Source: an optimization exercise on an open RTL-to-GDS flow (aim: small area). Production flows keep margins and buffers that such runs may drop. Function was checked by simulation only, so behaviour that the tests miss may differ from the original. The series may have gaps, and a smaller design here may also do less where the tests do not look. The clock cells of runs 5 to 10 come from the design's own scripts or RTL, not from TritonCTS. No driver is modelled on the clock port, so clock power and skew are understated where the tree is cut down; a real chip needs a root buffer or a tree.

**Run 1: power grid**

Scale bar: 50 um. Pins as bars on the die edge.
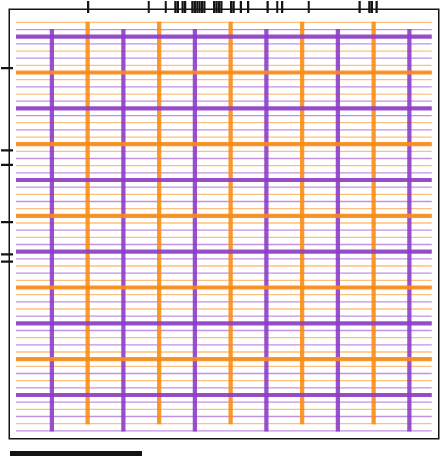
**Run 1: cell classes on the final placement**

Scale bar: 50 um. Fill, decap, tap and diode cells in grey.
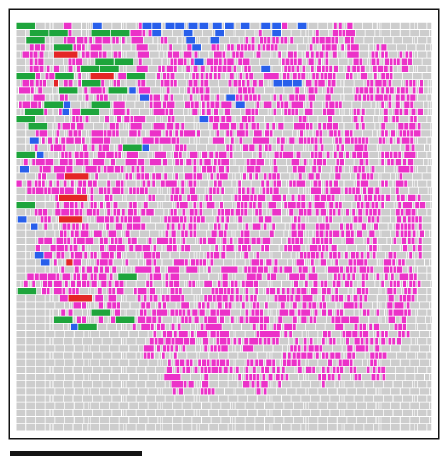
**Run 1: routed clock nets over the placement**

Scale bar: 50 um.
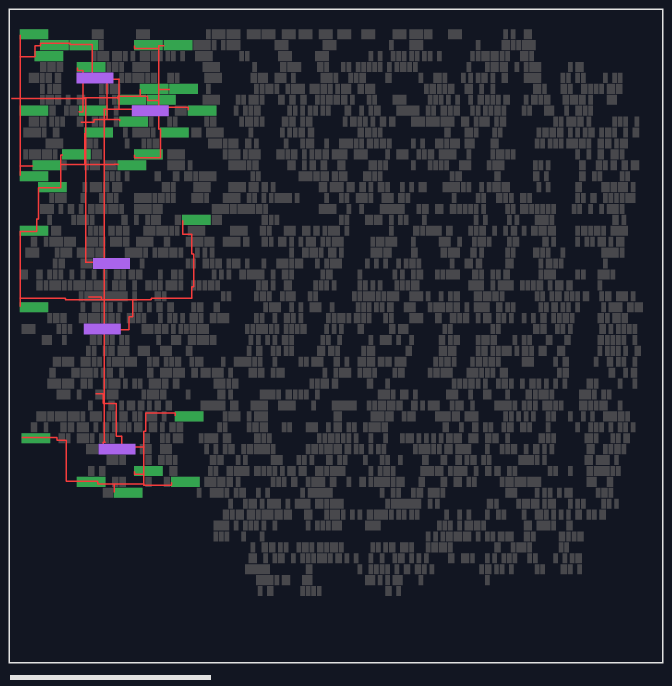
`design/flow/run.sh`:
```
#!/bin/bash
# synth_recipe.tcl (not shown) runs the flow's synth.tcl, then flattens the netlist and writes it again
# the make line also repeats each setting of config.mk as NAME=value (left out here)
make -C /OpenROAD-flow-scripts/flow DESIGN_CONFIG=/design/flow/config.mk WORK_HOME=/design/flow/orfs CLKGATE_MAP_FILE= SYNTH_SCRIPT=/design/flow/synth_recipe.tcl finish
```
`design/flow/config.mk`:
```
export PLATFORM = sky130hd
export DESIGN_NAME = parking_meter
export DESIGN_NICKNAME = parking_meter
export VERILOG_FILES = /design/flow/design.v
export SDC_FILE = /design/flow/constraint.sdc
export NUM_CORES = 4
export LEC_CHECK = 0
export ABC_AREA = 1
export CAP_MARGIN = 20
export CORE_MARGIN = 2
export CORE_UTILIZATION = 40
export SLEW_MARGIN = 20
```
`design/flow/constraint.sdc`:
```
create_clock -name core_clock -period 20.0 [get_ports {clk}]
set_input_delay 4.0000 -clock core_clock [delete_from_list [all_inputs] [get_ports {clk}]]
set_output_delay 4.0000 -clock core_clock [all_outputs]
set_load 0.01 [all_outputs]
```
`design/flow/design.v`:
```
`timescale 1ns / 1ps
module parking_meter(
	input add1,
	input add2,
	input add3,
	input add4,
	input rst1,
	input rst2,
	input clk,
	input rst,
	output [6:0] led_seg,
	output a1,
	output a2,
	output a3,
	output a4,
	output [3:0] val1,
	output [3:0] val2,
	output [3:0] val3,
	output [3:0] val4
   );
	reg clk_div_100_reg;
	reg [13:0] bin_time;
	reg [1:0] flash;
	wire clk_div_100;
	reg [6:0] counter;
	always @(posedge clk) begin
		if (rst) begin
			counter <= 7'b000_0000;
			clk_div_100_reg <= 0;
		end
		else begin
			if (counter == 7'b110_0010) begin
				clk_div_100_reg <= ~clk_div_100_reg;
				counter <= counter + 1'b1;
			end
			else if (counter == 7'b110_0011) begin
				counter <= 7'b000_0000;
				clk_div_100_reg <= ~clk_div_100_reg;
			end
			else
				counter <= counter + 1'b1;
		end
	end
	assign clk_div_100 = clk_div_100_reg;
	always @(posedge clk) begin
		if (rst)
			bin_time <= 0;
		else if (rst1)
			bin_time <= 16;
		else if (rst2)
			bin_time <= 150;
		else if (add1) begin
			if (9999-bin_time >= 60)
				bin_time <= bin_time + 60;
			else
				bin_time <= 9999;
		end
		else if (add2) begin
			if (9999-bin_time >= 120)
				bin_time <= bin_time + 120;
			else
				bin_time <= 9999;
		end
		else if (add3) begin
			if (9999-bin_time >= 180)
				bin_time <= bin_time + 180;
			else
				bin_time <= 9999;
		end
		else if (add4) begin
			if (9999-bin_time >= 300)
				bin_time <= bin_time + 300;
			else
				bin_time <= 9999;
		end
		else if (clk_div_100) begin
			if (bin_time != 0)
				bin_time <= bin_time - 1;
		end
	end
	always @(*) begin
		if (bin_time == 0)
			flash = 2'b01;
		else if (bin_time <= 180)
			flash = 2'b10;
		else
			flash = 2'b00;
	end
	reg [6:0] count;
	reg off;
	always @(posedge clk) begin
		if (rst) begin
			count <= 7'b000_0000;
			off <= 0;
		end
		else if (flash == 2'b00)
			off <= 0;
		else if (flash == 2'b01) begin
			if (count == 7'b011_0001) begin
				off <= ~off;
				count <= 7'b000_0000;
			end
			else
				count <= count + 1;
		end
		else if (flash == 2'b10)
			off <= 0;
	end
	BCDencoder bcd_test(.bin_time(bin_time), .val1(val1), .val2(val2), .val3(val3), .val4(val4));
	sevenseg led_test(.bin_time(bin_time), .clk(clk), .rst(rst), .off(off), .flash(flash), .clk_div_100(clk_div_100),
							.dig1(val1), .dig2(val2), .dig3(val3), .dig4(val4), .a1(a1), .a2(a2), .a3(a3), .a4(a4), 
							.led_seg(led_seg));
endmodule
module BCDencoder(
	input [13:0] bin_time,
	output [3:0] val1,
	output [3:0] val2,
	output [3:0] val3,
	output [3:0] val4
	);
	assign val1 = bin_time % 10;
	assign val2 = (bin_time/10) % 10;
	assign val3 = (bin_time/100) % 10;
	assign val4 = (bin_time/1000) % 10;
endmodule
module sevenseg(
	input [13:0] bin_time,
	input clk,
	input rst,
	input off,
	input [1:0] flash,
	input clk_div_100,
	input [3:0] dig1,
	input [3:0] dig2,
	input [3:0] dig3,
	input [3:0] dig4,
	output a1,
	output a2,
	output a3,
	output a4,
	output [6:0] led_seg
	);
	reg a1_reg;
	reg a2_reg;
	reg a3_reg;
	reg a4_reg;
	reg [6:0] led_seg_reg;
	function [6:0] ledsegdisplay;
		input [4:0] digit;
		begin
			case (digit)
			0: ledsegdisplay = 7'b000_0001;
			1: ledsegdisplay = 7'b100_1111;
			2: ledsegdisplay = 7'b001_0010;
			3: ledsegdisplay = 7'b000_0110;
			4: ledsegdisplay = 7'b100_1100;
			5: ledsegdisplay = 7'b010_0100;
			6: ledsegdisplay = 7'b010_0000;
			7: ledsegdisplay = 7'b000_1111;
			8: ledsegdisplay = 7'b000_0000;
			9: ledsegdisplay = 7'b000_0100;
			endcase
		end
	endfunction
	reg [1:0] counter;
	always @(posedge clk) begin
		if (rst) begin
			counter <= 0;
		end
		else
			counter <= counter + 1;
	end
	always @(*) begin
		case (counter)
		0: begin a1_reg = 0; a2_reg = 1; a3_reg = 1; a4_reg = 1; end
		1: begin a1_reg = 1; a2_reg = 0; a3_reg = 1; a4_reg = 1; end
		2: begin a1_reg = 1; a2_reg = 1; a3_reg = 0; a4_reg = 1; end
		default: begin a1_reg = 1; a2_reg = 1; a3_reg = 1; a4_reg = 0; end
		endcase
	end
	always @(*) begin
		if (off)
			led_seg_reg = 7'b111_1111;
		else if (flash == 2'b10) begin
			if ((bin_time % 2) == 1)
				led_seg_reg = 7'b111_1111;
			else begin
				case (counter)
			0: begin
				led_seg_reg = ledsegdisplay(dig1);
				end
			1: begin
				led_seg_reg = ledsegdisplay(dig2);
				end
			2: begin
				led_seg_reg = ledsegdisplay(dig3);
				end
			3: begin
				led_seg_reg = ledsegdisplay(dig4);
				end
			endcase
			end
		end
		else begin
			case (counter)
			0: begin
				led_seg_reg = ledsegdisplay(dig1);
				end
			1: begin
				led_seg_reg = ledsegdisplay(dig2);
				end
			2: begin
				led_seg_reg = ledsegdisplay(dig3);
				end
			3: begin
				led_seg_reg = ledsegdisplay(dig4);
				end
			endcase
		end
	end
	assign a1 = a1_reg;
	assign a2 = a2_reg;
	assign a3 = a3_reg;
	assign a4 = a4_reg;
	assign led_seg = led_seg_reg;
endmodule
```
==> key figures, run 1 <==
Synthesis
  – FFs w/ async S/R, synth: 0%
  – Synth cell count leaders: nand2_1 (555), inv_1 (242), nor2_1 (207)
  – Ys flop type: dfxtp_1
  – Netlist cell types: 66
  – Sequential area share after synthesis: 6.38%
  – Leading area contributor after synthesis: nand2_1
  – Synth Area in Compound Gates: 14.5%
  – Most area-consuming cells after synthesis: nand2_1 (21%), nand3_1 (9.2%), inv_1 (9.0%), nor2_1 (7.7%), dfxtp_1 (6.4%)
  – Main combinational cell family by area after synthesis: simple AND/OR/NAND/NOR gates
  – Seq cells post-synth: 32
  – Synth Area in Adders: 4.86%
  – Simple-gate share of the synthesized area: 53.7%
  – Synth top area share: 20.7%
  – Average size of a mapped cell: 5.31 um2
  – Multiplexer share of the synthesized area: 0%
  – Cells after Synth: 1890
  – Warnings from Yosys: 2
  – EDFF count, synth: 0
  – Xor and xnor area share after synthesis: 6.79%
  – Synth Cell Area: 0.0100 mm2
  – Most frequent cell after synthesis: nand2_1
  – Syn_nets: 1937

Min path
  – Hold path endpoint: clk_div_100_reg
  – WHS Path Cells: 1
  – Worst min path class: flip-flop to flip-flop
  – Hold Path Origin: clk_div_100_reg

Global route
  – Tot GR Track Use: 22.8%
  – Vias in the first global route: 10700
  – Grt total ovfl: 0
  – First-pass GRT wire length: 50800 um
  – Largest net degree at the start of global routing: 40
  – Initial antenna violation count: 0

Floorplan
  – Core Rows: 57
  – Die Y: 162 um
  – Die area: 0.0264 mm2
  – Core area: 0.0245 mm2
  – Width of the die: 162 um
  – Initial Utilization: 41.1%
  – Io pins: 35

Layout
  – Layout Area Growth over Synthesis: 6.45%
  – Multi-input gate area: 0.00801 mm2
  – Layout cells sized above 1: 9.10%
  – Largest Register: bin_time
  – Fill cell count: 2732
  – Final #Nets: 1937
  – Antenna diodes: 0
  – Largest registers: bin_time (14), count (7), counter (7)
  – Storage cell area: 641 um2
  – Max reg flops: 14

Drt
  – Drt via density: 5.31
  – Avg WL per Cell: 13.6 um
  – # DRC: 0
  – Via Count: 11800
  – DR pass1 iterations: 5
  – DRC marker count from the first detailed-route iteration: 873
  – Post-route ant nets: 0
  – Routed wire length: 30200 um

STA
  – Final-report setup violation count: 0
  – RSZ-0062 raised after global routing: false
  – FMAX: 66.2 MHz
  – Setup TNS Final: 0 ns
  – Ratio of final minimum period to clock period: 75.5%
  – Max Slew Vio Count: 0
  – Worst-margin pin slew: 1.03 ns
  – Clock skew: 0.0112 ns
  – Time the worst path needs with I/O delays and setup: 15.11 ns
  – Hold Vio Cnt, Final: 0
  – Max-Slew Margin vs Limit: 30.6%
  – Worst hold slack: 0.452 ns

Clocking
  – CTS H-tree lvls: 2
  – Postcts setup bufs: 0
  – CTS tree: yes
  – Clk slew on worst S/H paths: 0.06 ns
  – Num Clock Sinks: 32
  – # resized after CTS: 0
  – Clock buffer depth: 2
  – Cts hold-fix bufs: 0
  – Worst-Skew Late Latency: 0.29 ns
  – CTS Buf Count: 5
  – Root buffer cell: clkbuf_16

Setup path
  – Crit end category: primary output
  – CP Data Arrival Time: 11.11 ns
  – CP startpoint kind: flip-flop
  – Worst r2r dst: bin_time[2]
  – R2r startpoint: bin_time[2]
  – Beginning of the critical path: bin_time[12]
  – R2R cell count: 11
  – Required time of the critical path: 16.00 ns
  – Critical path's largest stage delay: 0.75 ns
  – Setup crit end: led_seg[3]
  – Critical path class: flip-flop to primary output
  – CP Max Fanout: 39
  – Slowest-stage cell, CP: nand3b_2
  – Worst path most repeated cell: nand2_1

Placement
  – Detailed placement HPWL: 23900 um
  – RePlAce Congestion: 0.944
  – # port buffers: 34

Run
  – Maxcap violations: 0

Outcome
  – Outcome: finished clean
## Picture notes: 'power grid'
purple -> VSS
orange -> VDD
met1 rails = 58
met4 straps = 11
rows = 57
met5 straps = 11
signal pins = 35

## Picture notes: 'cell classes on the final placement'
red -> clock drivers and dummy loads  # cells 8, share of their area 1.6%
magenta -> all other logic  # cells 1810, share of their area 88%
blue -> other buffers and delay cells  # cells 41, share of their area 3.8%
green -> flip-flops  # cells 32, share of their area 6.2%

## Picture notes: 'routed clock nets over the placement'
purple -> cells driving clock nets  # count 5
green -> flip-flops  # count 32
red -> clock wires  # length 624 um
routed clock nets = 6
flops lie = a vertical strip on the left

-- run 1: routing by layer --
layer | share of wire, % | vias up | GRT usage [%]
met5 | 0 | - | 0
met4 | 2.0 | 0 | 5.75
met3 | 4.7 | 37 | 1.50
met2 | 46 | 288 | 39.1
met1 | 47 | 5299 | 31.2
li1 | - | 6142 | -
-- run 1: area by class of cell --
type	count	share of cell area, %
clock buffer	5	1.17
sequential	32	5.99
timing repair buffer	41	3.68
clock inverter	3	0.398
inverter	285	10.0
multi-input combinational	1525	75.0
tap	324	3.79
-- run 1: through the flow --
| stage | worst slack, ns | util, % | instance area (um2) | instances |
|---|---|---|---|---|
| 2_1_floorplan | 9.35 | - | 10000 | 1890 |
| 3_3_place_gp | 5.54 | 43.0 | 10500 | 2207 |
| 3_5_place_dp | 5.28 | 43.0 | 10500 | 2207 |
| 4_1_cts | 4.91 | 43.7 | 10700 | 2215 |
| 5_1_grt | 3.62 | 43.7 | 10700 | 2215 |
| 6_report | 4.89 | 43.7 | 10700 | 2215 |
-- run 1: critical path: cells and delay by family, from the launching register on --
kind / cells / cell delay [ns]
buffers and inverters: 4 / 1.02
AND/OR/NAND/NOR: 47 / 8.66
adder cells (fa/ha/maj): 1 / 0.19
AO/OA/AOI/OAI: 1 / 0.23
flip-flops: 1 / 0.67
-- run 1: cell usage in the layout (no fill, tap or decap), types with 6 or more instances in the layout --
cell,count
a21oi_1,63
inv_2,32
clkdlybuf4s50_1,34
a31oi_1,12
dfxtp_1,32
ha_1,39
nor2_2,19
nand3_2,20
nand3_1,185
o21ai_1,15
nand2_2,46
inv_1,242
o211ai_1,10
o21ai_0,86
nor3_1,15
or2_2,6
xor2_1,65
buf_4,7
xnor2_1,11
clkinv_1,11
nand2_1,555
nand3b_1,12
nand4_1,60
nor2_1,207
nor2_4,10
-- run 1: cell families after synthesis --
group,count (synthesis)
flip-flops,32
buffers and inverters,333
adder cells (fa/ha/maj),39
AND/OR/NAND/NOR,1164
AO/OA/AOI/OAI,245
XOR/XNOR,77
**Run 1: metal layers overlaid**

Scale bar: 50 um.
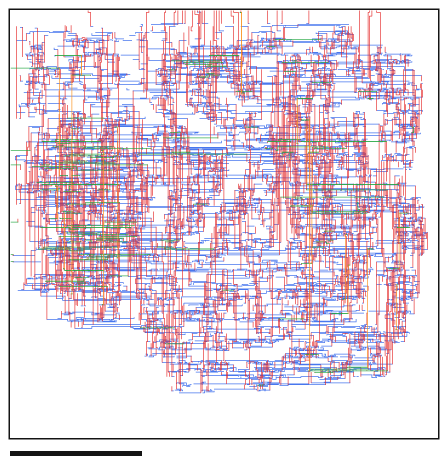

--- run 2 (diff from run 1) ---
==> design/flow/design.v (replaced) <==
module parking_meter(
	input add1,
	input add2,
	input add3,
	input add4,
	input rst1,
	input rst2,
	input clk,
	input rst,
	output [6:0] led_seg,
	output a1,
	output a2,
	output a3,
	output a4,
	output [3:0] val1,
	output [3:0] val2,
	output [3:0] val3,
	output [3:0] val4
);
	reg [6:0] div;
	wire tick = div[6] & div[5] & div[1] & div[0];	 
	always @(posedge clk)
		if (rst | tick)
			div <= 7'd0;
		else
			div <= div + 1'b1;
	reg [3:0] d0, d1, d2, d3;
	wire zero = ~|{d3, d2, d1, d0};
	wire add = add1 | add2 | add3 | add4;
	wire [3:0] at = add1 ? 4'd6 : add2 ? 4'd2 : add3 ? 4'd8 : 4'd0;
	wire [1:0] ah = add1 ? 2'd0 : (add2 | add3) ? 2'd1 : 2'd3;
	wire [4:0] s1 = d1 + at;
	wire c1 = s1 >= 5'd10;
	wire [3:0] t1 = c1 ? s1 - 5'd10 : s1;
	wire [4:0] s2 = d2 + ah + c1;
	wire c2 = s2 >= 5'd10;
	wire [3:0] t2 = c2 ? s2 - 5'd10 : s2;
	wire ovf = c2 & (d3 == 4'd9);
	wire [3:0] t3 = d3 + c2;
	wire b0 = d0 == 4'd0;
	wire b1 = b0 & (d1 == 4'd0);
	wire b2 = b1 & (d2 == 4'd0);
	wire [3:0] m0 = b0 ? 4'd9 : d0 - 1'b1;
	wire [3:0] m1 = !b0 ? d1 : (d1 == 4'd0) ? 4'd9 : d1 - 1'b1;
	wire [3:0] m2 = !b1 ? d2 : (d2 == 4'd0) ? 4'd9 : d2 - 1'b1;
	wire [3:0] m3 = !b2 ? d3 : d3 - 1'b1;
	always @(posedge clk)
		if (rst)
			{d3, d2, d1, d0} <= 16'h0000;
		else if (rst1)
			{d3, d2, d1, d0} <= 16'h0016;
		else if (rst2)
			{d3, d2, d1, d0} <= 16'h0150;
		else if (add) begin
			if (ovf)
				{d3, d2, d1, d0} <= 16'h9999;
			else
				{d3, d2, d1} <= {t3, t2, t1};
		end
		else if (tick & !zero)
			{d3, d2, d1, d0} <= {m3, m2, m1, m0};
	wire le180 = (d3 == 4'd0) & ((d2 == 4'd0) |
		((d2 == 4'd1) & (!d1[3] | (!d1[0] & (d0 == 4'd0)))));
	reg [5:0] bc;
	reg off;
	always @(posedge clk)
		if (rst) begin
			bc <= 6'd0;
			off <= 1'b0;
		end
		else if (!zero)
			off <= 1'b0;
		else if (bc[5] & bc[4] & bc[0]) begin	 
			bc <= 6'd0;
			off <= ~off;
		end
		else
			bc <= bc + 1'b1;
	wire [1:0] scan = div[1:0];
	assign a1 = scan != 2'd0;
	assign a2 = scan != 2'd1;
	assign a3 = scan != 2'd2;
	assign a4 = scan != 2'd3;
	reg [3:0] dig;
	always @(*)
		case (scan)
		2'd0: dig = d0;
		2'd1: dig = d1;
		2'd2: dig = d2;
		default: dig = d3;
		endcase
	reg [6:0] seg;
	always @(*)
		case (dig)
		4'd0: seg = 7'b000_0001;
		4'd1: seg = 7'b100_1111;
		4'd2: seg = 7'b001_0010;
		4'd3: seg = 7'b000_0110;
		4'd4: seg = 7'b100_1100;
		4'd5: seg = 7'b010_0100;
		4'd6: seg = 7'b010_0000;
		4'd7: seg = 7'b000_1111;
		default: seg = dig[0] ? 7'b000_0100 : 7'b000_0000;	 
		endcase
	assign led_seg = (off | (le180 & d0[0])) ? 7'b111_1111 : seg;
	assign val1 = d0;
	assign val2 = d1;
	assign val3 = d2;
	assign val4 = d3;
endmodule
**Run 2: metal layers overlaid**

Scale bar: 20 um.
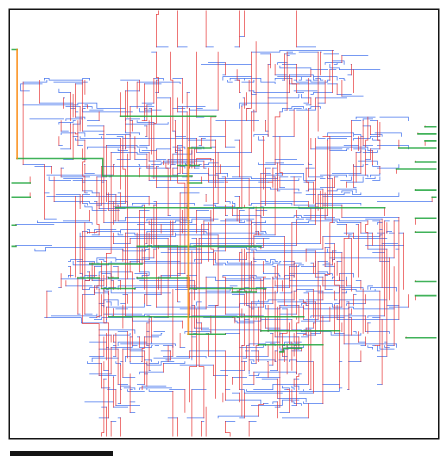
red -> met2  # wire length 2750 um
blue -> met1  # wire length 2990 um
orange -> met4  # wire length 57.1 um
green -> met3  # wire length 333 um

**Run 2: power grid**

Scale bar: 20 um. Pins as bars on the die edge.
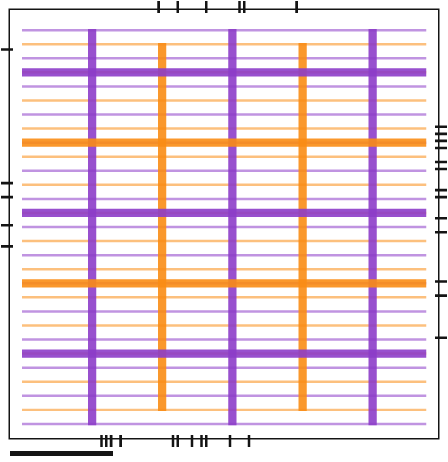
orange -> VDD
purple -> VSS
rows = 28
met4 straps = 5

==> key figures, run 2 <==
Synthesis
  – Synth top area share: 24.2%
  – Most area-consuming cells after synthesis: dfxtp_1 (24%), nand2_1 (11%), ha_1 (8.6%), inv_1 (7.3%), nor2_1 (6.8%)
  – EDFF count, synth: 0
  – FFs w/ async S/R, synth: 0%
  – Seq cells post-synth: 30
  – Sequential area share after synthesis: 24.2%
  – Syn_nets: 389
  – Netlist cell types: 38
  – Leading area contributor after synthesis: dfxtp_1
  – Synth Cell Area: 0.00248 mm2
  – Most frequent cell after synthesis: nand2_1
  – Synth cell count leaders: nand2_1 (72), inv_1 (48), nor2_1 (45)
  – Warnings from Yosys: 1
  – Cells after Synth: 361
  – Ys flop type: dfxtp_1
  – Average size of a mapped cell: 6.88 um2

Layout
  – Largest registers: div (7), bc (6)
  – Layout cells sized above 1: 10.8%
  – Most frequent cells in the layout: nand2_1 (72), inv_1 (48), nor2_1 (45)
  – Final #Nets: 426
  – Fill cell count: 609
  – Antenna diodes: 0
  – Most common cell after layout, fill and taps aside: nand2_1
  – Max reg flops: 7
  – Layout Area Growth over Synthesis: 20.0%
  – Cell area after layout: 0.00298 mm2
  – Largest Register: div

Clocking
  – CTS tree: yes
  – Postcts setup bufs: 0
  – CTS Buf Count: 5
  – Num Clock Sinks: 30
  – Clock buffer depth: 2
  – Worst-Skew Late Latency: 0.29 ns
  – CTS H-tree lvls: 2
  – Cts hold-fix bufs: 0
  – # resized after CTS: 0
  – Clk slew on worst S/H paths: 0.07 ns
  – Root buffer cell: clkbuf_8

Global route
  – Tot GR Track Use: 19.6%
  – Vias in the first global route: 2157
  – Met3 Use GR: 3.03%
  – GR peak layer: met2
  – First-pass GRT wire length: 10200 um
  – Initial antenna violation count: 0
  – Largest net degree at the start of global routing: 14
  – Grt total ovfl: 0
  – Met2 Track Usage GR: 31.6%
  – GR Util met1: 27.1%

Outcome
  – Outcome: finished clean

Drt
  – # DRC: 0
  – DR pass1 iterations: 4
  – Via Count: 2366
  – Drt via density: 4.99
  – Routed wire length: 6130 um
  – Post-route ant nets: 0
  – DRC marker count from the first detailed-route iteration: 133
  – Avg WL per Cell: 12.9 um

Placement
  – # port buffers: 34
  – Area post-placement: 0.00288 mm2
  – Detailed placement HPWL: 4870 um
  – RePlAce Congestion: 0.841

Floorplan
  – Die area: 0.00685 mm2
  – Core Rows: 28
  – Die Y: 82.8 um
  – Width of the die: 82.8 um
  – Initial Utilization: 41.7%
  – Core area: 0.00596 mm2
  – Io pins: 35

STA
  – Worst-margin pin slew: 0.781 ns
  – RSZ-0062 raised after global routing: false
  – Setup TNS Final: 0 ns
  – Max Slew Vio Count: 0
  – FMAX: 123 MHz
  – Ratio of final minimum period to clock period: 40.5%
  – Final-report setup violation count: 0
  – Clock skew: 0.00575 ns
  – Hold Vio Cnt, Final: 0
  – Time the worst path needs with I/O delays and setup: 8.11 ns
  – Max-Slew Margin vs Limit: 47.7%

Setup path
  – Critical path class: input port to flip-flop
  – CP Data Arrival Time: 8.34 ns
  – R2r startpoint: d1[1]
  – Beginning of the critical path: add1
  – Slowest-stage cell, CP: clkdlybuf4s50_1
  – Crit path buf inv count: 6
  – Crit end category: flip-flop
  – CP Max Fanout: 5
  – Required time of the critical path: 20.23 ns
  – Worst path most repeated cell: nand2_1
  – Cell family with most CP delay: adder cells
  – CP startpoint kind: input port
  – Critical path's largest stage delay: 0.53 ns

Min path
  – Hold Path Origin: bc[5]
  – Worst min path class: flip-flop to flip-flop

Run
  – Maxcap violations: 0
[run 2: cell types whose count changed in the layout (fill, tap and decap cells not counted), moves of 13 or more]
cell,change
xor2_1,-54
nor3_1,-13
a21oi_1,-44
ha_1,-22
nand2_2,-42
nand3_2,-20
nand4_1,-56
nand3_1,-164
nand2_1,-483
nor2_1,-162
inv_1,-194
o21ai_0,-62
nor2_2,-13
inv_2,-25
[run 2: per-stage QoR]
stage,std cells,util [%],worst slack (ns),hold slack [ns]
3_5_place_dp,466,48.4,11.59,0.464
3_3_place_gp,466,48.4,11.73,0.454
2_1_floorplan,361,-,12.46,0.436
6_report,474,50.0,11.89,0.487
5_1_grt,474,50.0,11.58,0.511
4_1_cts,474,50.0,11.89,0.479
[run 2: worst min-delay path: stages, from the launching register on]
cell and delay, ns:
dfxtp_1 0.34, a31oi_1 0.04, nor2_1 0.07
[run 2: kinds of logic (layout without fill, tap and decap cells)]
group           after synthesis  in the layout  synth area share (%)
xor+xnor                     14             14                  4.94
simple gates                172            172                  34.1
compound gates               66             66                  16.1
flops                        30             30                  24.2
buf+inv                      59             97                  9.68
fa+ha+maj                    20             20                  11.0
[run 2: path summary, 6_finish.rpt]
check / slack (ns) / depth (start not counted) / endpoint
max: 11.89 / 27 / d3[3]
min: 0.49 / 2 / bc[5]
max reg2reg: 15.87 / 24 / d3[3]
min reg2reg: 0.49 / 2 / bc[5]
[run 2: layer usage]
metal | part of all wire, % | vias up
li1 | - | 1240
met1 | 49 | 1067
met2 | 45 | 53
met3 | 5.4 | 6
met4 | 0.93 | 0
met5 | 0 | -
[run 2: area by class of cell]
cell class	instances	area, um2	area share, %
Timing Repair Buffer	34	340	11.4
Sequential cell	30	601	20.2
Tap cell	75	93.8	3.15
Inverter	55	206	6.93
Clock inverter	2	12.5	0.420
Multi-Input combinational cell	272	1640	55.1
Clock buffer	6	82.6	2.77
**Run 2: cell classes on the final placement**

Scale bar: 20 um. Fill, decap, tap and diode cells in grey.
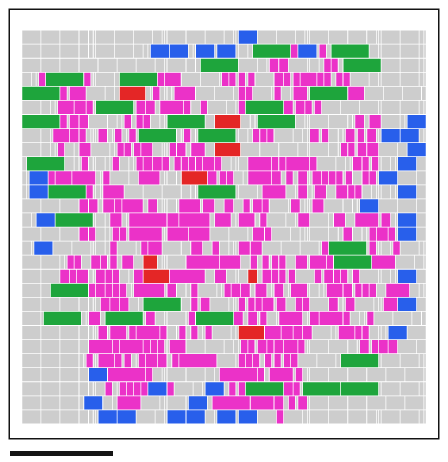

--- run 3 (diff from run 2) ---
==> design/flow/flow/run.sh (new file) <==
#!/bin/bash
# Own layout flow: the standard synthesis, then an area-only re-mapping of the
# combinational logic between the (untouched) registers, then the standard
# layout steps with small port buffers and a small clock tree.
set -euo pipefail
W=$(pwd)
R=$W/orfs/results/$FLOW_PLATFORM/parking_meter/base
YOSYS=${YOSYS_EXE:-$FLOW_HOME/../tools/install/yosys/bin/yosys}
[ -x "$YOSYS" ] || YOSYS=yosys

bash standard.sh synth > $W/synth.log 2>&1

cp $R/1_2_yosys.v $W/std_synth.v
sed -e "s#@IN@#$W/std_synth.v#; s#@OUT@#$W/remap.v#; s#@ABC@#$W/flow/area.abc#; s#@LIB@#$FLOW_HOME/platforms/$FLOW_PLATFORM/lib/sky130_fd_sc_hd__tt_025C_1v80.lib#g" \
  flow/remap.ys > $W/remap.ys
$YOSYS -s $W/remap.ys > $W/remap.log 2>&1
cp $W/remap.v $R/1_2_yosys.v

export BUFFER_PORTS_ARGS="-buffer_cell sky130_fd_sc_hd__buf_1"
export CTS_ARGS="-sink_clustering_enable -repair_clock_nets -dont_use_dummy_load -root_buf sky130_fd_sc_hd__clkbuf_4 -buf_list sky130_fd_sc_hd__clkbuf_4 -sink_clustering_size 40 -sink_clustering_max_diameter 200"
bash standard.sh finish > $W/finish.log 2>&1
==> design/flow/flow/area.abc (new file) <==
strash
&get -n
&deepsyn -T 120
&put
dch -f
amap
topo
==> design/flow/flow/remap.ys (new file) <==
read_liberty -ignore_miss_func @LIB@
blackbox sky130_fd_sc_hd__df* sky130_fd_sc_hd__edf* sky130_fd_sc_hd__sdf* sky130_fd_sc_hd__sedf* sky130_fd_sc_hd__dl* sky130_fd_sc_hd__conb*
read_verilog @IN@
hierarchy -top parking_meter
flatten
opt_clean
techmap
opt -fast
abc -liberty @LIB@ -script @ABC@
opt_clean -purge
hilomap -singleton -hicell sky130_fd_sc_hd__conb_1 HI -locell sky130_fd_sc_hd__conb_1 LO
stat -liberty @LIB@
write_verilog -noattr -noexpr @OUT@
==> design/flow/standard.sh (new file) <==
#!/bin/bash
# synth_recipe.tcl (not shown) runs the flow's synth.tcl, then flattens the netlist and writes it again
# the make line also repeats each setting of config.mk as NAME=value (left out here)
make -C /OpenROAD-flow-scripts/flow DESIGN_CONFIG=/design/flow/config.mk WORK_HOME=/design/flow/orfs CLKGATE_MAP_FILE= SYNTH_SCRIPT=/design/flow/synth_recipe.tcl "${@:-finish}"
removed: design/flow/run.sh
**Run 3: cell classes on the final placement**

Scale bar: 20 um. Fill, decap, tap and diode cells in grey.
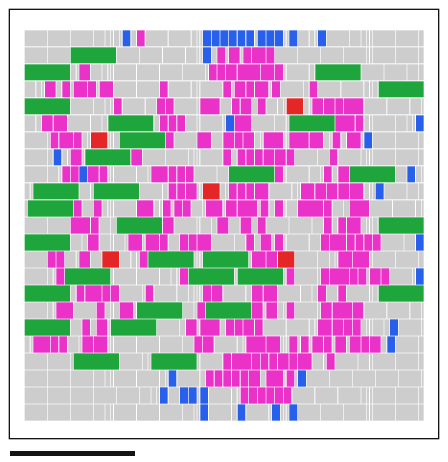
green -> flip-flops  # cells 30, share of their area 33%
blue -> other buffers and delay cells  # cells 34, share of their area 7.0%
red -> cells driving clock nets  # cells 5, share of their area 2.1%
magenta -> all other logic  # cells 219, share of their area 58%

**Run 3: routed clock nets over the placement**

Scale bar: 20 um.
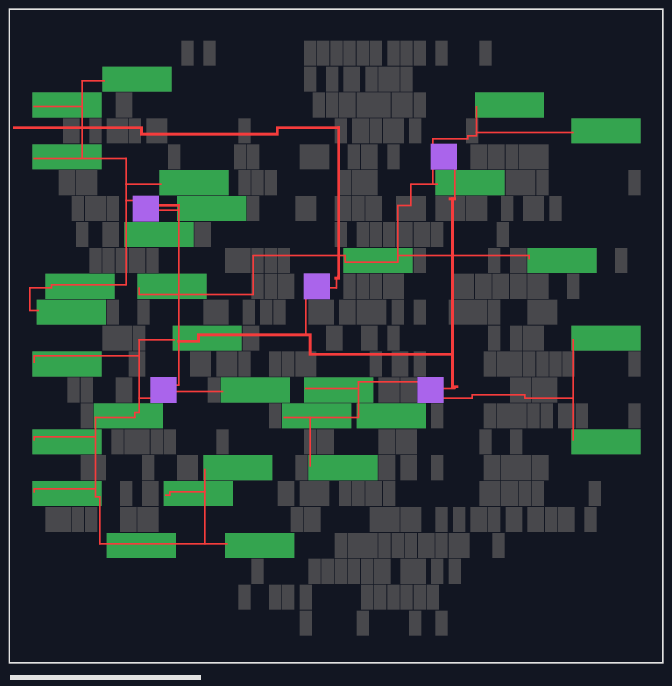
purple -> cells driving clock nets  # count 5
green -> flip-flops  # count 30
red -> clock wires  # length 436 um
routed clock nets = 6

==> key figures, run 3 <==
Outcome
  – Outcome: finished clean

Synthesis
  – Average size of a mapped cell: 6.67 um2
  – Warnings from Yosys: 1
  – Syn_nets: 257
  – Synth Cell Area: 0.00166 mm2
  – Cells after Synth: 249

Placement
  – RePlAce Congestion: 0.827
  – Detailed placement HPWL: 3530 um
  – Area post-placement: 0.00185 mm2
  – # port buffers: 34

Drt
  – Drt via density: 5.43
  – Avg WL per Cell: 13.3 um
  – Post-route ant nets: 0
  – Via Count: 1836
  – Routed wire length: 4500 um
  – DRC marker count from the first detailed-route iteration: 132
  – # DRC: 0
  – DR pass1 iterations: 4

Floorplan
  – Die area: 0.00469 mm2
  – Io pins: 35
  – Width of the die: 68.5 um
  – Core Rows: 23
  – Core area: 0.00400 mm2
  – Die Y: 68.5 um
  – Initial Utilization: 41.5%

Layout
  – Final #Nets: 298
  – Layout Area Growth over Synthesis: 13.7%
  – Largest registers: div (7), bc (6)
  – Cell area after layout: 0.00189 mm2
  – Most common cell after layout, fill and taps aside: nor2_1
  – Largest Register: div
  – Most frequent cells in the layout: nor2_1 (55), clkinv_1 (40), buf_1 (34)
  – Max reg flops: 7
  – Layout Utilization: 47.2%
  – Layout cells sized above 1: 1.74%
  – Antenna diodes: 0

Setup path
  – CP Data Arrival Time: 6.93 ns
  – Critical path class: input port to flip-flop
  – R2r startpoint: d1[2]
  – Setup crit end: d2[0]
  – CP Max Fanout: 4
  – Beginning of the critical path: add3
  – Slowest-stage cell, CP: or3_1
  – Crit-path cells: buf_1, or3_1, nor2_1, clkinv_1, nor2_1, clkinv_1, nor2_1, clkinv_1, nor2_1, nand2_1, nor2_1, nand2_1, o21ai_0, a21oi_1, nor4_1, nor3_1
  – R2R cell count: 15
  – Critical path's largest stage delay: 0.40 ns
  – Worst path most repeated cell: nor2_1
  – Crit end category: flip-flop
  – Worst r2r dst: d0[1]
  – Required time of the critical path: 20.20 ns
  – CP startpoint kind: input port

Clocking
  – Cts hold-fix bufs: 0
  – Clk slew on worst S/H paths: 0.08 ns
  – CTS tree: yes
  – Clock buffer depth: 2
  – Root buffer cell: clkbuf_4
  – # resized after CTS: 0
  – Worst-Skew Late Latency: 0.34 ns
  – Postcts setup bufs: 0
  – CTS H-tree lvls: 2
  – CTS Buf Count: 5
  – Num Clock Sinks: 30

Run
  – Maxcap violations: 0

STA
  – Max-Slew Margin vs Limit: 59.8%
  – Hold Vio Cnt, Final: 0
  – Worst-margin pin slew: 0.597 ns
  – RSZ-0062 raised after global routing: false
  – Ratio of final minimum period to clock period: 33.6%
  – Worst hold slack: 0.463 ns
  – FMAX: 149 MHz
  – Max Slew Vio Count: 0
  – Clock skew: 0.0209 ns
  – Setup TNS Final: 0 ns
  – Time the worst path needs with I/O delays and setup: 6.73 ns
  – Final-report setup violation count: 0

Global route
  – Largest net degree at the start of global routing: 11
  – Grt total ovfl: 0
  – Tot GR Track Use: 20.4%
  – Vias in the first global route: 1513
  – First-pass GRT wire length: 7080 um
  – Initial antenna violation count: 0

Min path
  – Worst min path class: flip-flop to flip-flop
## run 3: cell types whose count changed in the layout (fill, tap and decap cells not counted), moves of 11 or more
cell	previous run	this run
nand3_1	21	5
nor3_1	2	17
ha_1	17	0
xor2_1	11	0
clkdlybuf4s50_1	34	0
inv_1	48	0
buf_1	0	34
nand2_1	72	26
clkinv_1	0	40
## run 3: area by class of cell
cell class,instances,area (um2)
well taps,50,62.6
clock buffers,5,37.5
multi-input cells,179,911
repair buffers,34,128
flip-flops and latches,30,601
inverters,40,150
fillers,409,2110
## run 3: how the worst min path moves through the flow
stage	endpoint	cells past startpoint	slack, ns	from
floorplan	div[0]	1	0.43	div[0]
global placement	div[0]	1	0.44	div[0]
detailed placement	div[0]	1	0.45	div[0]
CTS	div[0]	1	0.47	div[0]
global route	div[0]	1	0.48	div[0]
finish	div[0]	1	0.46	div[0]
## run 3: worst max-delay path, delay by kind of cell
kind	cells	cell delay, ns
compound gates	2	0.36
buf+inv	4	0.54
simple gates	10	2.01
## run 3: metal layers
| metal | share of wire (%) | GRT usage (%) | vias up |
|---|---|---|---|
| li1 | - | - | 956 |
| met1 | 48 | 27.7 | 816 |
| met2 | 46 | 31.7 | 57 |
| met3 | 4.7 | 4.44 | 7 |
| met4 | 1.4 | 7.00 | 0 |
| met5 | 0 | 0 | - |
## run 3: through the flow
stage / worst slack, ns / instances
floorplan: 13.63 / 249
detailed placement: 12.97 / 333
finish: 13.27 / 338
global route: 12.92 / 338
CTS: 13.30 / 338
global placement: 12.86 / 333
**Run 3: metal layers overlaid**

Scale bar: 20 um.
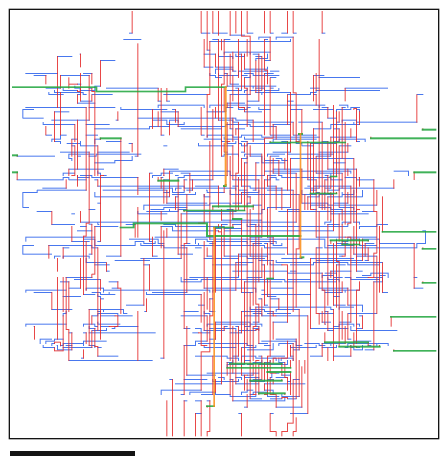

==> run 4: a larger rewrite; changed files in full <==
==> design/flow/design.v <==
module parking_meter(
	input add1,
	input add2,
	input add3,
	input add4,
	input rst1,
	input rst2,
	input clk,
	input rst,
	output [6:0] led_seg,
	output a1,
	output a2,
	output a3,
	output a4,
	output [3:0] val1,
	output [3:0] val2,
	output [3:0] val3,
	output [3:0] val4
);
	reg [1:0] j;	 
	reg [4:0] s;
	always @(posedge clk)
		if (rst) begin
			j <= 2'b00;
			s <= 5'b00000;
		end
		else begin
			j <= {j[0], ~j[1]};
			s <= {s[3], ~s[2], ~s[1], ~s[0], ~(s[0] | s[1]) ^ ~(s[3] ^ s[4])};
		end
	wire tick = j[1] & ~j[0] & s[0] & s[1] & s[2] & ~s[3];
	reg [3:0] d0, d1, d2, d3;
	wire z0 = ~(d0[0] | d0[1] | d0[2] | d0[3]);
	wire z1 = ~(d1[0] | d1[1] | d1[2] | d1[3]);
	wire z2 = ~(d2[0] | d2[1] | d2[2] | d2[3]);
	wire z3 = ~(d3[0] | d3[1] | d3[2] | d3[3]);
	wire zero = z0 & z1 & z2 & z3;
	function [3:0] dn(input [3:0] d);
		dn = {(d[3] & d[0]) | ~(d[3] | d[2] | d[1] | d[0]),
			(d[0] | d[1]) ? d[2] : (~d[2] & d[3]),
			d[0] ? d[1] : (~d[1] & (d[2] | d[3])),
			~d[0]};
	endfunction
	wire LD = rst | rst1 | rst2;
	wire K1 = ~rst & rst1;
	wire K2 = ~rst & ~rst1 & rst2;
	wire anyadd = add1 | add2 | add3 | add4;
	wire AD = ~LD & anyadd;
	wire p1 = add1;
	wire p2 = ~add1 & add2;
	wire p3 = ~add1 & ~add2 & add3;
	wire DEC = ~LD & ~anyadd & tick & ~zero;
	wire E0 = DEC, E1 = DEC & z0, E2 = E1 & z1, E3 = E2 & z2;
	wire l = d1[0];
	wire x0 = d1[1], x1 = d1[2], x2 = d1[3];
	wire [2:0] h_p1 = {x1 & x0, x1 ^ x0, ~x0 & ~x2};
	wire [2:0] h_p3 = {x0 & ~x1, ~x1 & ~x0, ~x2 & ~(x1 ^ x0)};
	wire [2:0] h_p4 = {~x2 & ~x1 & ~x0, x2 | (x1 & x0), x2 | (x1 & ~x0)};
	wire m4 = AD ? p3 : (E1 & ~l);
	wire A1 = AD & p1, A2 = AD & p2;
	wire [2:0] hn = (h_p3 & {3{A1}}) | (h_p1 & {3{A2}}) | (h_p4 & {3{m4}}) | ({x2, x1, x0} & {3{~(A1 | A2 | m4)}});
	wire c1 = p1 ? (x1 | x2) : p2 ? x2 : p3 ? (x0 | x1 | x2) : 1'b0;
	wire [1:0] v = p1 ? {1'b0, c1} : (p2 | p3) ? {c1, ~c1} : 2'd3;
	wire [4:0] s2 = {1'b0, d2} + {3'b000, v};
	wire c2 = s2 > 5'd9;
	wire [3:0] t2 = c2 ? s2[3:0] + 4'd6 : s2[3:0];
	wire SAT = AD & c2 & d3[3] & d3[0];
	wire I3 = AD & c2;	 
	wire [3:0] u3 = {d3[0] & d3[1] & d3[2], d3[0] & d3[1], d3[0] & ~d3[3], ~(d3[3] & d3[0])};
	always @(posedge clk) begin
		d0 <= (d0 & {4{~(LD | SAT | E0)}}) | (dn(d0) & {4{E0}}) | {SAT, K1, K1, SAT};
		d1 <= ({hn, l ^ E1} & {4{~(LD | SAT)}}) | {SAT, K2, 1'b0, SAT | K1 | K2};
		d2 <= (d2 & {4{~(LD | AD | E2)}}) | (dn(d2) & {4{E2}}) | (t2 & {4{AD & ~SAT}}) | {SAT, 2'b00, SAT | K2};
		d3 <= (d3 & {4{~(LD | I3 | E3)}}) | (dn(d3) & {4{E3}}) | ((d3 ^ u3) & {4{I3}});
	end
	reg [5:0] bc;
	reg off;
	always @(posedge clk)
		if (rst) begin
			bc <= 6'd0;
			off <= 1'b0;
		end
		else if (!zero)
			off <= 1'b0;
		else if (bc[5] & bc[4] & bc[0]) begin	 
			bc <= 6'd0;
			off <= ~off;
		end
		else
			bc <= bc + 1'b1;
	wire q0 = ~(j[1] | j[0]);
	wire q1 = ~j[1] & j[0];
	wire q2 = j[1] & j[0];
	wire q3 = j[1] & ~j[0];
	assign a1 = ~q0;
	assign a2 = ~q1;
	assign a3 = ~q2;
	assign a4 = ~q3;
	wire [3:0] dsel = ({4{q0}} & d0) | ({4{q1}} & d1) | ({4{q2}} & d2) | ({4{q3}} & d3);
	wire blank = off | (d0[0] & z3 & ~(d2[3] | d2[2] | d2[1]) & ~(d2[0] & d1[3]));
	wire [3:0] dig = {dsel[3] | blank, dsel[2], dsel[1] | blank, dsel[0]};
	reg [6:0] seg;
	always @(*)
		casez (dig)
		4'b0000: seg = 7'b000_0001;
		4'b0001: seg = 7'b100_1111;
		4'b0010: seg = 7'b001_0010;
		4'b0011: seg = 7'b000_0110;
		4'b0100: seg = 7'b100_1100;
		4'b0101: seg = 7'b010_0100;
		4'b0110: seg = 7'b010_0000;
		4'b0111: seg = 7'b000_1111;
		4'b1?1?: seg = 7'b111_1111;
		4'b1?00: seg = 7'b000_0000;
		default: seg = 7'b000_0100;
		endcase
	assign led_seg = seg;
	assign val1 = d0;
	assign val2 = d1;
	assign val3 = d2;
	assign val4 = d3;
endmodule
==> design/flow/flow/area.abc <==
strash
&get -n
&deepsyn -T 300
&put
dch -f
amap
topo
==> design/flow/flow/remap.ys <==
read_liberty -ignore_miss_func @LIB@
blackbox sky130_fd_sc_hd__df* sky130_fd_sc_hd__edf* sky130_fd_sc_hd__sdf* sky130_fd_sc_hd__sedf* sky130_fd_sc_hd__dl* sky130_fd_sc_hd__conb*
read_verilog @IN@
hierarchy -top parking_meter
flatten
opt_clean
techmap
opt -fast
abc -liberty @LIB@ -script @ABC@ -dont_use sky130_fd_sc_hd__lpflow_bleeder_1 -dont_use sky130_fd_sc_hd__lpflow_clkbufkapwr_1 -dont_use sky130_fd_sc_hd__lpflow_clkbufkapwr_16 -dont_use sky130_fd_sc_hd__lpflow_clkbufkapwr_2 -dont_use sky130_fd_sc_hd__lpflow_clkbufkapwr_4 -dont_use sky130_fd_sc_hd__lpflow_clkbufkapwr_8 -dont_use sky130_fd_sc_hd__lpflow_clkinvkapwr_1 -dont_use sky130_fd_sc_hd__lpflow_clkinvkapwr_16 -dont_use sky130_fd_sc_hd__lpflow_clkinvkapwr_2 -dont_use sky130_fd_sc_hd__lpflow_clkinvkapwr_4 -dont_use sky130_fd_sc_hd__lpflow_clkinvkapwr_8 -dont_use sky130_fd_sc_hd__lpflow_decapkapwr_12 -dont_use sky130_fd_sc_hd__lpflow_decapkapwr_3 -dont_use sky130_fd_sc_hd__lpflow_decapkapwr_4 -dont_use sky130_fd_sc_hd__lpflow_decapkapwr_6 -dont_use sky130_fd_sc_hd__lpflow_decapkapwr_8 -dont_use sky130_fd_sc_hd__lpflow_inputiso0n_1 -dont_use sky130_fd_sc_hd__lpflow_inputiso0p_1 -dont_use sky130_fd_sc_hd__lpflow_inputiso1n_1 -dont_use sky130_fd_sc_hd__lpflow_inputiso1p_1 -dont_use sky130_fd_sc_hd__lpflow_inputisolatch_1 -dont_use sky130_fd_sc_hd__lpflow_isobufsrc_1 -dont_use sky130_fd_sc_hd__lpflow_isobufsrc_16 -dont_use sky130_fd_sc_hd__lpflow_isobufsrc_2 -dont_use sky130_fd_sc_hd__lpflow_isobufsrc_4 -dont_use sky130_fd_sc_hd__lpflow_isobufsrc_8 -dont_use sky130_fd_sc_hd__lpflow_isobufsrckapwr_16 -dont_use sky130_fd_sc_hd__lpflow_lsbuf_lh_hl_isowell_tap_1 -dont_use sky130_fd_sc_hd__lpflow_lsbuf_lh_hl_isowell_tap_2 -dont_use sky130_fd_sc_hd__lpflow_lsbuf_lh_hl_isowell_tap_4 -dont_use sky130_fd_sc_hd__lpflow_lsbuf_lh_isowell_4 -dont_use sky130_fd_sc_hd__lpflow_lsbuf_lh_isowell_tap_1 -dont_use sky130_fd_sc_hd__lpflow_lsbuf_lh_isowell_tap_2 -dont_use sky130_fd_sc_hd__lpflow_lsbuf_lh_isowell_tap_4 -dont_use sky130_fd_sc_hd__probe_p_8 -dont_use sky130_fd_sc_hd__probec_p_8
opt_clean -purge
rename -hide w:*.*
opt_clean -purge
hilomap -singleton -hicell sky130_fd_sc_hd__conb_1 HI -locell sky130_fd_sc_hd__conb_1 LO
stat -liberty @LIB@
write_verilog -noattr -noexpr @OUT@
**Run 4: metal layers overlaid**

Scale bar: 20 um.
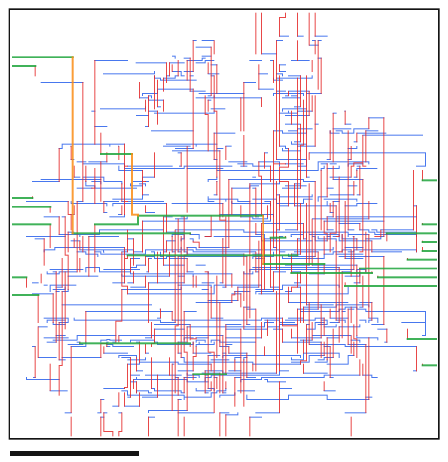
green -> met3  # wire length 217 um
red -> met2  # wire length 1680 um
blue -> met1  # wire length 1920 um
orange -> met4  # wire length 45.1 um

**Run 4: routed clock nets over the placement**

Scale bar: 20 um.
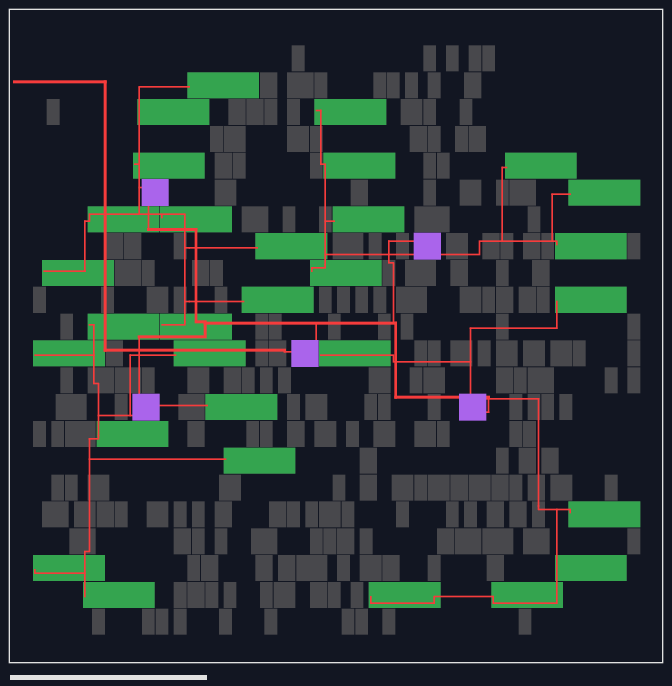
red -> clock wires  # length 438 um
purple -> cells driving clock nets  # count 5
green -> flip-flops  # count 30
flops lie = all over the die
routed clock nets = 6

==> key figures, run 4 <==
Setup path
  – Cell family with most CP delay: compound AO/OA/AOI/OAI gates
  – CP Data Arrival Time: 2.87 ns
  – Critical path class: flip-flop to primary output
  – Worst path most repeated cell: clkinv_1
  – Critical path's largest stage delay: 0.56 ns
  – Crit path buf inv count: 3
  – Slowest-stage cell, CP: a311oi_1
  – CP startpoint kind: flip-flop
  – Required time of the critical path: 16.00 ns
  – Crit-path cells: clkinv_1, nand2_1, o22ai_1, a311oi_1, o221ai_1, a41o_1, nor2_1, clkinv_1, o21ai_0, buf_1
  – Crit end category: primary output
  – CP Max Fanout: 6

Layout
  – Largest Register: bc
  – Multi-input gate area: 837 um2
  – Layout Area Growth over Synthesis: 14.6%
  – Most frequent cells in the layout: nor2_1 (48), buf_1 (34), dfxtp_1 (30)
  – Fill cell count: 422
  – Antenna diodes: 0
  – Final #Nets: 271
  – Storage cell area: 601 um2
  – Largest registers: bc (6), s (5)
  – Layout cells sized above 1: 1.92%
  – Most common cell after layout, fill and taps aside: nor2_1
  – Max reg flops: 6

Global route
  – Initial antenna violation count: 0
  – Vias in the first global route: 1474
  – Largest net degree at the start of global routing: 18
  – Grt total ovfl: 0
  – First-pass GRT wire length: 6430 um
  – Tot GR Track Use: 19.4%

Clocking
  – Root buffer cell: clkbuf_4
  – Postcts setup bufs: 0
  – Cts hold-fix bufs: 0
  – Clk slew on worst S/H paths: 0.09 ns
  – CTS tree: yes
  – Clock buffer depth: 2
  – Worst-Skew Late Latency: 0.33 ns
  – CTS H-tree lvls: 2
  – # resized after CTS: 0
  – Num Clock Sinks: 30
  – CTS Buf Count: 5

Drt
  – Via Count: 1662
  – Post-route ant nets: 0
  – # DRC: 0
  – Routed wire length: 3850 um
  – Avg WL per Cell: 12.5 um
  – DR pass1 iterations: 4
  – DRC marker count from the first detailed-route iteration: 59
  – Drt via density: 5.38

Floorplan
  – Die area: 0.00437 mm2
  – Initial Utilization: 41.8%
  – Core area: 0.00369 mm2
  – Die Y: 66.1 um
  – Width of the die: 66.1 um
  – Io pins: 35
  – Core Rows: 22

STA
  – Worst hold slack: 0.406 ns
  – FMAX: 146 MHz
  – Setup TNS Final: 0 ns
  – RSZ-0062 raised after global routing: false
  – Ratio of final minimum period to clock period: 34.3%
  – Time the worst path needs with I/O delays and setup: 6.87 ns
  – Final-report setup violation count: 0
  – Max Slew Vio Count: 0
  – Hold Vio Cnt, Final: 0
  – Clock skew: 0.00700 ns
  – Worst-margin pin slew: 0.691 ns
  – PnR worst setup slack: 13.13 ns
  – Max-Slew Margin vs Limit: 53.6%

Synthesis
  – Synth Cell Area: 0.00154 mm2
  – Syn_nets: 230
  – Warnings from Yosys: 1
  – Average size of a mapped cell: 6.95 um2
  – Cells after Synth: 222

Outcome
  – Outcome: finished clean

Placement
  – # port buffers: 34
  – RePlAce Congestion: 0.889
  – Detailed placement HPWL: 2990 um
  – DP Worst Slack: 12.92 ns

Min path
  – Worst min path class: flip-flop to flip-flop

Run
  – Maxcap violations: 0
==> run 4: cell count changes in the layout (fill, tap and decap cells not counted), sizes merged, moves of 4 or more <==
cell and change:
a31oi +4, and3 -6, clkinv -12, nand2 -6, nor2 -7, or2 +4
==> run 4: worst paths after layout <==
check	start	end	slack, ns	cells after the start
worst max-delay path	j[0]	led_seg[5]	13.13	10
worst min-delay path	s[2]	s[3]	0.41	1
worst max register to register	d1[3]	d2[3]	17.08	12
worst min register to register	s[2]	s[3]	0.41	1
==> run 4: per-layer routing <==
| metal | vias up | global-route usage (%) | share of wire [%] |
|---|---|---|---|
| met5 | - | 0 | 0 |
| met4 | 0 | 7.65 | 1.2 |
| met3 | 6 | 4.94 | 5.6 |
| met2 | 34 | 30.5 | 43 |
| met1 | 755 | 25.2 | 50 |
| li1 | 867 | - | - |
==> run 4: through the flow <==
stage / util (%) / cell area (um2) / cells
after global routing: 47.9 / 1770 / 309
after floorplan: - / 1540 / 222
after detailed placement: 46.9 / 1730 / 304
final: 47.9 / 1770 / 309
after global placement: 46.9 / 1730 / 304
after CTS: 47.9 / 1770 / 309
==> run 4: layout make-up <==
cell class,instances,share of cell area (%)
inverter,28,5.94
multi-input combinational,164,47.3
sequential,30,34.0
tap,48,3.40
clock buffer,5,2.12
timing repair buffer,34,7.22
**Run 4: routing congestion map**

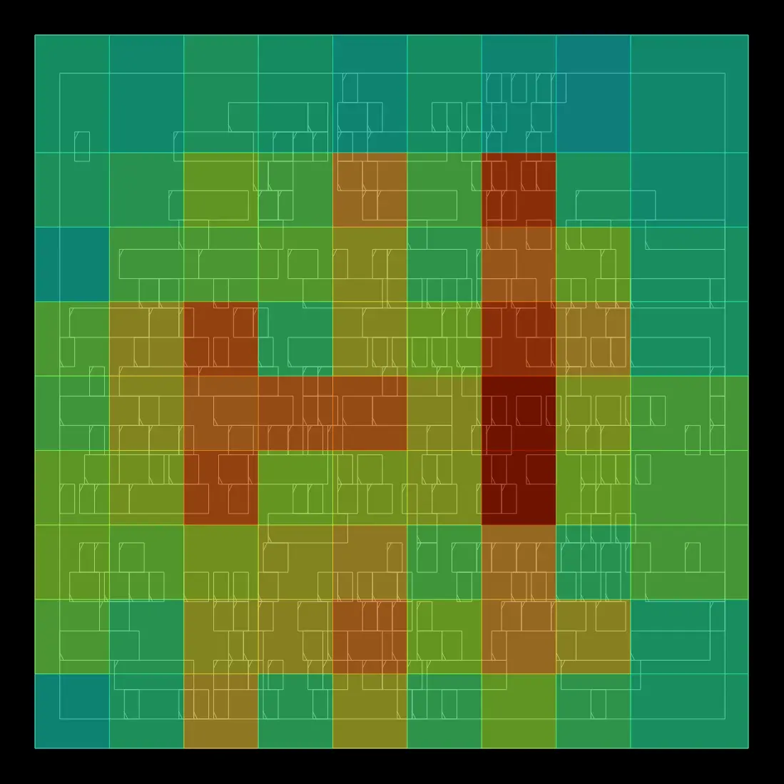

--- run 5 (diff from run 4) ---
==> design/flow/flow/run.sh (replaced) <==
#!/bin/bash
# Own layout flow:
#  1. the standard synthesis (standard.sh synth), unchanged;
#  2. an area-only re-mapping of the combinational logic between the
#     registers (the registers themselves are kept as they are);
#  3. the standard floorplan and placement, with buf_1 port buffers;
#  4. a small clock tree made by hand (mcts.tcl) in place of CTS;
#  5. the standard routing and finishing steps.
# Each tool's output goes to a log file of its own in this folder.
set -euo pipefail
W=$(pwd)
R=$W/orfs/results/$FLOW_PLATFORM/parking_meter/base
YOSYS=${YOSYS_EXE:-$FLOW_HOME/../tools/install/yosys/bin/yosys}
[ -x "$YOSYS" ] || YOSYS=yosys
OPENROAD=${OPENROAD_EXE:-$FLOW_HOME/../tools/install/OpenROAD/bin/openroad}
[ -x "$OPENROAD" ] || OPENROAD=openroad

bash standard.sh synth > $W/synth.log 2>&1

cp $R/1_2_yosys.v $W/std_synth.v
sed -e "s#@IN@#$W/std_synth.v#; s#@OUT@#$W/remap.v#; s#@ABC@#$W/flow/area.abc#; s#@LIB@#$FLOW_HOME/platforms/$FLOW_PLATFORM/lib/sky130_fd_sc_hd__tt_025C_1v80.lib#g" \
  flow/remap.ys > $W/remap.ys
$YOSYS -s $W/remap.ys > $W/remap.log 2>&1
cp $W/remap.v $R/1_2_yosys.v

export BUFFER_PORTS_ARGS="-buffer_cell sky130_fd_sc_hd__buf_1"
bash standard.sh place > $W/place.log 2>&1

RESULTS=$R CLK_PORT=clk CLK_BUF=sky130_fd_sc_hd__clkbuf_8 CLK_NBUF=2 \
  $OPENROAD -no_init -exit $W/flow/mcts.tcl > $W/mcts.log 2>&1

bash standard.sh finish > $W/finish.log 2>&1
==> design/flow/flow/mcts.tcl (new file) <==
# Clock tree made by hand: the clock port drives a few clock buffers, each
# next to a cluster of registers (k-means on their placed positions).
set P $::env(FLOW_HOME)/platforms/$::env(FLOW_PLATFORM)
set R $::env(RESULTS)
read_lef $P/lef/sky130_fd_sc_hd.tlef
read_lef $P/lef/sky130_fd_sc_hd_merged.lef
read_liberty $P/lib/sky130_fd_sc_hd__tt_025C_1v80.lib
read_db $R/3_place.odb
read_sdc $R/3_place.sdc
source $P/setRC.tcl

set db [ord::get_db]
set block [ord::get_db_block]
set clk [$block findNet $::env(CLK_PORT)]
set master [$db findMaster $::env(CLK_BUF)]
set nb $::env(CLK_NBUF)

set sinks {}
foreach it [$clk getITerms] {
  set b [[$it getInst] getBBox]
  lappend sinks [list $it [expr {([$b xMin] + [$b xMax]) / 2.0}] [expr {([$b yMin] + [$b yMax]) / 2.0}]]
}
set n [llength $sinks]
# k-means, started from sinks spread along the sorted x order
set sorted [lsort -real -index 1 $sinks]
set cx {}; set cy {}
for {set k 0} {$k < $nb} {incr k} {
  set s [lindex $sorted [expr {int(($k + 0.5) * $n / $nb)}]]
  lappend cx [lindex $s 1]; lappend cy [lindex $s 2]
}
for {set iter 0} {$iter < 50} {incr iter} {
  # balanced assignment: nearest free cluster first, at most cap sinks each
  set cap [expr {($n + $nb - 1) / $nb}]
  set pairs {}
  set i 0
  foreach s $sinks {
    for {set k 0} {$k < $nb} {incr k} {
      lappend pairs [list $i $k [expr {abs([lindex $s 1] - [lindex $cx $k]) + abs([lindex $s 2] - [lindex $cy $k])}]]
    }
    incr i
  }
  set asg [lrepeat $n -1]
  set load [lrepeat $nb 0]
  foreach p [lsort -real -index 2 $pairs] {
    lassign $p i k d
    if {[lindex $asg $i] < 0 && [lindex $load $k] < $cap} {
      lset asg $i $k
      lset load $k [expr {[lindex $load $k] + 1}]
    }
  }
  set ncx {}; set ncy {}
  for {set k 0} {$k < $nb} {incr k} {
    set sx 0; set sy 0; set m 0
    foreach s $sinks a $asg { if {$a == $k} { set sx [expr {$sx + [lindex $s 1]}]; set sy [expr {$sy + [lindex $s 2]}]; incr m } }
    if {$m > 0} { lappend ncx [expr {$sx / $m}]; lappend ncy [expr {$sy / $m}] } else { lappend ncx [lindex $cx $k]; lappend ncy [lindex $cy $k] }
  }
  set cx $ncx; set cy $ncy
}
for {set k 0} {$k < $nb} {incr k} {
  set net [odb::dbNet_create $block clknet_${k}_$::env(CLK_PORT)]
  $net setSigType CLOCK
  set inst [odb::dbInst_create $block $master clkbuf_${k}_$::env(CLK_PORT)]
  [$inst findITerm A] connect $clk
  [$inst findITerm X] connect $net
  set w [[$inst getMaster] getWidth]
  $inst setLocation [expr {int([lindex $cx $k] - $w / 2)}] [expr {int([lindex $cy $k])}]
  $inst setPlacementStatus PLACED
  set m 0
  foreach s $sinks a $asg {
    if {$a == $k} { set it [lindex $s 0]; $it disconnect; $it connect $net; incr m }
  }
  puts "manual cts: buffer $k drives $m registers"
}
detailed_placement
check_placement -verbose
set_propagated_clock [all_clocks]
estimate_parasitics -placement
set worst 0
foreach p [get_pins -hierarchical */CLK] { set s [get_property $p slew_max]; if {$s > $worst} { set worst $s } }
puts "manual cts: worst register clock slew (placement estimate) $worst"
report_checks -path_delay min_max
write_db $R/4_1_cts.odb
unset_propagated_clock [all_clocks]
write_sdc -no_timestamp $R/4_cts.sdc
**Run 5: routing congestion map**

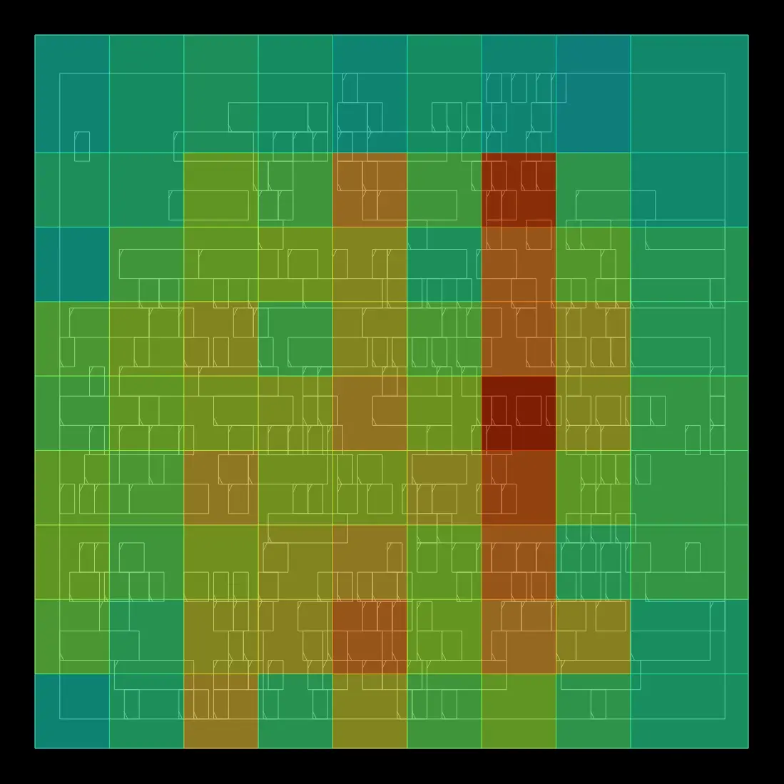
met3 Use GR: 1.36%
Layout Utilization: 47.7%
Tot GR Track Use: 17.7%
GR peak layer: met2

**Run 5: power grid**

Scale bar: 20 um. Pins as bars on the die edge.
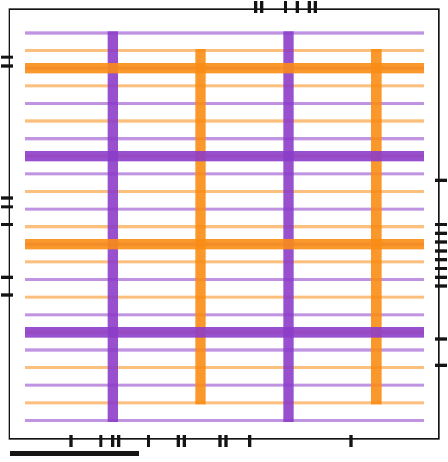
purple -> VSS
orange -> VDD
signal pins = 35
met1 rails = 23
met4 straps = 4
rows = 22

==> key figures, run 5 <==
Outcome
  – Outcome: finished clean

Placement
  – # port buffers: 34
  – Detailed placement HPWL: 2990 um
  – DP Worst Slack: 12.92 ns
  – RePlAce Congestion: 0.889

Drt
  – DR pass1 iterations: 4
  – DRC marker count from the first detailed-route iteration: 74
  – Via Count: 1651
  – Drt via density: 5.40
  – Post-route ant nets: 0
  – Avg WL per Cell: 12.3 um
  – Routed wire length: 3770 um
  – # DRC: 0

Setup path
  – R2r startpoint: d1[3]
  – CP Max Fanout: 5
  – Required time of the critical path: 20.12 ns
  – R2R cell count: 12
  – Crit end category: flip-flop
  – CP Data Arrival Time: 7.09 ns
  – Beginning of the critical path: add1
  – Critical path class: input port to flip-flop
  – Setup crit end: d1[2]
  – CP startpoint kind: input port
  – Worst r2r dst: d2[3]

STA
  – Clock skew: 0.0185 ns
  – Max Slew Vio Count: 0
  – Worst hold slack: 0.407 ns
  – FMAX: 143 MHz
  – Max-Slew Margin vs Limit: 54.2%
  – Hold Vio Cnt, Final: 0
  – Time the worst path needs with I/O delays and setup: 6.97 ns
  – PnR worst setup slack: 13.03 ns
  – Final-report setup violation count: 0
  – Ratio of final minimum period to clock period: 34.9%
  – Worst-margin pin slew: 0.683 ns
  – RSZ-0062 raised after global routing: false
  – Setup TNS Final: 0 ns

Synthesis
  – Average size of a mapped cell: 6.95 um2
  – Syn_nets: 230
  – Cells after Synth: 222
  – Warnings from Yosys: 1
  – Synth Cell Area: 0.00154 mm2

Global route
  – Largest net degree at the start of global routing: 18
  – First-pass GRT wire length: 6330 um
  – Vias in the first global route: 1454
  – Grt total ovfl: 0
  – Initial antenna violation count: 0

Min path
  – Worst min path class: flip-flop to flip-flop
  – Hold Path Origin: s[2]
  – WHS Path Cells: 1

Layout
  – Most frequent cells in the layout: nor2_1 (48), buf_1 (34), dfxtp_1 (30)
  – Final #Nets: 268
  – Antenna diodes: 0
  – Max reg flops: 6
  – Most common cell after layout, fill and taps aside: nor2_1
  – Largest Register: bc
  – Layout Area Growth over Synthesis: 13.9%
  – Layout cells sized above 1: 0.775%
  – Largest registers: bc (6), s (5)

Floorplan
  – Die Y: 66.1 um
  – Initial Utilization: 41.8%
  – Core area: 0.00369 mm2
  – Die area: 0.00437 mm2
  – Io pins: 35
  – Width of the die: 66.1 um
  – Core Rows: 22

Clocking
  – Clk slew on worst S/H paths: 0.11 ns
  – Worst-Skew Late Latency: 0.16 ns

Run
  – Maxcap violations: 0
run 5: how the worst min path moves through the flow:
stage | endpoint | slack [ns]
after detailed placement | s[3] | 0.40
final | s[3] | 0.41
after global routing | s[3] | 0.44
after global placement | s[3] | 0.39
after floorplan | s[3] | 0.39
run 5: stage by stage:
stage               utilization, %  cell area (um2)  cells
floorplan                        -             1540    222
global placement              46.9             1730    304
detailed placement            46.9             1730    304
global route                  47.7             1760    306
finish                        47.7             1760    306
run 5: cell type report:
type / instances / area, um2
Timing Repair Buffer: 34 / 128
Buffer: 2 / 27.5
Inverter: 28 / 105
Tap cell: 48 / 60.1
Sequential cell: 30 / 601
Multi-Input combinational cell: 164 / 837
Fill cell: 424 / 1930
run 5: layer usage:
| layer | up-vias | track usage (%) | part of all wire, % |
|---|---|---|---|
| li1 | 863 | - | - |
| met2 | 33 | 30.5 | 44 |
| met4 | 0 | 2.04 | 1.2 |
| met3 | 6 | 1.36 | 4.2 |
| met1 | 749 | 24.9 | 51 |
| met5 | - | 0 | 0 |
run 5: worst max-delay path, stage by stage:
cell and delay [ns]:
buf_1 0.08, nor2_1 0.25, clkinv_1 0.15, or3_1 0.43, nor3_1 0.21, nand2_1 0.17
nor2_1 0.28, clkinv_1 0.12, or3_1 0.38, nand2_1 0.12, clkinv_1 0.13, nor3_1 0.35
clkinv_1 0.12, a31oi_1 0.19, o21a_1 0.12
**Run 5: metal layers overlaid**

Scale bar: 20 um.
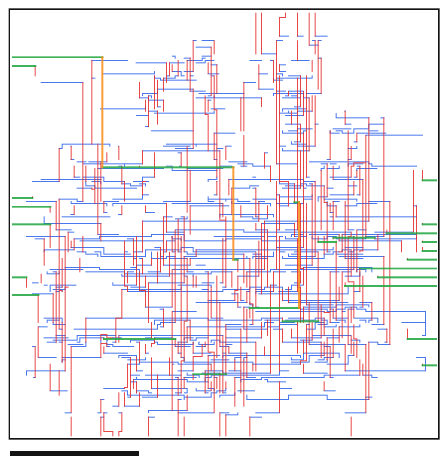

--- run 6 (diff from run 5) ---
--- a/design/flow/design.v
+++ b/design/flow/design.v
@@ -63,6 +63,77 @@
 	wire [1:0] v = p1 ? {1'b0, c1} : (p2 | p3) ? {c1, ~c1} : 2'd3;
-	wire [4:0] s2 = {1'b0, d2} + {3'b000, v};
-	wire c2 = s2 > 5'd9;
-	wire [3:0] t2 = c2 ? s2[3:0] + 4'd6 : s2[3:0];
-	wire SAT = AD & c2 & d3[3] & d3[0];
+	function [4:0] badd(input [1:0] v, input [3:0] d);
+		case ({v, d})
+		6'd0: badd = 5'b00000;
+		6'd1: badd = 5'b00001;
+		6'd2: badd = 5'b00010;
+		6'd3: badd = 5'b00011;
+		6'd4: badd = 5'b00100;
+		6'd5: badd = 5'b00101;
+		6'd6: badd = 5'b00110;
+		6'd7: badd = 5'b00111;
+		6'd8: badd = 5'b01000;
+		6'd9: badd = 5'b01001;
+		6'd10: badd = 5'b01000;
+		6'd11: badd = 5'b01001;
+		6'd12: badd = 5'b01000;
+		6'd13: badd = 5'b01001;
+		6'd14: badd = 5'b01000;
+		6'd15: badd = 5'b01001;
+		6'd16: badd = 5'b00001;
+		6'd17: badd = 5'b00010;
+		6'd18: badd = 5'b00011;
+		6'd19: badd = 5'b00100;
+		6'd20: badd = 5'b00101;
+		6'd21: badd = 5'b00110;
+		6'd22: badd = 5'b00111;
+		6'd23: badd = 5'b01000;
+		6'd24: badd = 5'b01001;
+		6'd25: badd = 5'b10000;
+		6'd26: badd = 5'b01001;
+		6'd27: badd = 5'b10000;
+		6'd28: badd = 5'b01001;
+		6'd29: badd = 5'b10000;
+		6'd30: badd = 5'b01001;
+		6'd31: badd = 5'b10000;
+		6'd32: badd = 5'b00010;
+		6'd33: badd = 5'b00011;
+		6'd34: badd = 5'b00100;
+		6'd35: badd = 5'b00101;
+		6'd36: badd = 5'b00110;
+		6'd37: badd = 5'b00111;
+		6'd38: badd = 5'b01000;
+		6'd39: badd = 5'b01001;
+		6'd40: badd = 5'b10000;
+		6'd41: badd = 5'b10001;
+		6'd42: badd = 5'b10000;
+		6'd43: badd = 5'b10001;
+		6'd44: badd = 5'b10000;
+		6'd45: badd = 5'b10001;
+		6'd46: badd = 5'b10000;
+		6'd47: badd = 5'b10001;
+		6'd48: badd = 5'b00011;
+		6'd49: badd = 5'b00100;
+		6'd50: badd = 5'b00101;
+		6'd51: badd = 5'b00110;
+		6'd52: badd = 5'b00111;
+		6'd53: badd = 5'b01000;
+		6'd54: badd = 5'b01001;
+		6'd55: badd = 5'b10000;
+		6'd56: badd = 5'b10001;
+		6'd57: badd = 5'b10010;
+		6'd58: badd = 5'b10001;
+		6'd59: badd = 5'b10010;
+		6'd60: badd = 5'b10001;
+		6'd61: badd = 5'b10010;
+		6'd62: badd = 5'b10001;
+		6'd63: badd = 5'b10010;
+		default: badd = 5'b00000;
+		endcase
+	endfunction
+	wire [4:0] bs = badd(v, d2);
+	wire c2 = bs[4];
+	wire [3:0] t2 = bs[3:0];
+	wire p4 = ~(p1 | p2 | p3);
+	wire SAT = AD & d3[3] & d3[0] & ((p1 & d2[3] & d2[0] & (d1[3] | d1[2])) | (p2 & d2[3] & (d2[0] | d1[3]))
+		| (p3 & d2[3] & (d2[0] | d1[3] | d1[2] | d1[1])) | (p4 & (d2[3] | (d2[2] & d2[1] & d2[0]))));
 	wire I3 = AD & c2;	 
--- a/design/flow/flow/run.sh
+++ b/design/flow/flow/run.sh
@@ -20,5 +20,21 @@
 cp $R/1_2_yosys.v $W/std_synth.v
-sed -e "s#@IN@#$W/std_synth.v#; s#@OUT@#$W/remap.v#; s#@ABC@#$W/flow/area.abc#; s#@LIB@#$FLOW_HOME/platforms/$FLOW_PLATFORM/lib/sky130_fd_sc_hd__tt_025C_1v80.lib#g" \
-  flow/remap.ys > $W/remap.ys
-$YOSYS -s $W/remap.ys > $W/remap.log 2>&1
+LIB=$FLOW_HOME/platforms/$FLOW_PLATFORM/lib/sky130_fd_sc_hd__tt_025C_1v80.lib
+for k in 1 2 3 4; do
+  sed -e "s#@SEED@#$k#" flow/area.abc > $W/area_$k.abc
+  sed -e "s#@IN@#$W/std_synth.v#; s#@OUT@#$W/remap_$k.v#; s#@ABC@#$W/area_$k.abc#; s#@LIB@#$LIB#g" \
+    flow/remap.ys > $W/remap_$k.ys
+  $YOSYS -s $W/remap_$k.ys > $W/remap_$k.log 2>&1 &
+done
+wait
+best=
+bestarea=
+for k in 1 2 3 4; do
+  a=$(grep -o "Chip area for module '.parking_meter': [0-9.]*" $W/remap_$k.log | tail -1 | awk '{print $NF}')
+  echo "seed $k: area $a" >> $W/remap_choice.log
+  if [ -n "$a" ] && { [ -z "$bestarea" ] || awk -v a=$a -v b=$bestarea 'BEGIN{exit !(a < b)}'; }; then
+    best=$k; bestarea=$a
+  fi
+done
+echo "chosen seed $best: area $bestarea" >> $W/remap_choice.log
+cp $W/remap_$best.v $W/remap.v
 cp $W/remap.v $R/1_2_yosys.v
==> design/flow/flow/area.abc (replaced) <==
strash
&get -n
&deepsyn -T 300 -S @SEED@
&put
dch -f
amap -m
topo
**Run 6: metal layers overlaid**

Scale bar: 20 um.
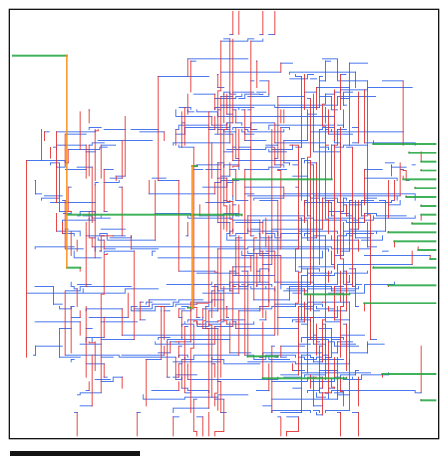
blue -> met1  # wire length 1810 um
green -> met3  # wire length 172 um
red -> met2  # wire length 1840 um
orange -> met4  # wire length 54.4 um

**Run 6: cell classes on the final placement**

Scale bar: 20 um. Fill, decap, tap and diode cells in grey.
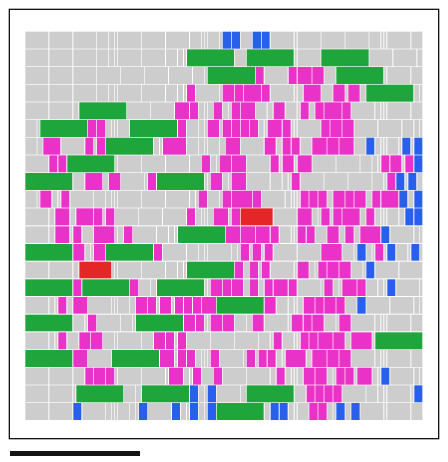
blue -> other buffers and delay cells  # cells 34, share of their area 7.6%
red -> cells driving clock nets  # cells 2, share of their area 1.6%
green -> flip-flops  # cells 30, share of their area 36%
magenta -> all other logic  # cells 196, share of their area 55%

==> key figures, run 6 <==
STA
  – Clock skew: 0.0176 ns
  – Final-report setup violation count: 0
  – Worst-margin pin slew: 0.570 ns
  – Ratio of final minimum period to clock period: 32.8%
  – Hold Vio Cnt, Final: 0
  – Time the worst path needs with I/O delays and setup: 6.56 ns
  – Setup TNS Final: 0 ns
  – Max-Slew Margin vs Limit: 61.6%
  – RSZ-0062 raised after global routing: false
  – FMAX: 152 MHz
  – Max Slew Vio Count: 0

Setup path
  – Required time of the critical path: 20.06 ns
  – Worst path most repeated cell: nor2_1
  – Crit end category: flip-flop
  – CP Data Arrival Time: 6.62 ns
  – Critical path's largest stage delay: 0.47 ns
  – Slowest-stage cell, CP: or3_1
  – CP startpoint kind: input port
  – CP Max Fanout: 6
  – Crit-path cells: buf_1, or3_1, nor4_1, nand2_1, nor2_1, clkinv_1, nor3_1, nor2b_1, nor2_1, a21oi_1, nand2_1, a31oi_1, nor2_1
  – Critical path class: input port to flip-flop

Synthesis
  – Average size of a mapped cell: 6.77 um2
  – Synth Cell Area: 0.00153 mm2
  – Cells after Synth: 226
  – Warnings from Yosys: 1
  – Syn_nets: 234

Layout
  – Multi-input gate area: 835 um2
  – Antenna diodes: 0
  – Final #Nets: 272
  – Fill cell count: 390
  – Largest Register: bc
  – Non-Filler Instances: 310
  – Largest registers: bc (6), s (5)
  – Max reg flops: 6
  – Cell area after layout: 0.00174 mm2
  – Storage cell area: 601 um2
  – Most frequent cells in the layout: nor2_1 (60), buf_1 (34), dfxtp_1 (30)
  – Most common cell after layout, fill and taps aside: nor2_1
  – Layout cells sized above 1: 0.763%
  – Layout Area Growth over Synthesis: 14.1%

Global route
  – Largest net degree at the start of global routing: 16
  – Tot GR Track Use: 18.3%
  – Met3 Use GR: 1.53%
  – Grt total ovfl: 0
  – Initial antenna violation count: 0
  – First-pass GRT wire length: 6450 um
  – GR Util met1: 24.6%
  – Vias in the first global route: 1455
  – Met2 Track Usage GR: 32.4%
  – GR peak layer: met2

Drt
  – Post-route ant nets: 0
  – # DRC: 0
  – DR pass1 iterations: 4
  – Routed wire length: 3870 um
  – Avg WL per Cell: 12.5 um
  – Via Count: 1603
  – Drt via density: 5.17
  – DRC marker count from the first detailed-route iteration: 134

Placement
  – Area post-placement: 0.00172 mm2
  – Detailed placement HPWL: 3120 um
  – # port buffers: 34
  – Placed Cells: 308
  – RePlAce Congestion: 0.871

Floorplan
  – Die Y: 65.8 um
  – Io pins: 35
  – Die area: 0.00433 mm2
  – Core area: 0.00366 mm2
  – Width of the die: 65.8 um
  – Initial Utilization: 41.8%
  – Core Rows: 22

Min path
  – Worst min path class: flip-flop to flip-flop

Clocking
  – Worst-Skew Late Latency: 0.16 ns
  – Clk slew on worst S/H paths: 0.11 ns

Run
  – Maxcap violations: 0

Outcome
  – Outcome: finished clean
## run 6: critical path: cells and delay by family
family          cells  cell delay, ns
buf+inv             2            0.25
simple gates        9            2.02
compound gates      2            0.33
## run 6: layout make-up
type,instances,share of cell area (%)
timing repair buffer,34,7.32
inverter,25,5.38
sequential,30,34.4
buffer,2,1.58
multi-input combinational,171,47.8
tap,48,3.44
## run 6: metal layers
metal  up-vias  wire (um)
li1        847          -
met1       718       1810
met2        33       1840
met3         5        171
met4         0         54
met5         -          0
## run 6: final timing paths
path / startpoint / endpoint / slack (ns) / cells past startpoint
max: add1 / d3[3] / 13.44 / 13
min: s[2] / s[3] / 0.41 / 1
max reg2reg: j[1] / d3[3] / 17.28 / 12
min reg2reg: s[2] / s[3] / 0.41 / 1
## run 6: through the flow
| step | worst slack [ns] | hold slack [ns] | utilization (%) |
|---|---|---|---|
| after floorplan | 13.73 | 0.385 | - |
| after global placement | 13.38 | 0.392 | 46.9 |
| after detailed placement | 13.28 | 0.400 | 46.9 |
| after global routing | 13.16 | 0.424 | 47.6 |
| final | 13.44 | 0.406 | 47.6 |
**Run 6: routing congestion map**

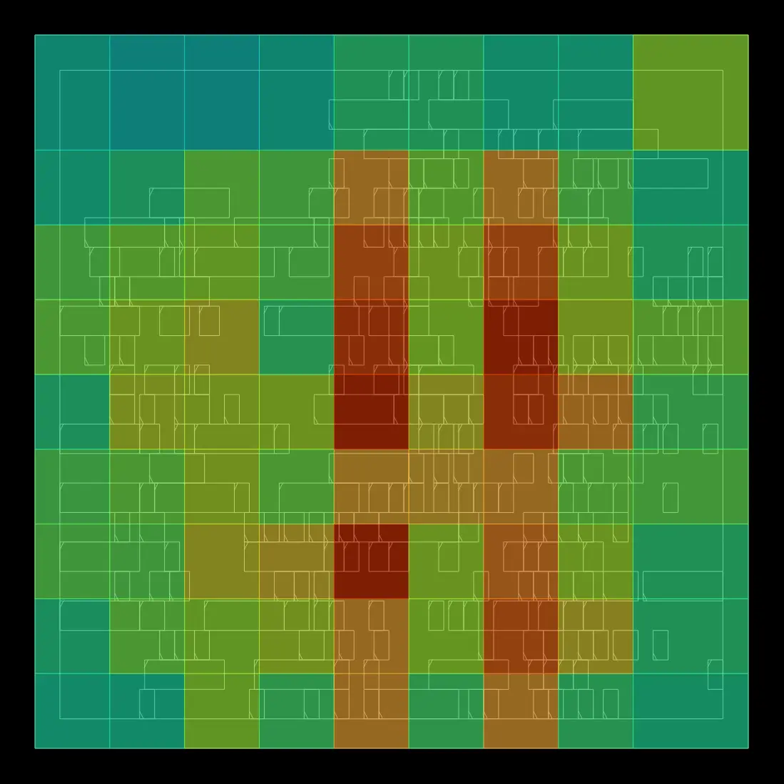

--- run 7 (diff from run 6) ---
--- a/design/flow/design.v
+++ b/design/flow/design.v
@@ -171,3 +171,3 @@
 	wire blank = off | (d0[0] & z3 & ~(d2[3] | d2[2] | d2[1]) & ~(d2[0] & d1[3]));
-	wire [3:0] dig = {dsel[3] | blank, dsel[2], dsel[1] | blank, dsel[0]};
+	wire [3:0] dig = {dsel[3] | blank, dsel[2] | blank, dsel[1], dsel[0]};
 	reg [6:0] seg;
@@ -183,4 +183,4 @@
 		4'b0111: seg = 7'b000_1111;
-		4'b1?1?: seg = 7'b111_1111;
-		4'b1?00: seg = 7'b000_0000;
+		4'b11??: seg = 7'b111_1111;
+		4'b10?0: seg = 7'b000_0000;
 		default: seg = 7'b000_0100;
--- a/design/flow/flow/run.sh
+++ b/design/flow/flow/run.sh
@@ -21,14 +21,17 @@
 LIB=$FLOW_HOME/platforms/$FLOW_PLATFORM/lib/sky130_fd_sc_hd__tt_025C_1v80.lib
-for k in 1 2 3 4; do
-  sed -e "s#@SEED@#$k#" flow/area.abc > $W/area_$k.abc
-  sed -e "s#@IN@#$W/std_synth.v#; s#@OUT@#$W/remap_$k.v#; s#@ABC@#$W/area_$k.abc#; s#@LIB@#$LIB#g" \
-    flow/remap.ys > $W/remap_$k.ys
-  $YOSYS -s $W/remap_$k.ys > $W/remap_$k.log 2>&1 &
+for wave in 0 1; do
+  for j in 1 2 3 4; do
+    k=$((wave * 4 + j))
+    sed -e "s#@SEED@#$k#" flow/area.abc > $W/area_$k.abc
+    sed -e "s#@IN@#$W/std_synth.v#; s#@OUT@#$W/remap_$k.v#; s#@ABC@#$W/area_$k.abc#; s#@LIB@#$LIB#g" \
+      flow/remap.ys > $W/remap_$k.ys
+    $YOSYS -s $W/remap_$k.ys > $W/remap_$k.log 2>&1 &
+  done
+  wait
 done
-wait
 best=
 bestarea=
-for k in 1 2 3 4; do
-  a=$(grep -o "Chip area for module '.parking_meter': [0-9.]*" $W/remap_$k.log | tail -1 | awk '{print $NF}')
-  echo "seed $k: area $a" >> $W/remap_choice.log
+for k in 1 2 3 4 5 6 7 8; do
+  a=$(grep -o "Chip area for module '.parking_meter': [0-9.]*" $W/remap_$k.log | tail -1 | awk '{print $NF}' || true)
+  echo "run $k: area $a" >> $W/remap_choice.log
   if [ -n "$a" ] && { [ -z "$bestarea" ] || awk -v a=$a -v b=$bestarea 'BEGIN{exit !(a < b)}'; }; then
@@ -37,3 +40,3 @@
 done
-echo "chosen seed $best: area $bestarea" >> $W/remap_choice.log
+echo "chosen run $best: area $bestarea" >> $W/remap_choice.log
 cp $W/remap_$best.v $W/remap.v
@@ -44,4 +47,11 @@
 
-RESULTS=$R CLK_PORT=clk CLK_BUF=sky130_fd_sc_hd__clkbuf_8 CLK_NBUF=2 \
+# three clkbuf_4 next to three equal clusters of registers; if the estimated
+# register clock slew comes out high, two clkbuf_8 instead
+RESULTS=$R CLK_PORT=clk CLK_BUF=sky130_fd_sc_hd__clkbuf_4 CLK_NBUF=3 \
   $OPENROAD -no_init -exit $W/flow/mcts.tcl > $W/mcts.log 2>&1
+slew=$(grep -o "worst register clock slew (placement estimate) [0-9.e-]*" $W/mcts.log | awk '{print $NF}' || true)
+if [ -z "$slew" ] || awk -v s=$slew 'BEGIN{exit !(s > 0.118)}'; then
+  RESULTS=$R CLK_PORT=clk CLK_BUF=sky130_fd_sc_hd__clkbuf_8 CLK_NBUF=2 \
+    $OPENROAD -no_init -exit $W/flow/mcts.tcl > $W/mcts2.log 2>&1
+fi
 
--- a/design/flow/config.mk
+++ b/design/flow/config.mk
@@ -11,2 +11,3 @@
 export CORE_UTILIZATION = 40
+export PLACE_DENSITY = 0.9
 export SLEW_MARGIN = 20
**Run 7: routing congestion map**

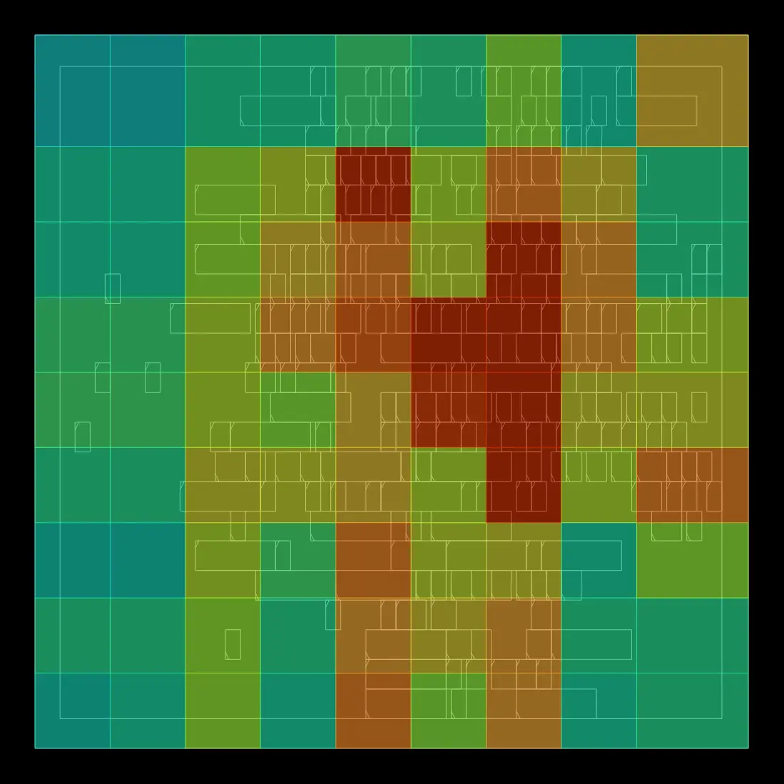
met2 Track Usage GR: 34.2%
Layout Utilization: 47.5%

**Run 7: cell classes on the final placement**

Scale bar: 20 um. Fill, decap, tap and diode cells in grey.
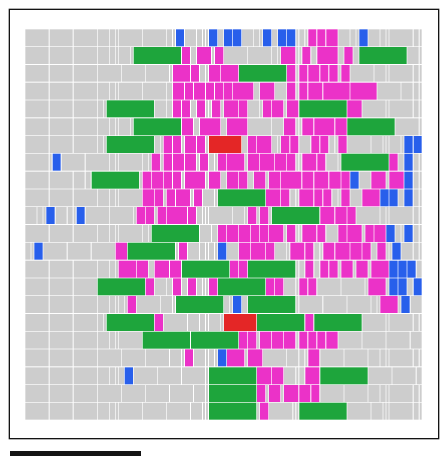
red -> cells driving clock nets  # cells 2, share of their area 1.7%
blue -> other buffers and delay cells  # cells 34, share of their area 7.7%
magenta -> all other logic  # cells 186, share of their area 55%
green -> flip-flops  # cells 30, share of their area 36%

==> key figures, run 7 <==
Drt
  – Post-route ant nets: 0
  – DRT met1 WL: 1770 um
  – Via Count: 1679
  – Avg WL per Cell: 13.4 um
  – Drt via density: 5.60
  – Met2 WL: 1810 um
  – Top sig layer: met4
  – DRC marker count from the first detailed-route iteration: 174
  – Met3 wire length: 375 um
  – # DRC: 0
  – DR pass1 iterations: 4
  – Routed wire length: 4010 um

Floorplan
  – Initial Utilization: 41.6%
  – Core Rows: 22
  – Width of the die: 65.4 um
  – Core area: 0.00363 mm2
  – Die area: 0.00428 mm2
  – Io pins: 35

STA
  – Max-Slew Margin vs Limit: 53.7%
  – PnR worst setup slack: 13.16 ns
  – Hold Vio Cnt, Final: 0
  – Time the worst path needs with I/O delays and setup: 6.84 ns
  – Max Slew Vio Count: 0
  – Worst hold slack: 0.409 ns
  – Worst-margin pin slew: 0.689 ns
  – Ratio of final minimum period to clock period: 34.2%
  – RSZ-0062 raised after global routing: false
  – Clock skew: 0.0126 ns
  – Final-report setup violation count: 0
  – Setup TNS Final: 0 ns
  – FMAX: 146 MHz

Placement
  – Area post-placement: 0.00170 mm2
  – RePlAce Congestion: 1.04
  – DP Worst Slack: 13.05 ns
  – # port buffers: 34
  – Detailed placement HPWL: 3110 um
  – Placed Cells: 298

Layout
  – Fill cell count: 378
  – Most common cell after layout, fill and taps aside: nor2_1
  – Largest registers: bc (6), s (5)
  – Max reg flops: 6
  – Antenna diodes: 0
  – Final #Nets: 262
  – Layout Area Growth over Synthesis: 14.2%
  – Most frequent cells in the layout: nor2_1 (51), buf_1 (34), dfxtp_1 (30)
  – Layout cells sized above 1: 0.794%
  – Cell area after layout: 0.00173 mm2
  – Non-Filler Instances: 300
  – Largest Register: bc

Global route
  – Vias in the first global route: 1543
  – Tot GR Track Use: 19.3%
  – Initial antenna violation count: 0
  – First-pass GRT wire length: 6720 um
  – Largest net degree at the start of global routing: 16
  – Grt total ovfl: 0

Synthesis
  – Synth Cell Area: 0.00151 mm2
  – Syn_nets: 224
  – Average size of a mapped cell: 6.99 um2
  – Cells after Synth: 216
  – Warnings from Yosys: 1

Setup path
  – CP Max Fanout: 6
  – Required time of the critical path: 20.11 ns
  – CP startpoint kind: input port
  – CP Data Arrival Time: 6.95 ns
  – Critical path class: input port to flip-flop
  – Crit end category: flip-flop

Clocking
  – Clk slew on worst S/H paths: 0.10 ns
  – Worst-Skew Late Latency: 0.16 ns

Min path
  – Worst min path class: flip-flop to flip-flop

Outcome
  – Outcome: finished clean

Run
  – Maxcap violations: 0
run 7: worst max-delay path, cell delays in order:
cell,delay [ns]
buf_1,0.12
or3_1,0.44
nor2_1,0.17
clkinv_1,0.10
or3_1,0.35
nor4_1,0.57
nand3_1,0.21
clkinv_1,0.10
a21oi_1,0.15
a221oi_1,0.29
a21oi_1,0.12
a31oi_1,0.14
o221a_1,0.18
run 7: final cells by class:
| cell class | count | area [um2] | share of cell area (%) |
|---|---|---|---|
| sequential | 30 | 601 | 34.8 |
| multi-input combinational | 158 | 805 | 46.6 |
| inverter | 28 | 105 | 6.09 |
| buffer | 2 | 27.5 | 1.60 |
| tap | 48 | 60.1 | 3.48 |
| timing repair buffer | 34 | 128 | 7.40 |
run 7: path summary, 6_finish.rpt:
path,from,end,slack (ns),cells past startpoint
worst max register to register,d1[3],d3[3],17.11,11
worst min register to register,s[2],s[3],0.41,1
worst max-delay path,add1,d1[1],13.16,13
worst min-delay path,s[2],s[3],0.41,1
run 7: per-layer routing:
metal / vias up / GRT usage, %
met1: 744 / 24.4
met4: 0 / 5.21
met3: 7 / 2.91
met2: 90 / 34.2
li1: 838 / -
met5: - / 0
**Run 7: routed clock nets over the placement**

Scale bar: 20 um.
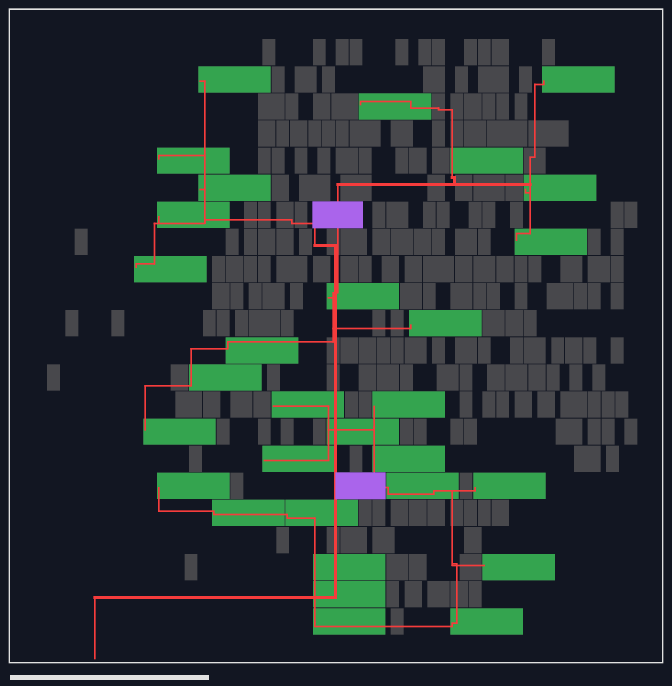

--- run 8 (diff from run 7) ---
--- a/design/flow/flow/run.sh
+++ b/design/flow/flow/run.sh
@@ -22,4 +22,4 @@
 for wave in 0 1; do
-  for j in 1 2 3 4; do
-    k=$((wave * 4 + j))
+  for j in 1 2 3 4 5 6 7 8; do
+    k=$((wave * 8 + j))
     sed -e "s#@SEED@#$k#" flow/area.abc > $W/area_$k.abc
@@ -33,3 +33,3 @@
 bestarea=
-for k in 1 2 3 4 5 6 7 8; do
+for k in $(seq 1 16); do
   a=$(grep -o "Chip area for module '.parking_meter': [0-9.]*" $W/remap_$k.log | tail -1 | awk '{print $NF}' || true)
@@ -52,3 +52,3 @@
 slew=$(grep -o "worst register clock slew (placement estimate) [0-9.e-]*" $W/mcts.log | awk '{print $NF}' || true)
-if [ -z "$slew" ] || awk -v s=$slew 'BEGIN{exit !(s > 0.118)}'; then
+if [ -z "$slew" ] || awk -v s=$slew 'BEGIN{exit !(s > 0.124)}'; then
   RESULTS=$R CLK_PORT=clk CLK_BUF=sky130_fd_sc_hd__clkbuf_8 CLK_NBUF=2 \
**Run 8: routed clock nets over the placement**

Scale bar: 20 um.
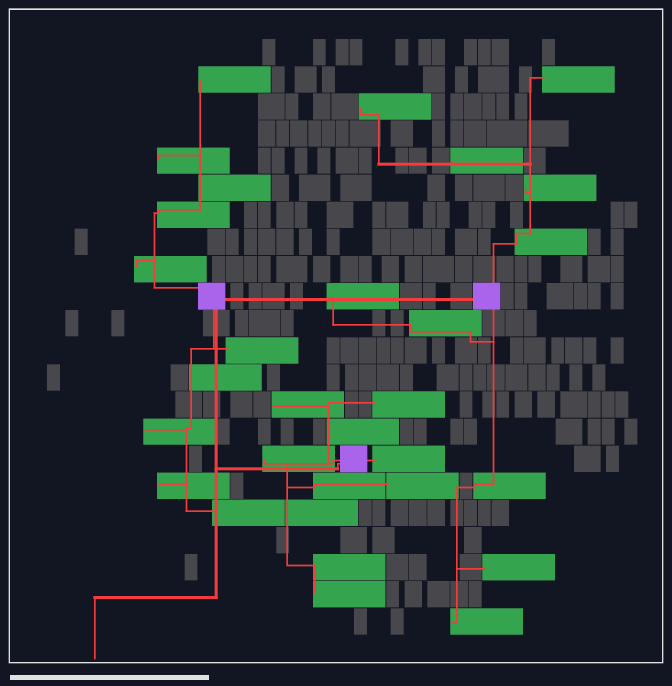
red -> clock wires  # length 328 um
green -> flip-flops  # count 30
purple -> cells driving clock nets  # count 3
routed clock nets = 4

**Run 8: routing congestion map**

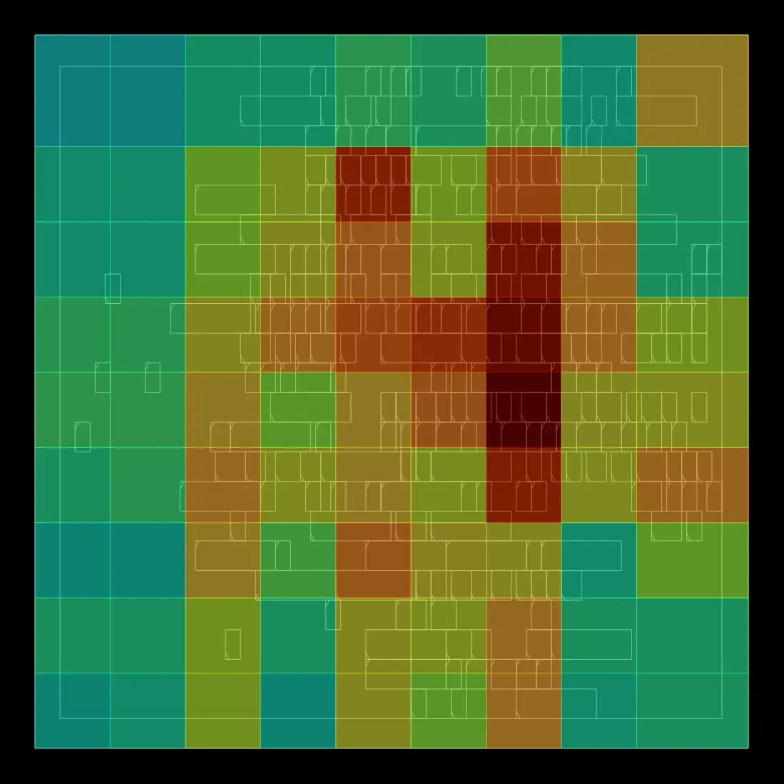
met2 Track Usage GR: 34.7%
Tot GR Track Use: 19.5%
GR Util met1: 24.4%

==> key figures, run 8 <==
STA
  – Worst-margin pin slew: 0.671 ns
  – FMAX: 147 MHz
  – Time the worst path needs with I/O delays and setup: 6.81 ns
  – Final-report setup violation count: 0
  – Ratio of final minimum period to clock period: 34.1%
  – Clock skew: 0.0231 ns
  – PnR worst setup slack: 13.19 ns
  – Hold Vio Cnt, Final: 0
  – Max-Slew Margin vs Limit: 54.9%
  – RSZ-0062 raised after global routing: false
  – Setup TNS Final: 0 ns
  – Max Slew Vio Count: 0

Layout
  – Final #Nets: 263
  – Most frequent cells in the layout: nor2_1 (51), buf_1 (34), dfxtp_1 (30)
  – Largest registers: bc (6), s (5)
  – Layout Area Growth over Synthesis: 13.9%
  – Most common cell after layout, fill and taps aside: nor2_1
  – Fill cell count: 380
  – Storage cell area: 601 um2
  – Cell area after layout: 0.00172 mm2
  – Largest Register: bc
  – Max reg flops: 6
  – Non-Filler Instances: 301
  – Antenna diodes: 0
  – Multi-input gate area: 805 um2
  – Layout cells sized above 1: 1.19%

Drt
  – Post-route ant nets: 0
  – Avg WL per Cell: 13.2 um
  – # DRC: 0
  – DRC marker count from the first detailed-route iteration: 268
  – Routed wire length: 3960 um
  – Drt via density: 5.57
  – Via Count: 1677
  – DR pass1 iterations: 7

Global route
  – Initial antenna violation count: 0
  – Grt total ovfl: 0
  – Vias in the first global route: 1575
  – First-pass GRT wire length: 6780 um
  – Largest net degree at the start of global routing: 13

Synthesis
  – Warnings from Yosys: 1
  – Syn_nets: 224
  – Average size of a mapped cell: 6.99 um2
  – Cells after Synth: 216
  – Synth Cell Area: 0.00151 mm2

Floorplan
  – Die Y: 65.4 um
  – Width of the die: 65.4 um
  – Initial Utilization: 41.6%
  – Core Rows: 22
  – Die area: 0.00428 mm2
  – Core area: 0.00363 mm2
  – Io pins: 35

Clocking
  – Worst-Skew Late Latency: 0.18 ns
  – Clk slew on worst S/H paths: 0.12 ns

Placement
  – # port buffers: 34
  – Area post-placement: 0.00170 mm2
  – Detailed placement HPWL: 3110 um
  – RePlAce Congestion: 1.04
  – Placed Cells: 298
  – DP Worst Slack: 13.05 ns

Run
  – Maxcap violations: 0

Min path
  – Worst min path class: flip-flop to flip-flop
  – WHS Path Cells: 1

Setup path
  – Slowest-stage cell, CP: nor4_1
  – Critical path's largest stage delay: 0.56 ns
  – Worst r2r dst: d3[3]
  – Setup crit end: d1[1]
  – R2R cell count: 11
  – R2r startpoint: d1[3]
  – CP Max Fanout: 6
  – Critical path class: input port to flip-flop
  – Crit end category: flip-flop
  – Crit-path cells: buf_1, or3_1, nor2_1, clkinv_1, or3_1, nor4_1, nand3_1, clkinv_1, a21oi_1, a221oi_1, a21oi_1, a31oi_1, o221a_1
  – CP Data Arrival Time: 6.94 ns
  – CP startpoint kind: input port
  – Required time of the critical path: 20.13 ns
  – Beginning of the critical path: add1

Outcome
  – Outcome: finished clean
[run 8: final cells by class]
class	count	share of cell area, %
buffer	3	1.31
timing repair buffer	34	7.42
inverter	28	6.11
tap	48	3.49
multi-input combinational	158	46.8
sequential	30	34.9
[run 8: worst min-delay path by stage]
stage                      end  startpoint
after floorplan           s[3]        s[2]
after global placement    s[3]        s[2]
after detailed placement  s[3]        s[2]
after global routing      s[3]        s[2]
final                     s[3]        s[2]
[run 8: per-layer routing]
layer	wire, um	share of wire, %	global-route usage (%)	vias up
met5	0	0	0	-
met4	44	1.1	5.21	0
met3	397	10	3.25	5
met2	1830	46	34.7	90
met1	1690	43	24.4	741
li1	-	-	-	841
[run 8: through the flow]
step	hold slack [ns]	util (%)
3_5_place_dp	0.403	46.7
6_report	0.411	47.3
2_1_floorplan	0.385	-
5_1_grt	0.431	47.3
3_3_place_gp	0.393	46.7
[run 8: critical path, delay by kind of cell]
kind	cells	cell delay (ns)
AOI/OAI and AO/OA	5	0.88
and+or+nand+nor	5	1.73
buffers and inverters	3	0.32
--- run 9 (diff from run 8) ---
--- a/design/flow/flow/run.sh
+++ b/design/flow/flow/run.sh
@@ -21,5 +21,6 @@
 LIB=$FLOW_HOME/platforms/$FLOW_PLATFORM/lib/sky130_fd_sc_hd__tt_025C_1v80.lib
+SEEDS=(5 17 18 19 20 21 22 23 24 25 26 27 28 29 30 31)
 for wave in 0 1; do
-  for j in 1 2 3 4 5 6 7 8; do
-    k=$((wave * 8 + j))
+  for j in 0 1 2 3 4 5 6 7; do
+    k=${SEEDS[$((wave * 8 + j))]}
     sed -e "s#@SEED@#$k#" flow/area.abc > $W/area_$k.abc
@@ -33,5 +34,5 @@
 bestarea=
-for k in $(seq 1 16); do
+for k in ${SEEDS[@]}; do
   a=$(grep -o "Chip area for module '.parking_meter': [0-9.]*" $W/remap_$k.log | tail -1 | awk '{print $NF}' || true)
-  echo "run $k: area $a" >> $W/remap_choice.log
+  echo "seed $k: area $a" >> $W/remap_choice.log
   if [ -n "$a" ] && { [ -z "$bestarea" ] || awk -v a=$a -v b=$bestarea 'BEGIN{exit !(a < b)}'; }; then
@@ -40,3 +41,3 @@
 done
-echo "chosen run $best: area $bestarea" >> $W/remap_choice.log
+echo "chosen seed $best: area $bestarea" >> $W/remap_choice.log
 cp $W/remap_$best.v $W/remap.v
**Run 9: power grid**

Scale bar: 20 um. Pins as bars on the die edge.
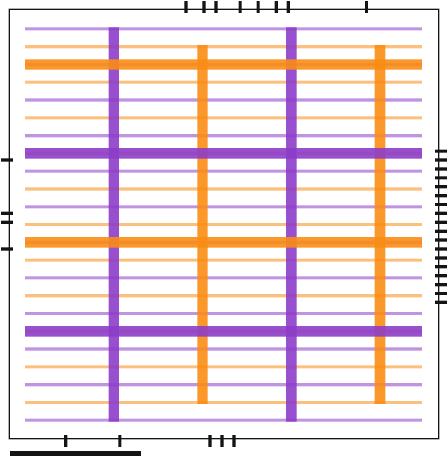
orange -> VDD
purple -> VSS
signal pins = 35
met5 straps = 4

**Run 9: metal layers overlaid**

Scale bar: 20 um.
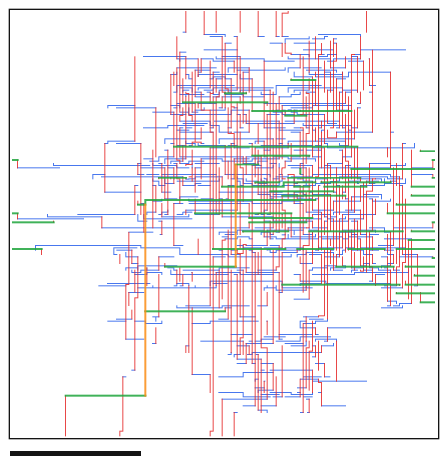
red -> met2  # wire length 1830 um
blue -> met1  # wire length 1690 um
green -> met3  # wire length 398 um
orange -> met4  # wire length 44.9 um

==> key figures, run 9 <==
Drt
  – Post-route ant nets: 0
  – Via Count: 1677
  – Drt via density: 5.57
  – DR pass1 iterations: 7
  – # DRC: 0
  – Avg WL per Cell: 13.2 um
  – DRC marker count from the first detailed-route iteration: 268
  – Routed wire length: 3960 um

Clocking
  – Clk slew on worst S/H paths: 0.12 ns
  – Worst-Skew Late Latency: 0.18 ns

Placement
  – Detailed placement HPWL: 3110 um
  – RePlAce Congestion: 1.04
  – Area post-placement: 0.00170 mm2
  – # port buffers: 34

Setup path
  – Critical path class: input port to flip-flop
  – CP Max Fanout: 6
  – Crit end category: flip-flop
  – CP Data Arrival Time: 6.94 ns
  – Required time of the critical path: 20.13 ns
  – CP startpoint kind: input port

STA
  – Hold Vio Cnt, Final: 0
  – Ratio of final minimum period to clock period: 34.1%
  – RSZ-0062 raised after global routing: false
  – Setup TNS Final: 0 ns
  – Max-Slew Margin vs Limit: 54.9%
  – Worst-margin pin slew: 0.671 ns
  – Clock skew: 0.0231 ns
  – Max Slew Vio Count: 0
  – Final-report setup violation count: 0
  – Time the worst path needs with I/O delays and setup: 6.81 ns
  – FMAX: 147 MHz

Global route
  – First-pass GRT wire length: 6780 um
  – Grt total ovfl: 0
  – Tot GR Track Use: 19.5%
  – Largest net degree at the start of global routing: 13
  – Initial antenna violation count: 0
  – Vias in the first global route: 1575

Synthesis
  – Warnings from Yosys: 1
  – Synth Cell Area: 0.00151 mm2
  – Cells after Synth: 216
  – Syn_nets: 224
  – Average size of a mapped cell: 6.99 um2

Layout
  – Max reg flops: 6
  – Layout Utilization: 47.3%
  – Antenna diodes: 0
  – Largest Register: bc
  – Cell area after layout: 0.00172 mm2
  – Fill cell count: 380
  – Most frequent cells in the layout: nor2_1 (51), buf_1 (34), dfxtp_1 (30)
  – Largest registers: bc (6), s (5)
  – Layout Area Growth over Synthesis: 13.9%
  – Most common cell after layout, fill and taps aside: nor2_1
  – Final #Nets: 263
  – Layout cells sized above 1: 1.19%

Floorplan
  – Io pins: 35
  – Die Y: 65.4 um
  – Core area: 0.00363 mm2
  – Initial Utilization: 41.6%
  – Width of the die: 65.4 um
  – Die area: 0.00428 mm2
  – Core Rows: 22

Min path
  – Worst min path class: flip-flop to flip-flop

Run
  – Maxcap violations: 0

Outcome
  – Outcome: finished clean
## run 9: worst paths after layout
check	from	endpoint	depth (start not counted)	slack [ns]
max	add1	d1[1]	13	13.19
min	s[2]	s[3]	1	0.41
max reg2reg	d1[3]	d3[3]	11	17.08
min reg2reg	s[2]	s[3]	1	0.41
## run 9: per-layer routing
metal	routed length (um)	global-route usage, %	up-vias
met3	397	3.25	5
li1	-	-	841
met5	0	0	-
met2	1830	34.7	90
met1	1690	24.4	741
met4	44	5.21	0
## run 9: metrics by stage
stage | hold slack [ns] | instances | setup slack, ns
2_1_floorplan | 0.385 | 216 | 13.45
3_3_place_gp | 0.393 | 298 | 13.20
3_5_place_dp | 0.403 | 298 | 13.05
5_1_grt | 0.431 | 301 | 12.92
6_report | 0.411 | 301 | 13.19
## run 9: cell type report
class	count	area (um2)	area share [%]
repair buffers	34	128	7.42
plain buffers	3	22.5	1.31
well taps	48	60.1	3.49
multi-input cells	158	805	46.8
flip-flops and latches	30	601	34.9
inverters	28	105	6.11
## run 9: critical path, stage by stage
cell and delay (ns):
buf_1 0.12, or3_1 0.44, nor2_1 0.17, clkinv_1 0.10
or3_1 0.35, nor4_1 0.56, nand3_1 0.21, clkinv_1 0.10
a21oi_1 0.15, a221oi_1 0.29, a21oi_1 0.12, a31oi_1 0.14
o221a_1 0.18
**Run 9: cell classes on the final placement**

Scale bar: 20 um. Fill, decap, tap and diode cells in grey.
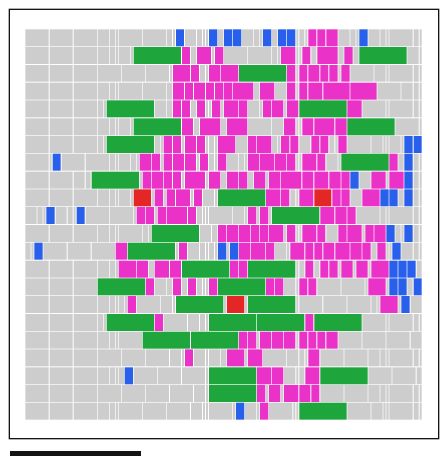

--- run 10 (diff from run 9) ---
--- a/design/flow/design.v
+++ b/design/flow/design.v
@@ -146,17 +146,19 @@
 	end
-	reg [5:0] bc;
+	reg bp;
+	reg [4:0] bq;
 	reg off;
+	wire bwrap = bp & bq[0] & bq[1] & bq[2] & ~bq[3];
 	always @(posedge clk)
 		if (rst) begin
-			bc <= 6'd0;
+			bp <= 1'b0;
+			bq <= 5'b00000;
 			off <= 1'b0;
 		end
-		else if (!zero)
-			off <= 1'b0;
-		else if (bc[5] & bc[4] & bc[0]) begin	 
-			bc <= 6'd0;
-			off <= ~off;
+		else begin
+			if (zero) begin
+				bp <= ~bp;
+				bq <= {bq[3], ~bq[2], ~bq[1], ~bq[0], ~(bq[0] | bq[1]) ^ ~(bq[3] ^ bq[4])};
+			end
+			off <= zero & (off ^ bwrap);
 		end
-		else
-			bc <= bc + 1'b1;
 	wire q0 = ~(j[1] | j[0]);
--- a/design/flow/flow/run.sh
+++ b/design/flow/flow/run.sh
@@ -21,3 +21,3 @@
 LIB=$FLOW_HOME/platforms/$FLOW_PLATFORM/lib/sky130_fd_sc_hd__tt_025C_1v80.lib
-SEEDS=(5 17 18 19 20 21 22 23 24 25 26 27 28 29 30 31)
+SEEDS=(1 2 3 4 5 6 7 8 9 10 11 12 13 14 15 16)
 for wave in 0 1; do
**Run 10: cell classes on the final placement**

Scale bar: 20 um. Fill, decap, tap and diode cells in grey.
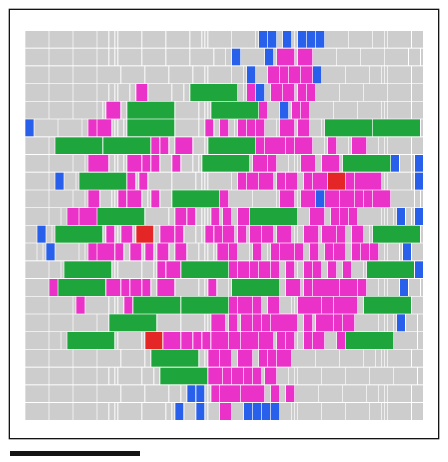
red -> cells driving clock nets  # cells 3, share of their area 1.3%
blue -> other buffers and delay cells  # cells 34, share of their area 7.6%
magenta -> all other logic  # cells 185, share of their area 55%
green -> flip-flops  # cells 30, share of their area 36%

**Run 10: routing congestion map**

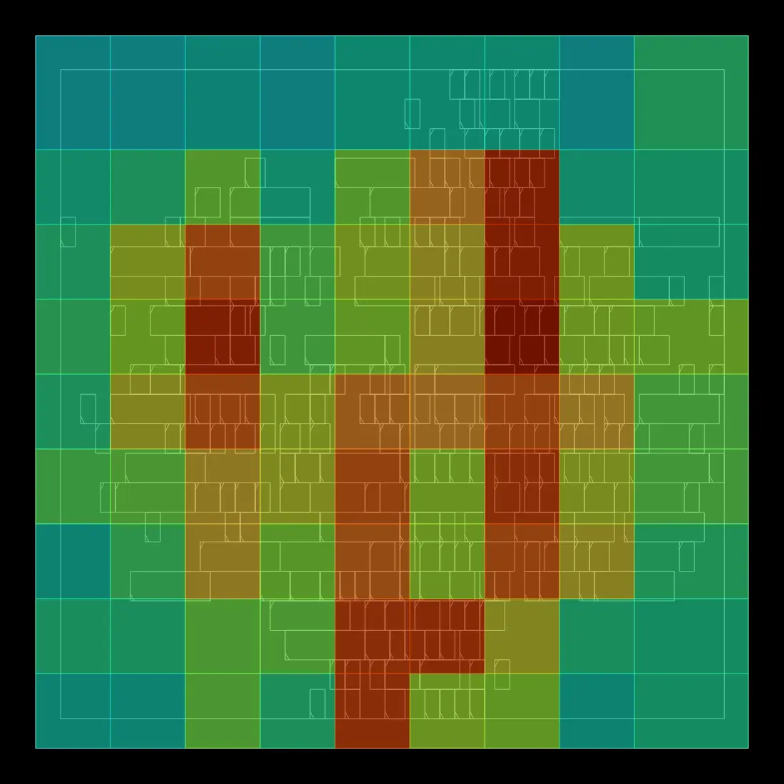
met3 Use GR: 1.20%
GR Util met1: 23.5%
Tot GR Track Use: 18.1%

==> key figures, run 10 <==
STA
  – RSZ-0062 raised after global routing: false
  – Worst-margin pin slew: 0.567 ns
  – Max-Slew Margin vs Limit: 62.2%
  – Time the worst path needs with I/O delays and setup: 6.84 ns
  – Max Slew Vio Count: 0
  – FMAX: 146 MHz
  – Clock skew: 0.0140 ns
  – Final-report setup violation count: 0

Floorplan
  – Initial Utilization: 41.6%
  – Io pins: 35
  – Width of the die: 65.7 um
  – Core area: 0.00366 mm2
  – Die area: 0.00432 mm2
  – Die Y: 65.7 um
  – Core Rows: 22

Synthesis
  – Cells after Synth: 215
  – Synth Cell Area: 0.00152 mm2
  – Warnings from Yosys: 1
  – Syn_nets: 223
  – Average size of a mapped cell: 7.08 um2

Setup path
  – CP startpoint kind: input port
  – Critical path class: input port to flip-flop
  – Worst r2r dst: d3[3]
  – R2R cell count: 12
  – Crit end category: flip-flop
  – CP Max Fanout: 5

Placement
  – Detailed placement HPWL: 3010 um
  – RePlAce Congestion: 0.885

Min path
  – WHS Path Cells: 1
  – Hold Path Origin: s[2]
  – Hold path endpoint: s[3]
  – Worst min path class: flip-flop to flip-flop

Layout
  – Multi-input gate area: 813 um2
  – Final #Nets: 262
  – Layout Utilization: 47.3%
  – Storage cell area: 601 um2
  – Largest registers: bq (5), s (5)
  – Most common cell after layout, fill and taps aside: nor2_1
  – Fill cell count: 371
  – Antenna diodes: 0
  – Most frequent cells in the layout: nor2_1 (51), buf_1 (34), dfxtp_1 (30)
  – Layout Area Growth over Synthesis: 13.8%
  – Layout cells sized above 1: 1.19%

Drt
  – Via Count: 1713
  – Drt via density: 5.71
  – DR pass1 iterations: 4
  – Post-route ant nets: 0
  – Avg WL per Cell: 12.6 um
  – # DRC: 0
  – DRC marker count from the first detailed-route iteration: 139

Global route
  – Largest net degree at the start of global routing: 14
  – Vias in the first global route: 1478
  – GR peak layer: met2
  – Grt total ovfl: 0
  – First-pass GRT wire length: 6380 um
  – Met2 Track Usage GR: 32.4%

Run
  – Maxcap violations: 0

Outcome
  – Outcome: finished clean

Clocking
  – Clk slew on worst S/H paths: 0.11 ns
  – Worst-Skew Late Latency: 0.17 ns
[run 10: metrics by stage]
stage	cell area [um2]	hold slack (ns)	std cells	setup slack [ns]
after floorplan	1520	0.386	215	13.64
after global placement	1710	0.392	297	13.25
after detailed placement	1710	0.405	297	13.04
after global routing	1730	0.442	300	12.91
final	1730	0.416	300	13.16
[run 10: how the worst max path moves through the flow]
stage                     from  endpoint  cells after the start  slack [ns]
after detailed placement  add1     d3[3]                     15       13.04
after global routing      add1     d3[3]                     15       12.91
after global placement    add1     d3[3]                     15       13.25
final                     add1     d3[3]                     15       13.16
after floorplan           add1     d3[3]                     14       13.64
[run 10: area by class of cell]
type	count	area share [%]
inverters	29	6.28
flip-flops and latches	30	34.7
repair buffers	34	7.36
well taps	48	3.47
plain buffers	3	1.30
multi-input cells	156	46.9
[run 10: critical path, cell delays in order]
cell	delay, ns
buf_1	0.18
clkinv_1	0.17
nand3_1	0.20
nor2_1	0.08
a31oi_1	0.22
o221a_1	0.25
o21ai_0	0.15
a222oi_1	0.35
nand4_1	0.18
nor3_1	0.35
clkinv_1	0.15
o22ai_1	0.18
and2_0	0.19
nor2_1	0.06
o221a_1	0.21
[run 10: per-layer routing]
| layer | up-vias | share of wire [%] |
|---|---|---|
| met5 | - | 0 |
| met4 | 0 | 2.2 |
| met3 | 13 | 6.8 |
| met2 | 62 | 48 |
| met1 | 792 | 43 |
| li1 | 846 | - |

==> what the ideal ports hide <==
Ports are ideal in the flow. The routed layouts listed here were re-timed in OpenROAD. Step 1 assumes that a clkbuf_16 drives the clock port and a buf_2 every other input. Step 2 also shifts input and output timing later by t, the mid clock arrival at the registers, as if the neighbouring blocks saw the same clock. Slacks: ideal / step 1 / step 2; pairs: ideal / step 1.
run | t, ns | setup slack, ns | latest minus earliest clock arrival (ns) | cell pins on the clock port's net
run 1 | 0.321 | 4.894 / 4.861 / 5.182 | 0.011 / 0.012 | 1
run 2 | 0.314 | 11.894 / 11.900 / 11.586 | 0.005 / 0.005 | 1
run 3 | 0.357 | 13.271 / 13.271 / 12.914 | 0.021 / 0.021 | 1
run 4 | 0.347 | 13.134 / 13.111 / 12.860 | 0.007 / 0.007 | 1
run 5 | 0.189 | 13.026 / 13.040 / 12.851 | 0.019 / 0.018 | 2
run 6 | 0.187 | 13.441 / 13.455 / 13.268 | 0.018 / 0.018 | 2
run 7 | 0.185 | 13.160 / 13.174 / 12.989 | 0.012 / 0.012 | 2
run 8 | 0.201 | 13.188 / 13.205 / 13.004 | 0.023 / 0.024 | 3
run 9 | 0.201 | 13.188 / 13.205 / 13.004 | 0.023 / 0.024 | 3
run 10 | 0.197 | 13.163 / 13.180 / 12.983 | 0.014 / 0.014 | 3
After both steps every run listed still meets setup and hold. The setup slack of run 3, which loses most, moves by 0.000 ns with the drivers and by -0.357 ns with both steps.
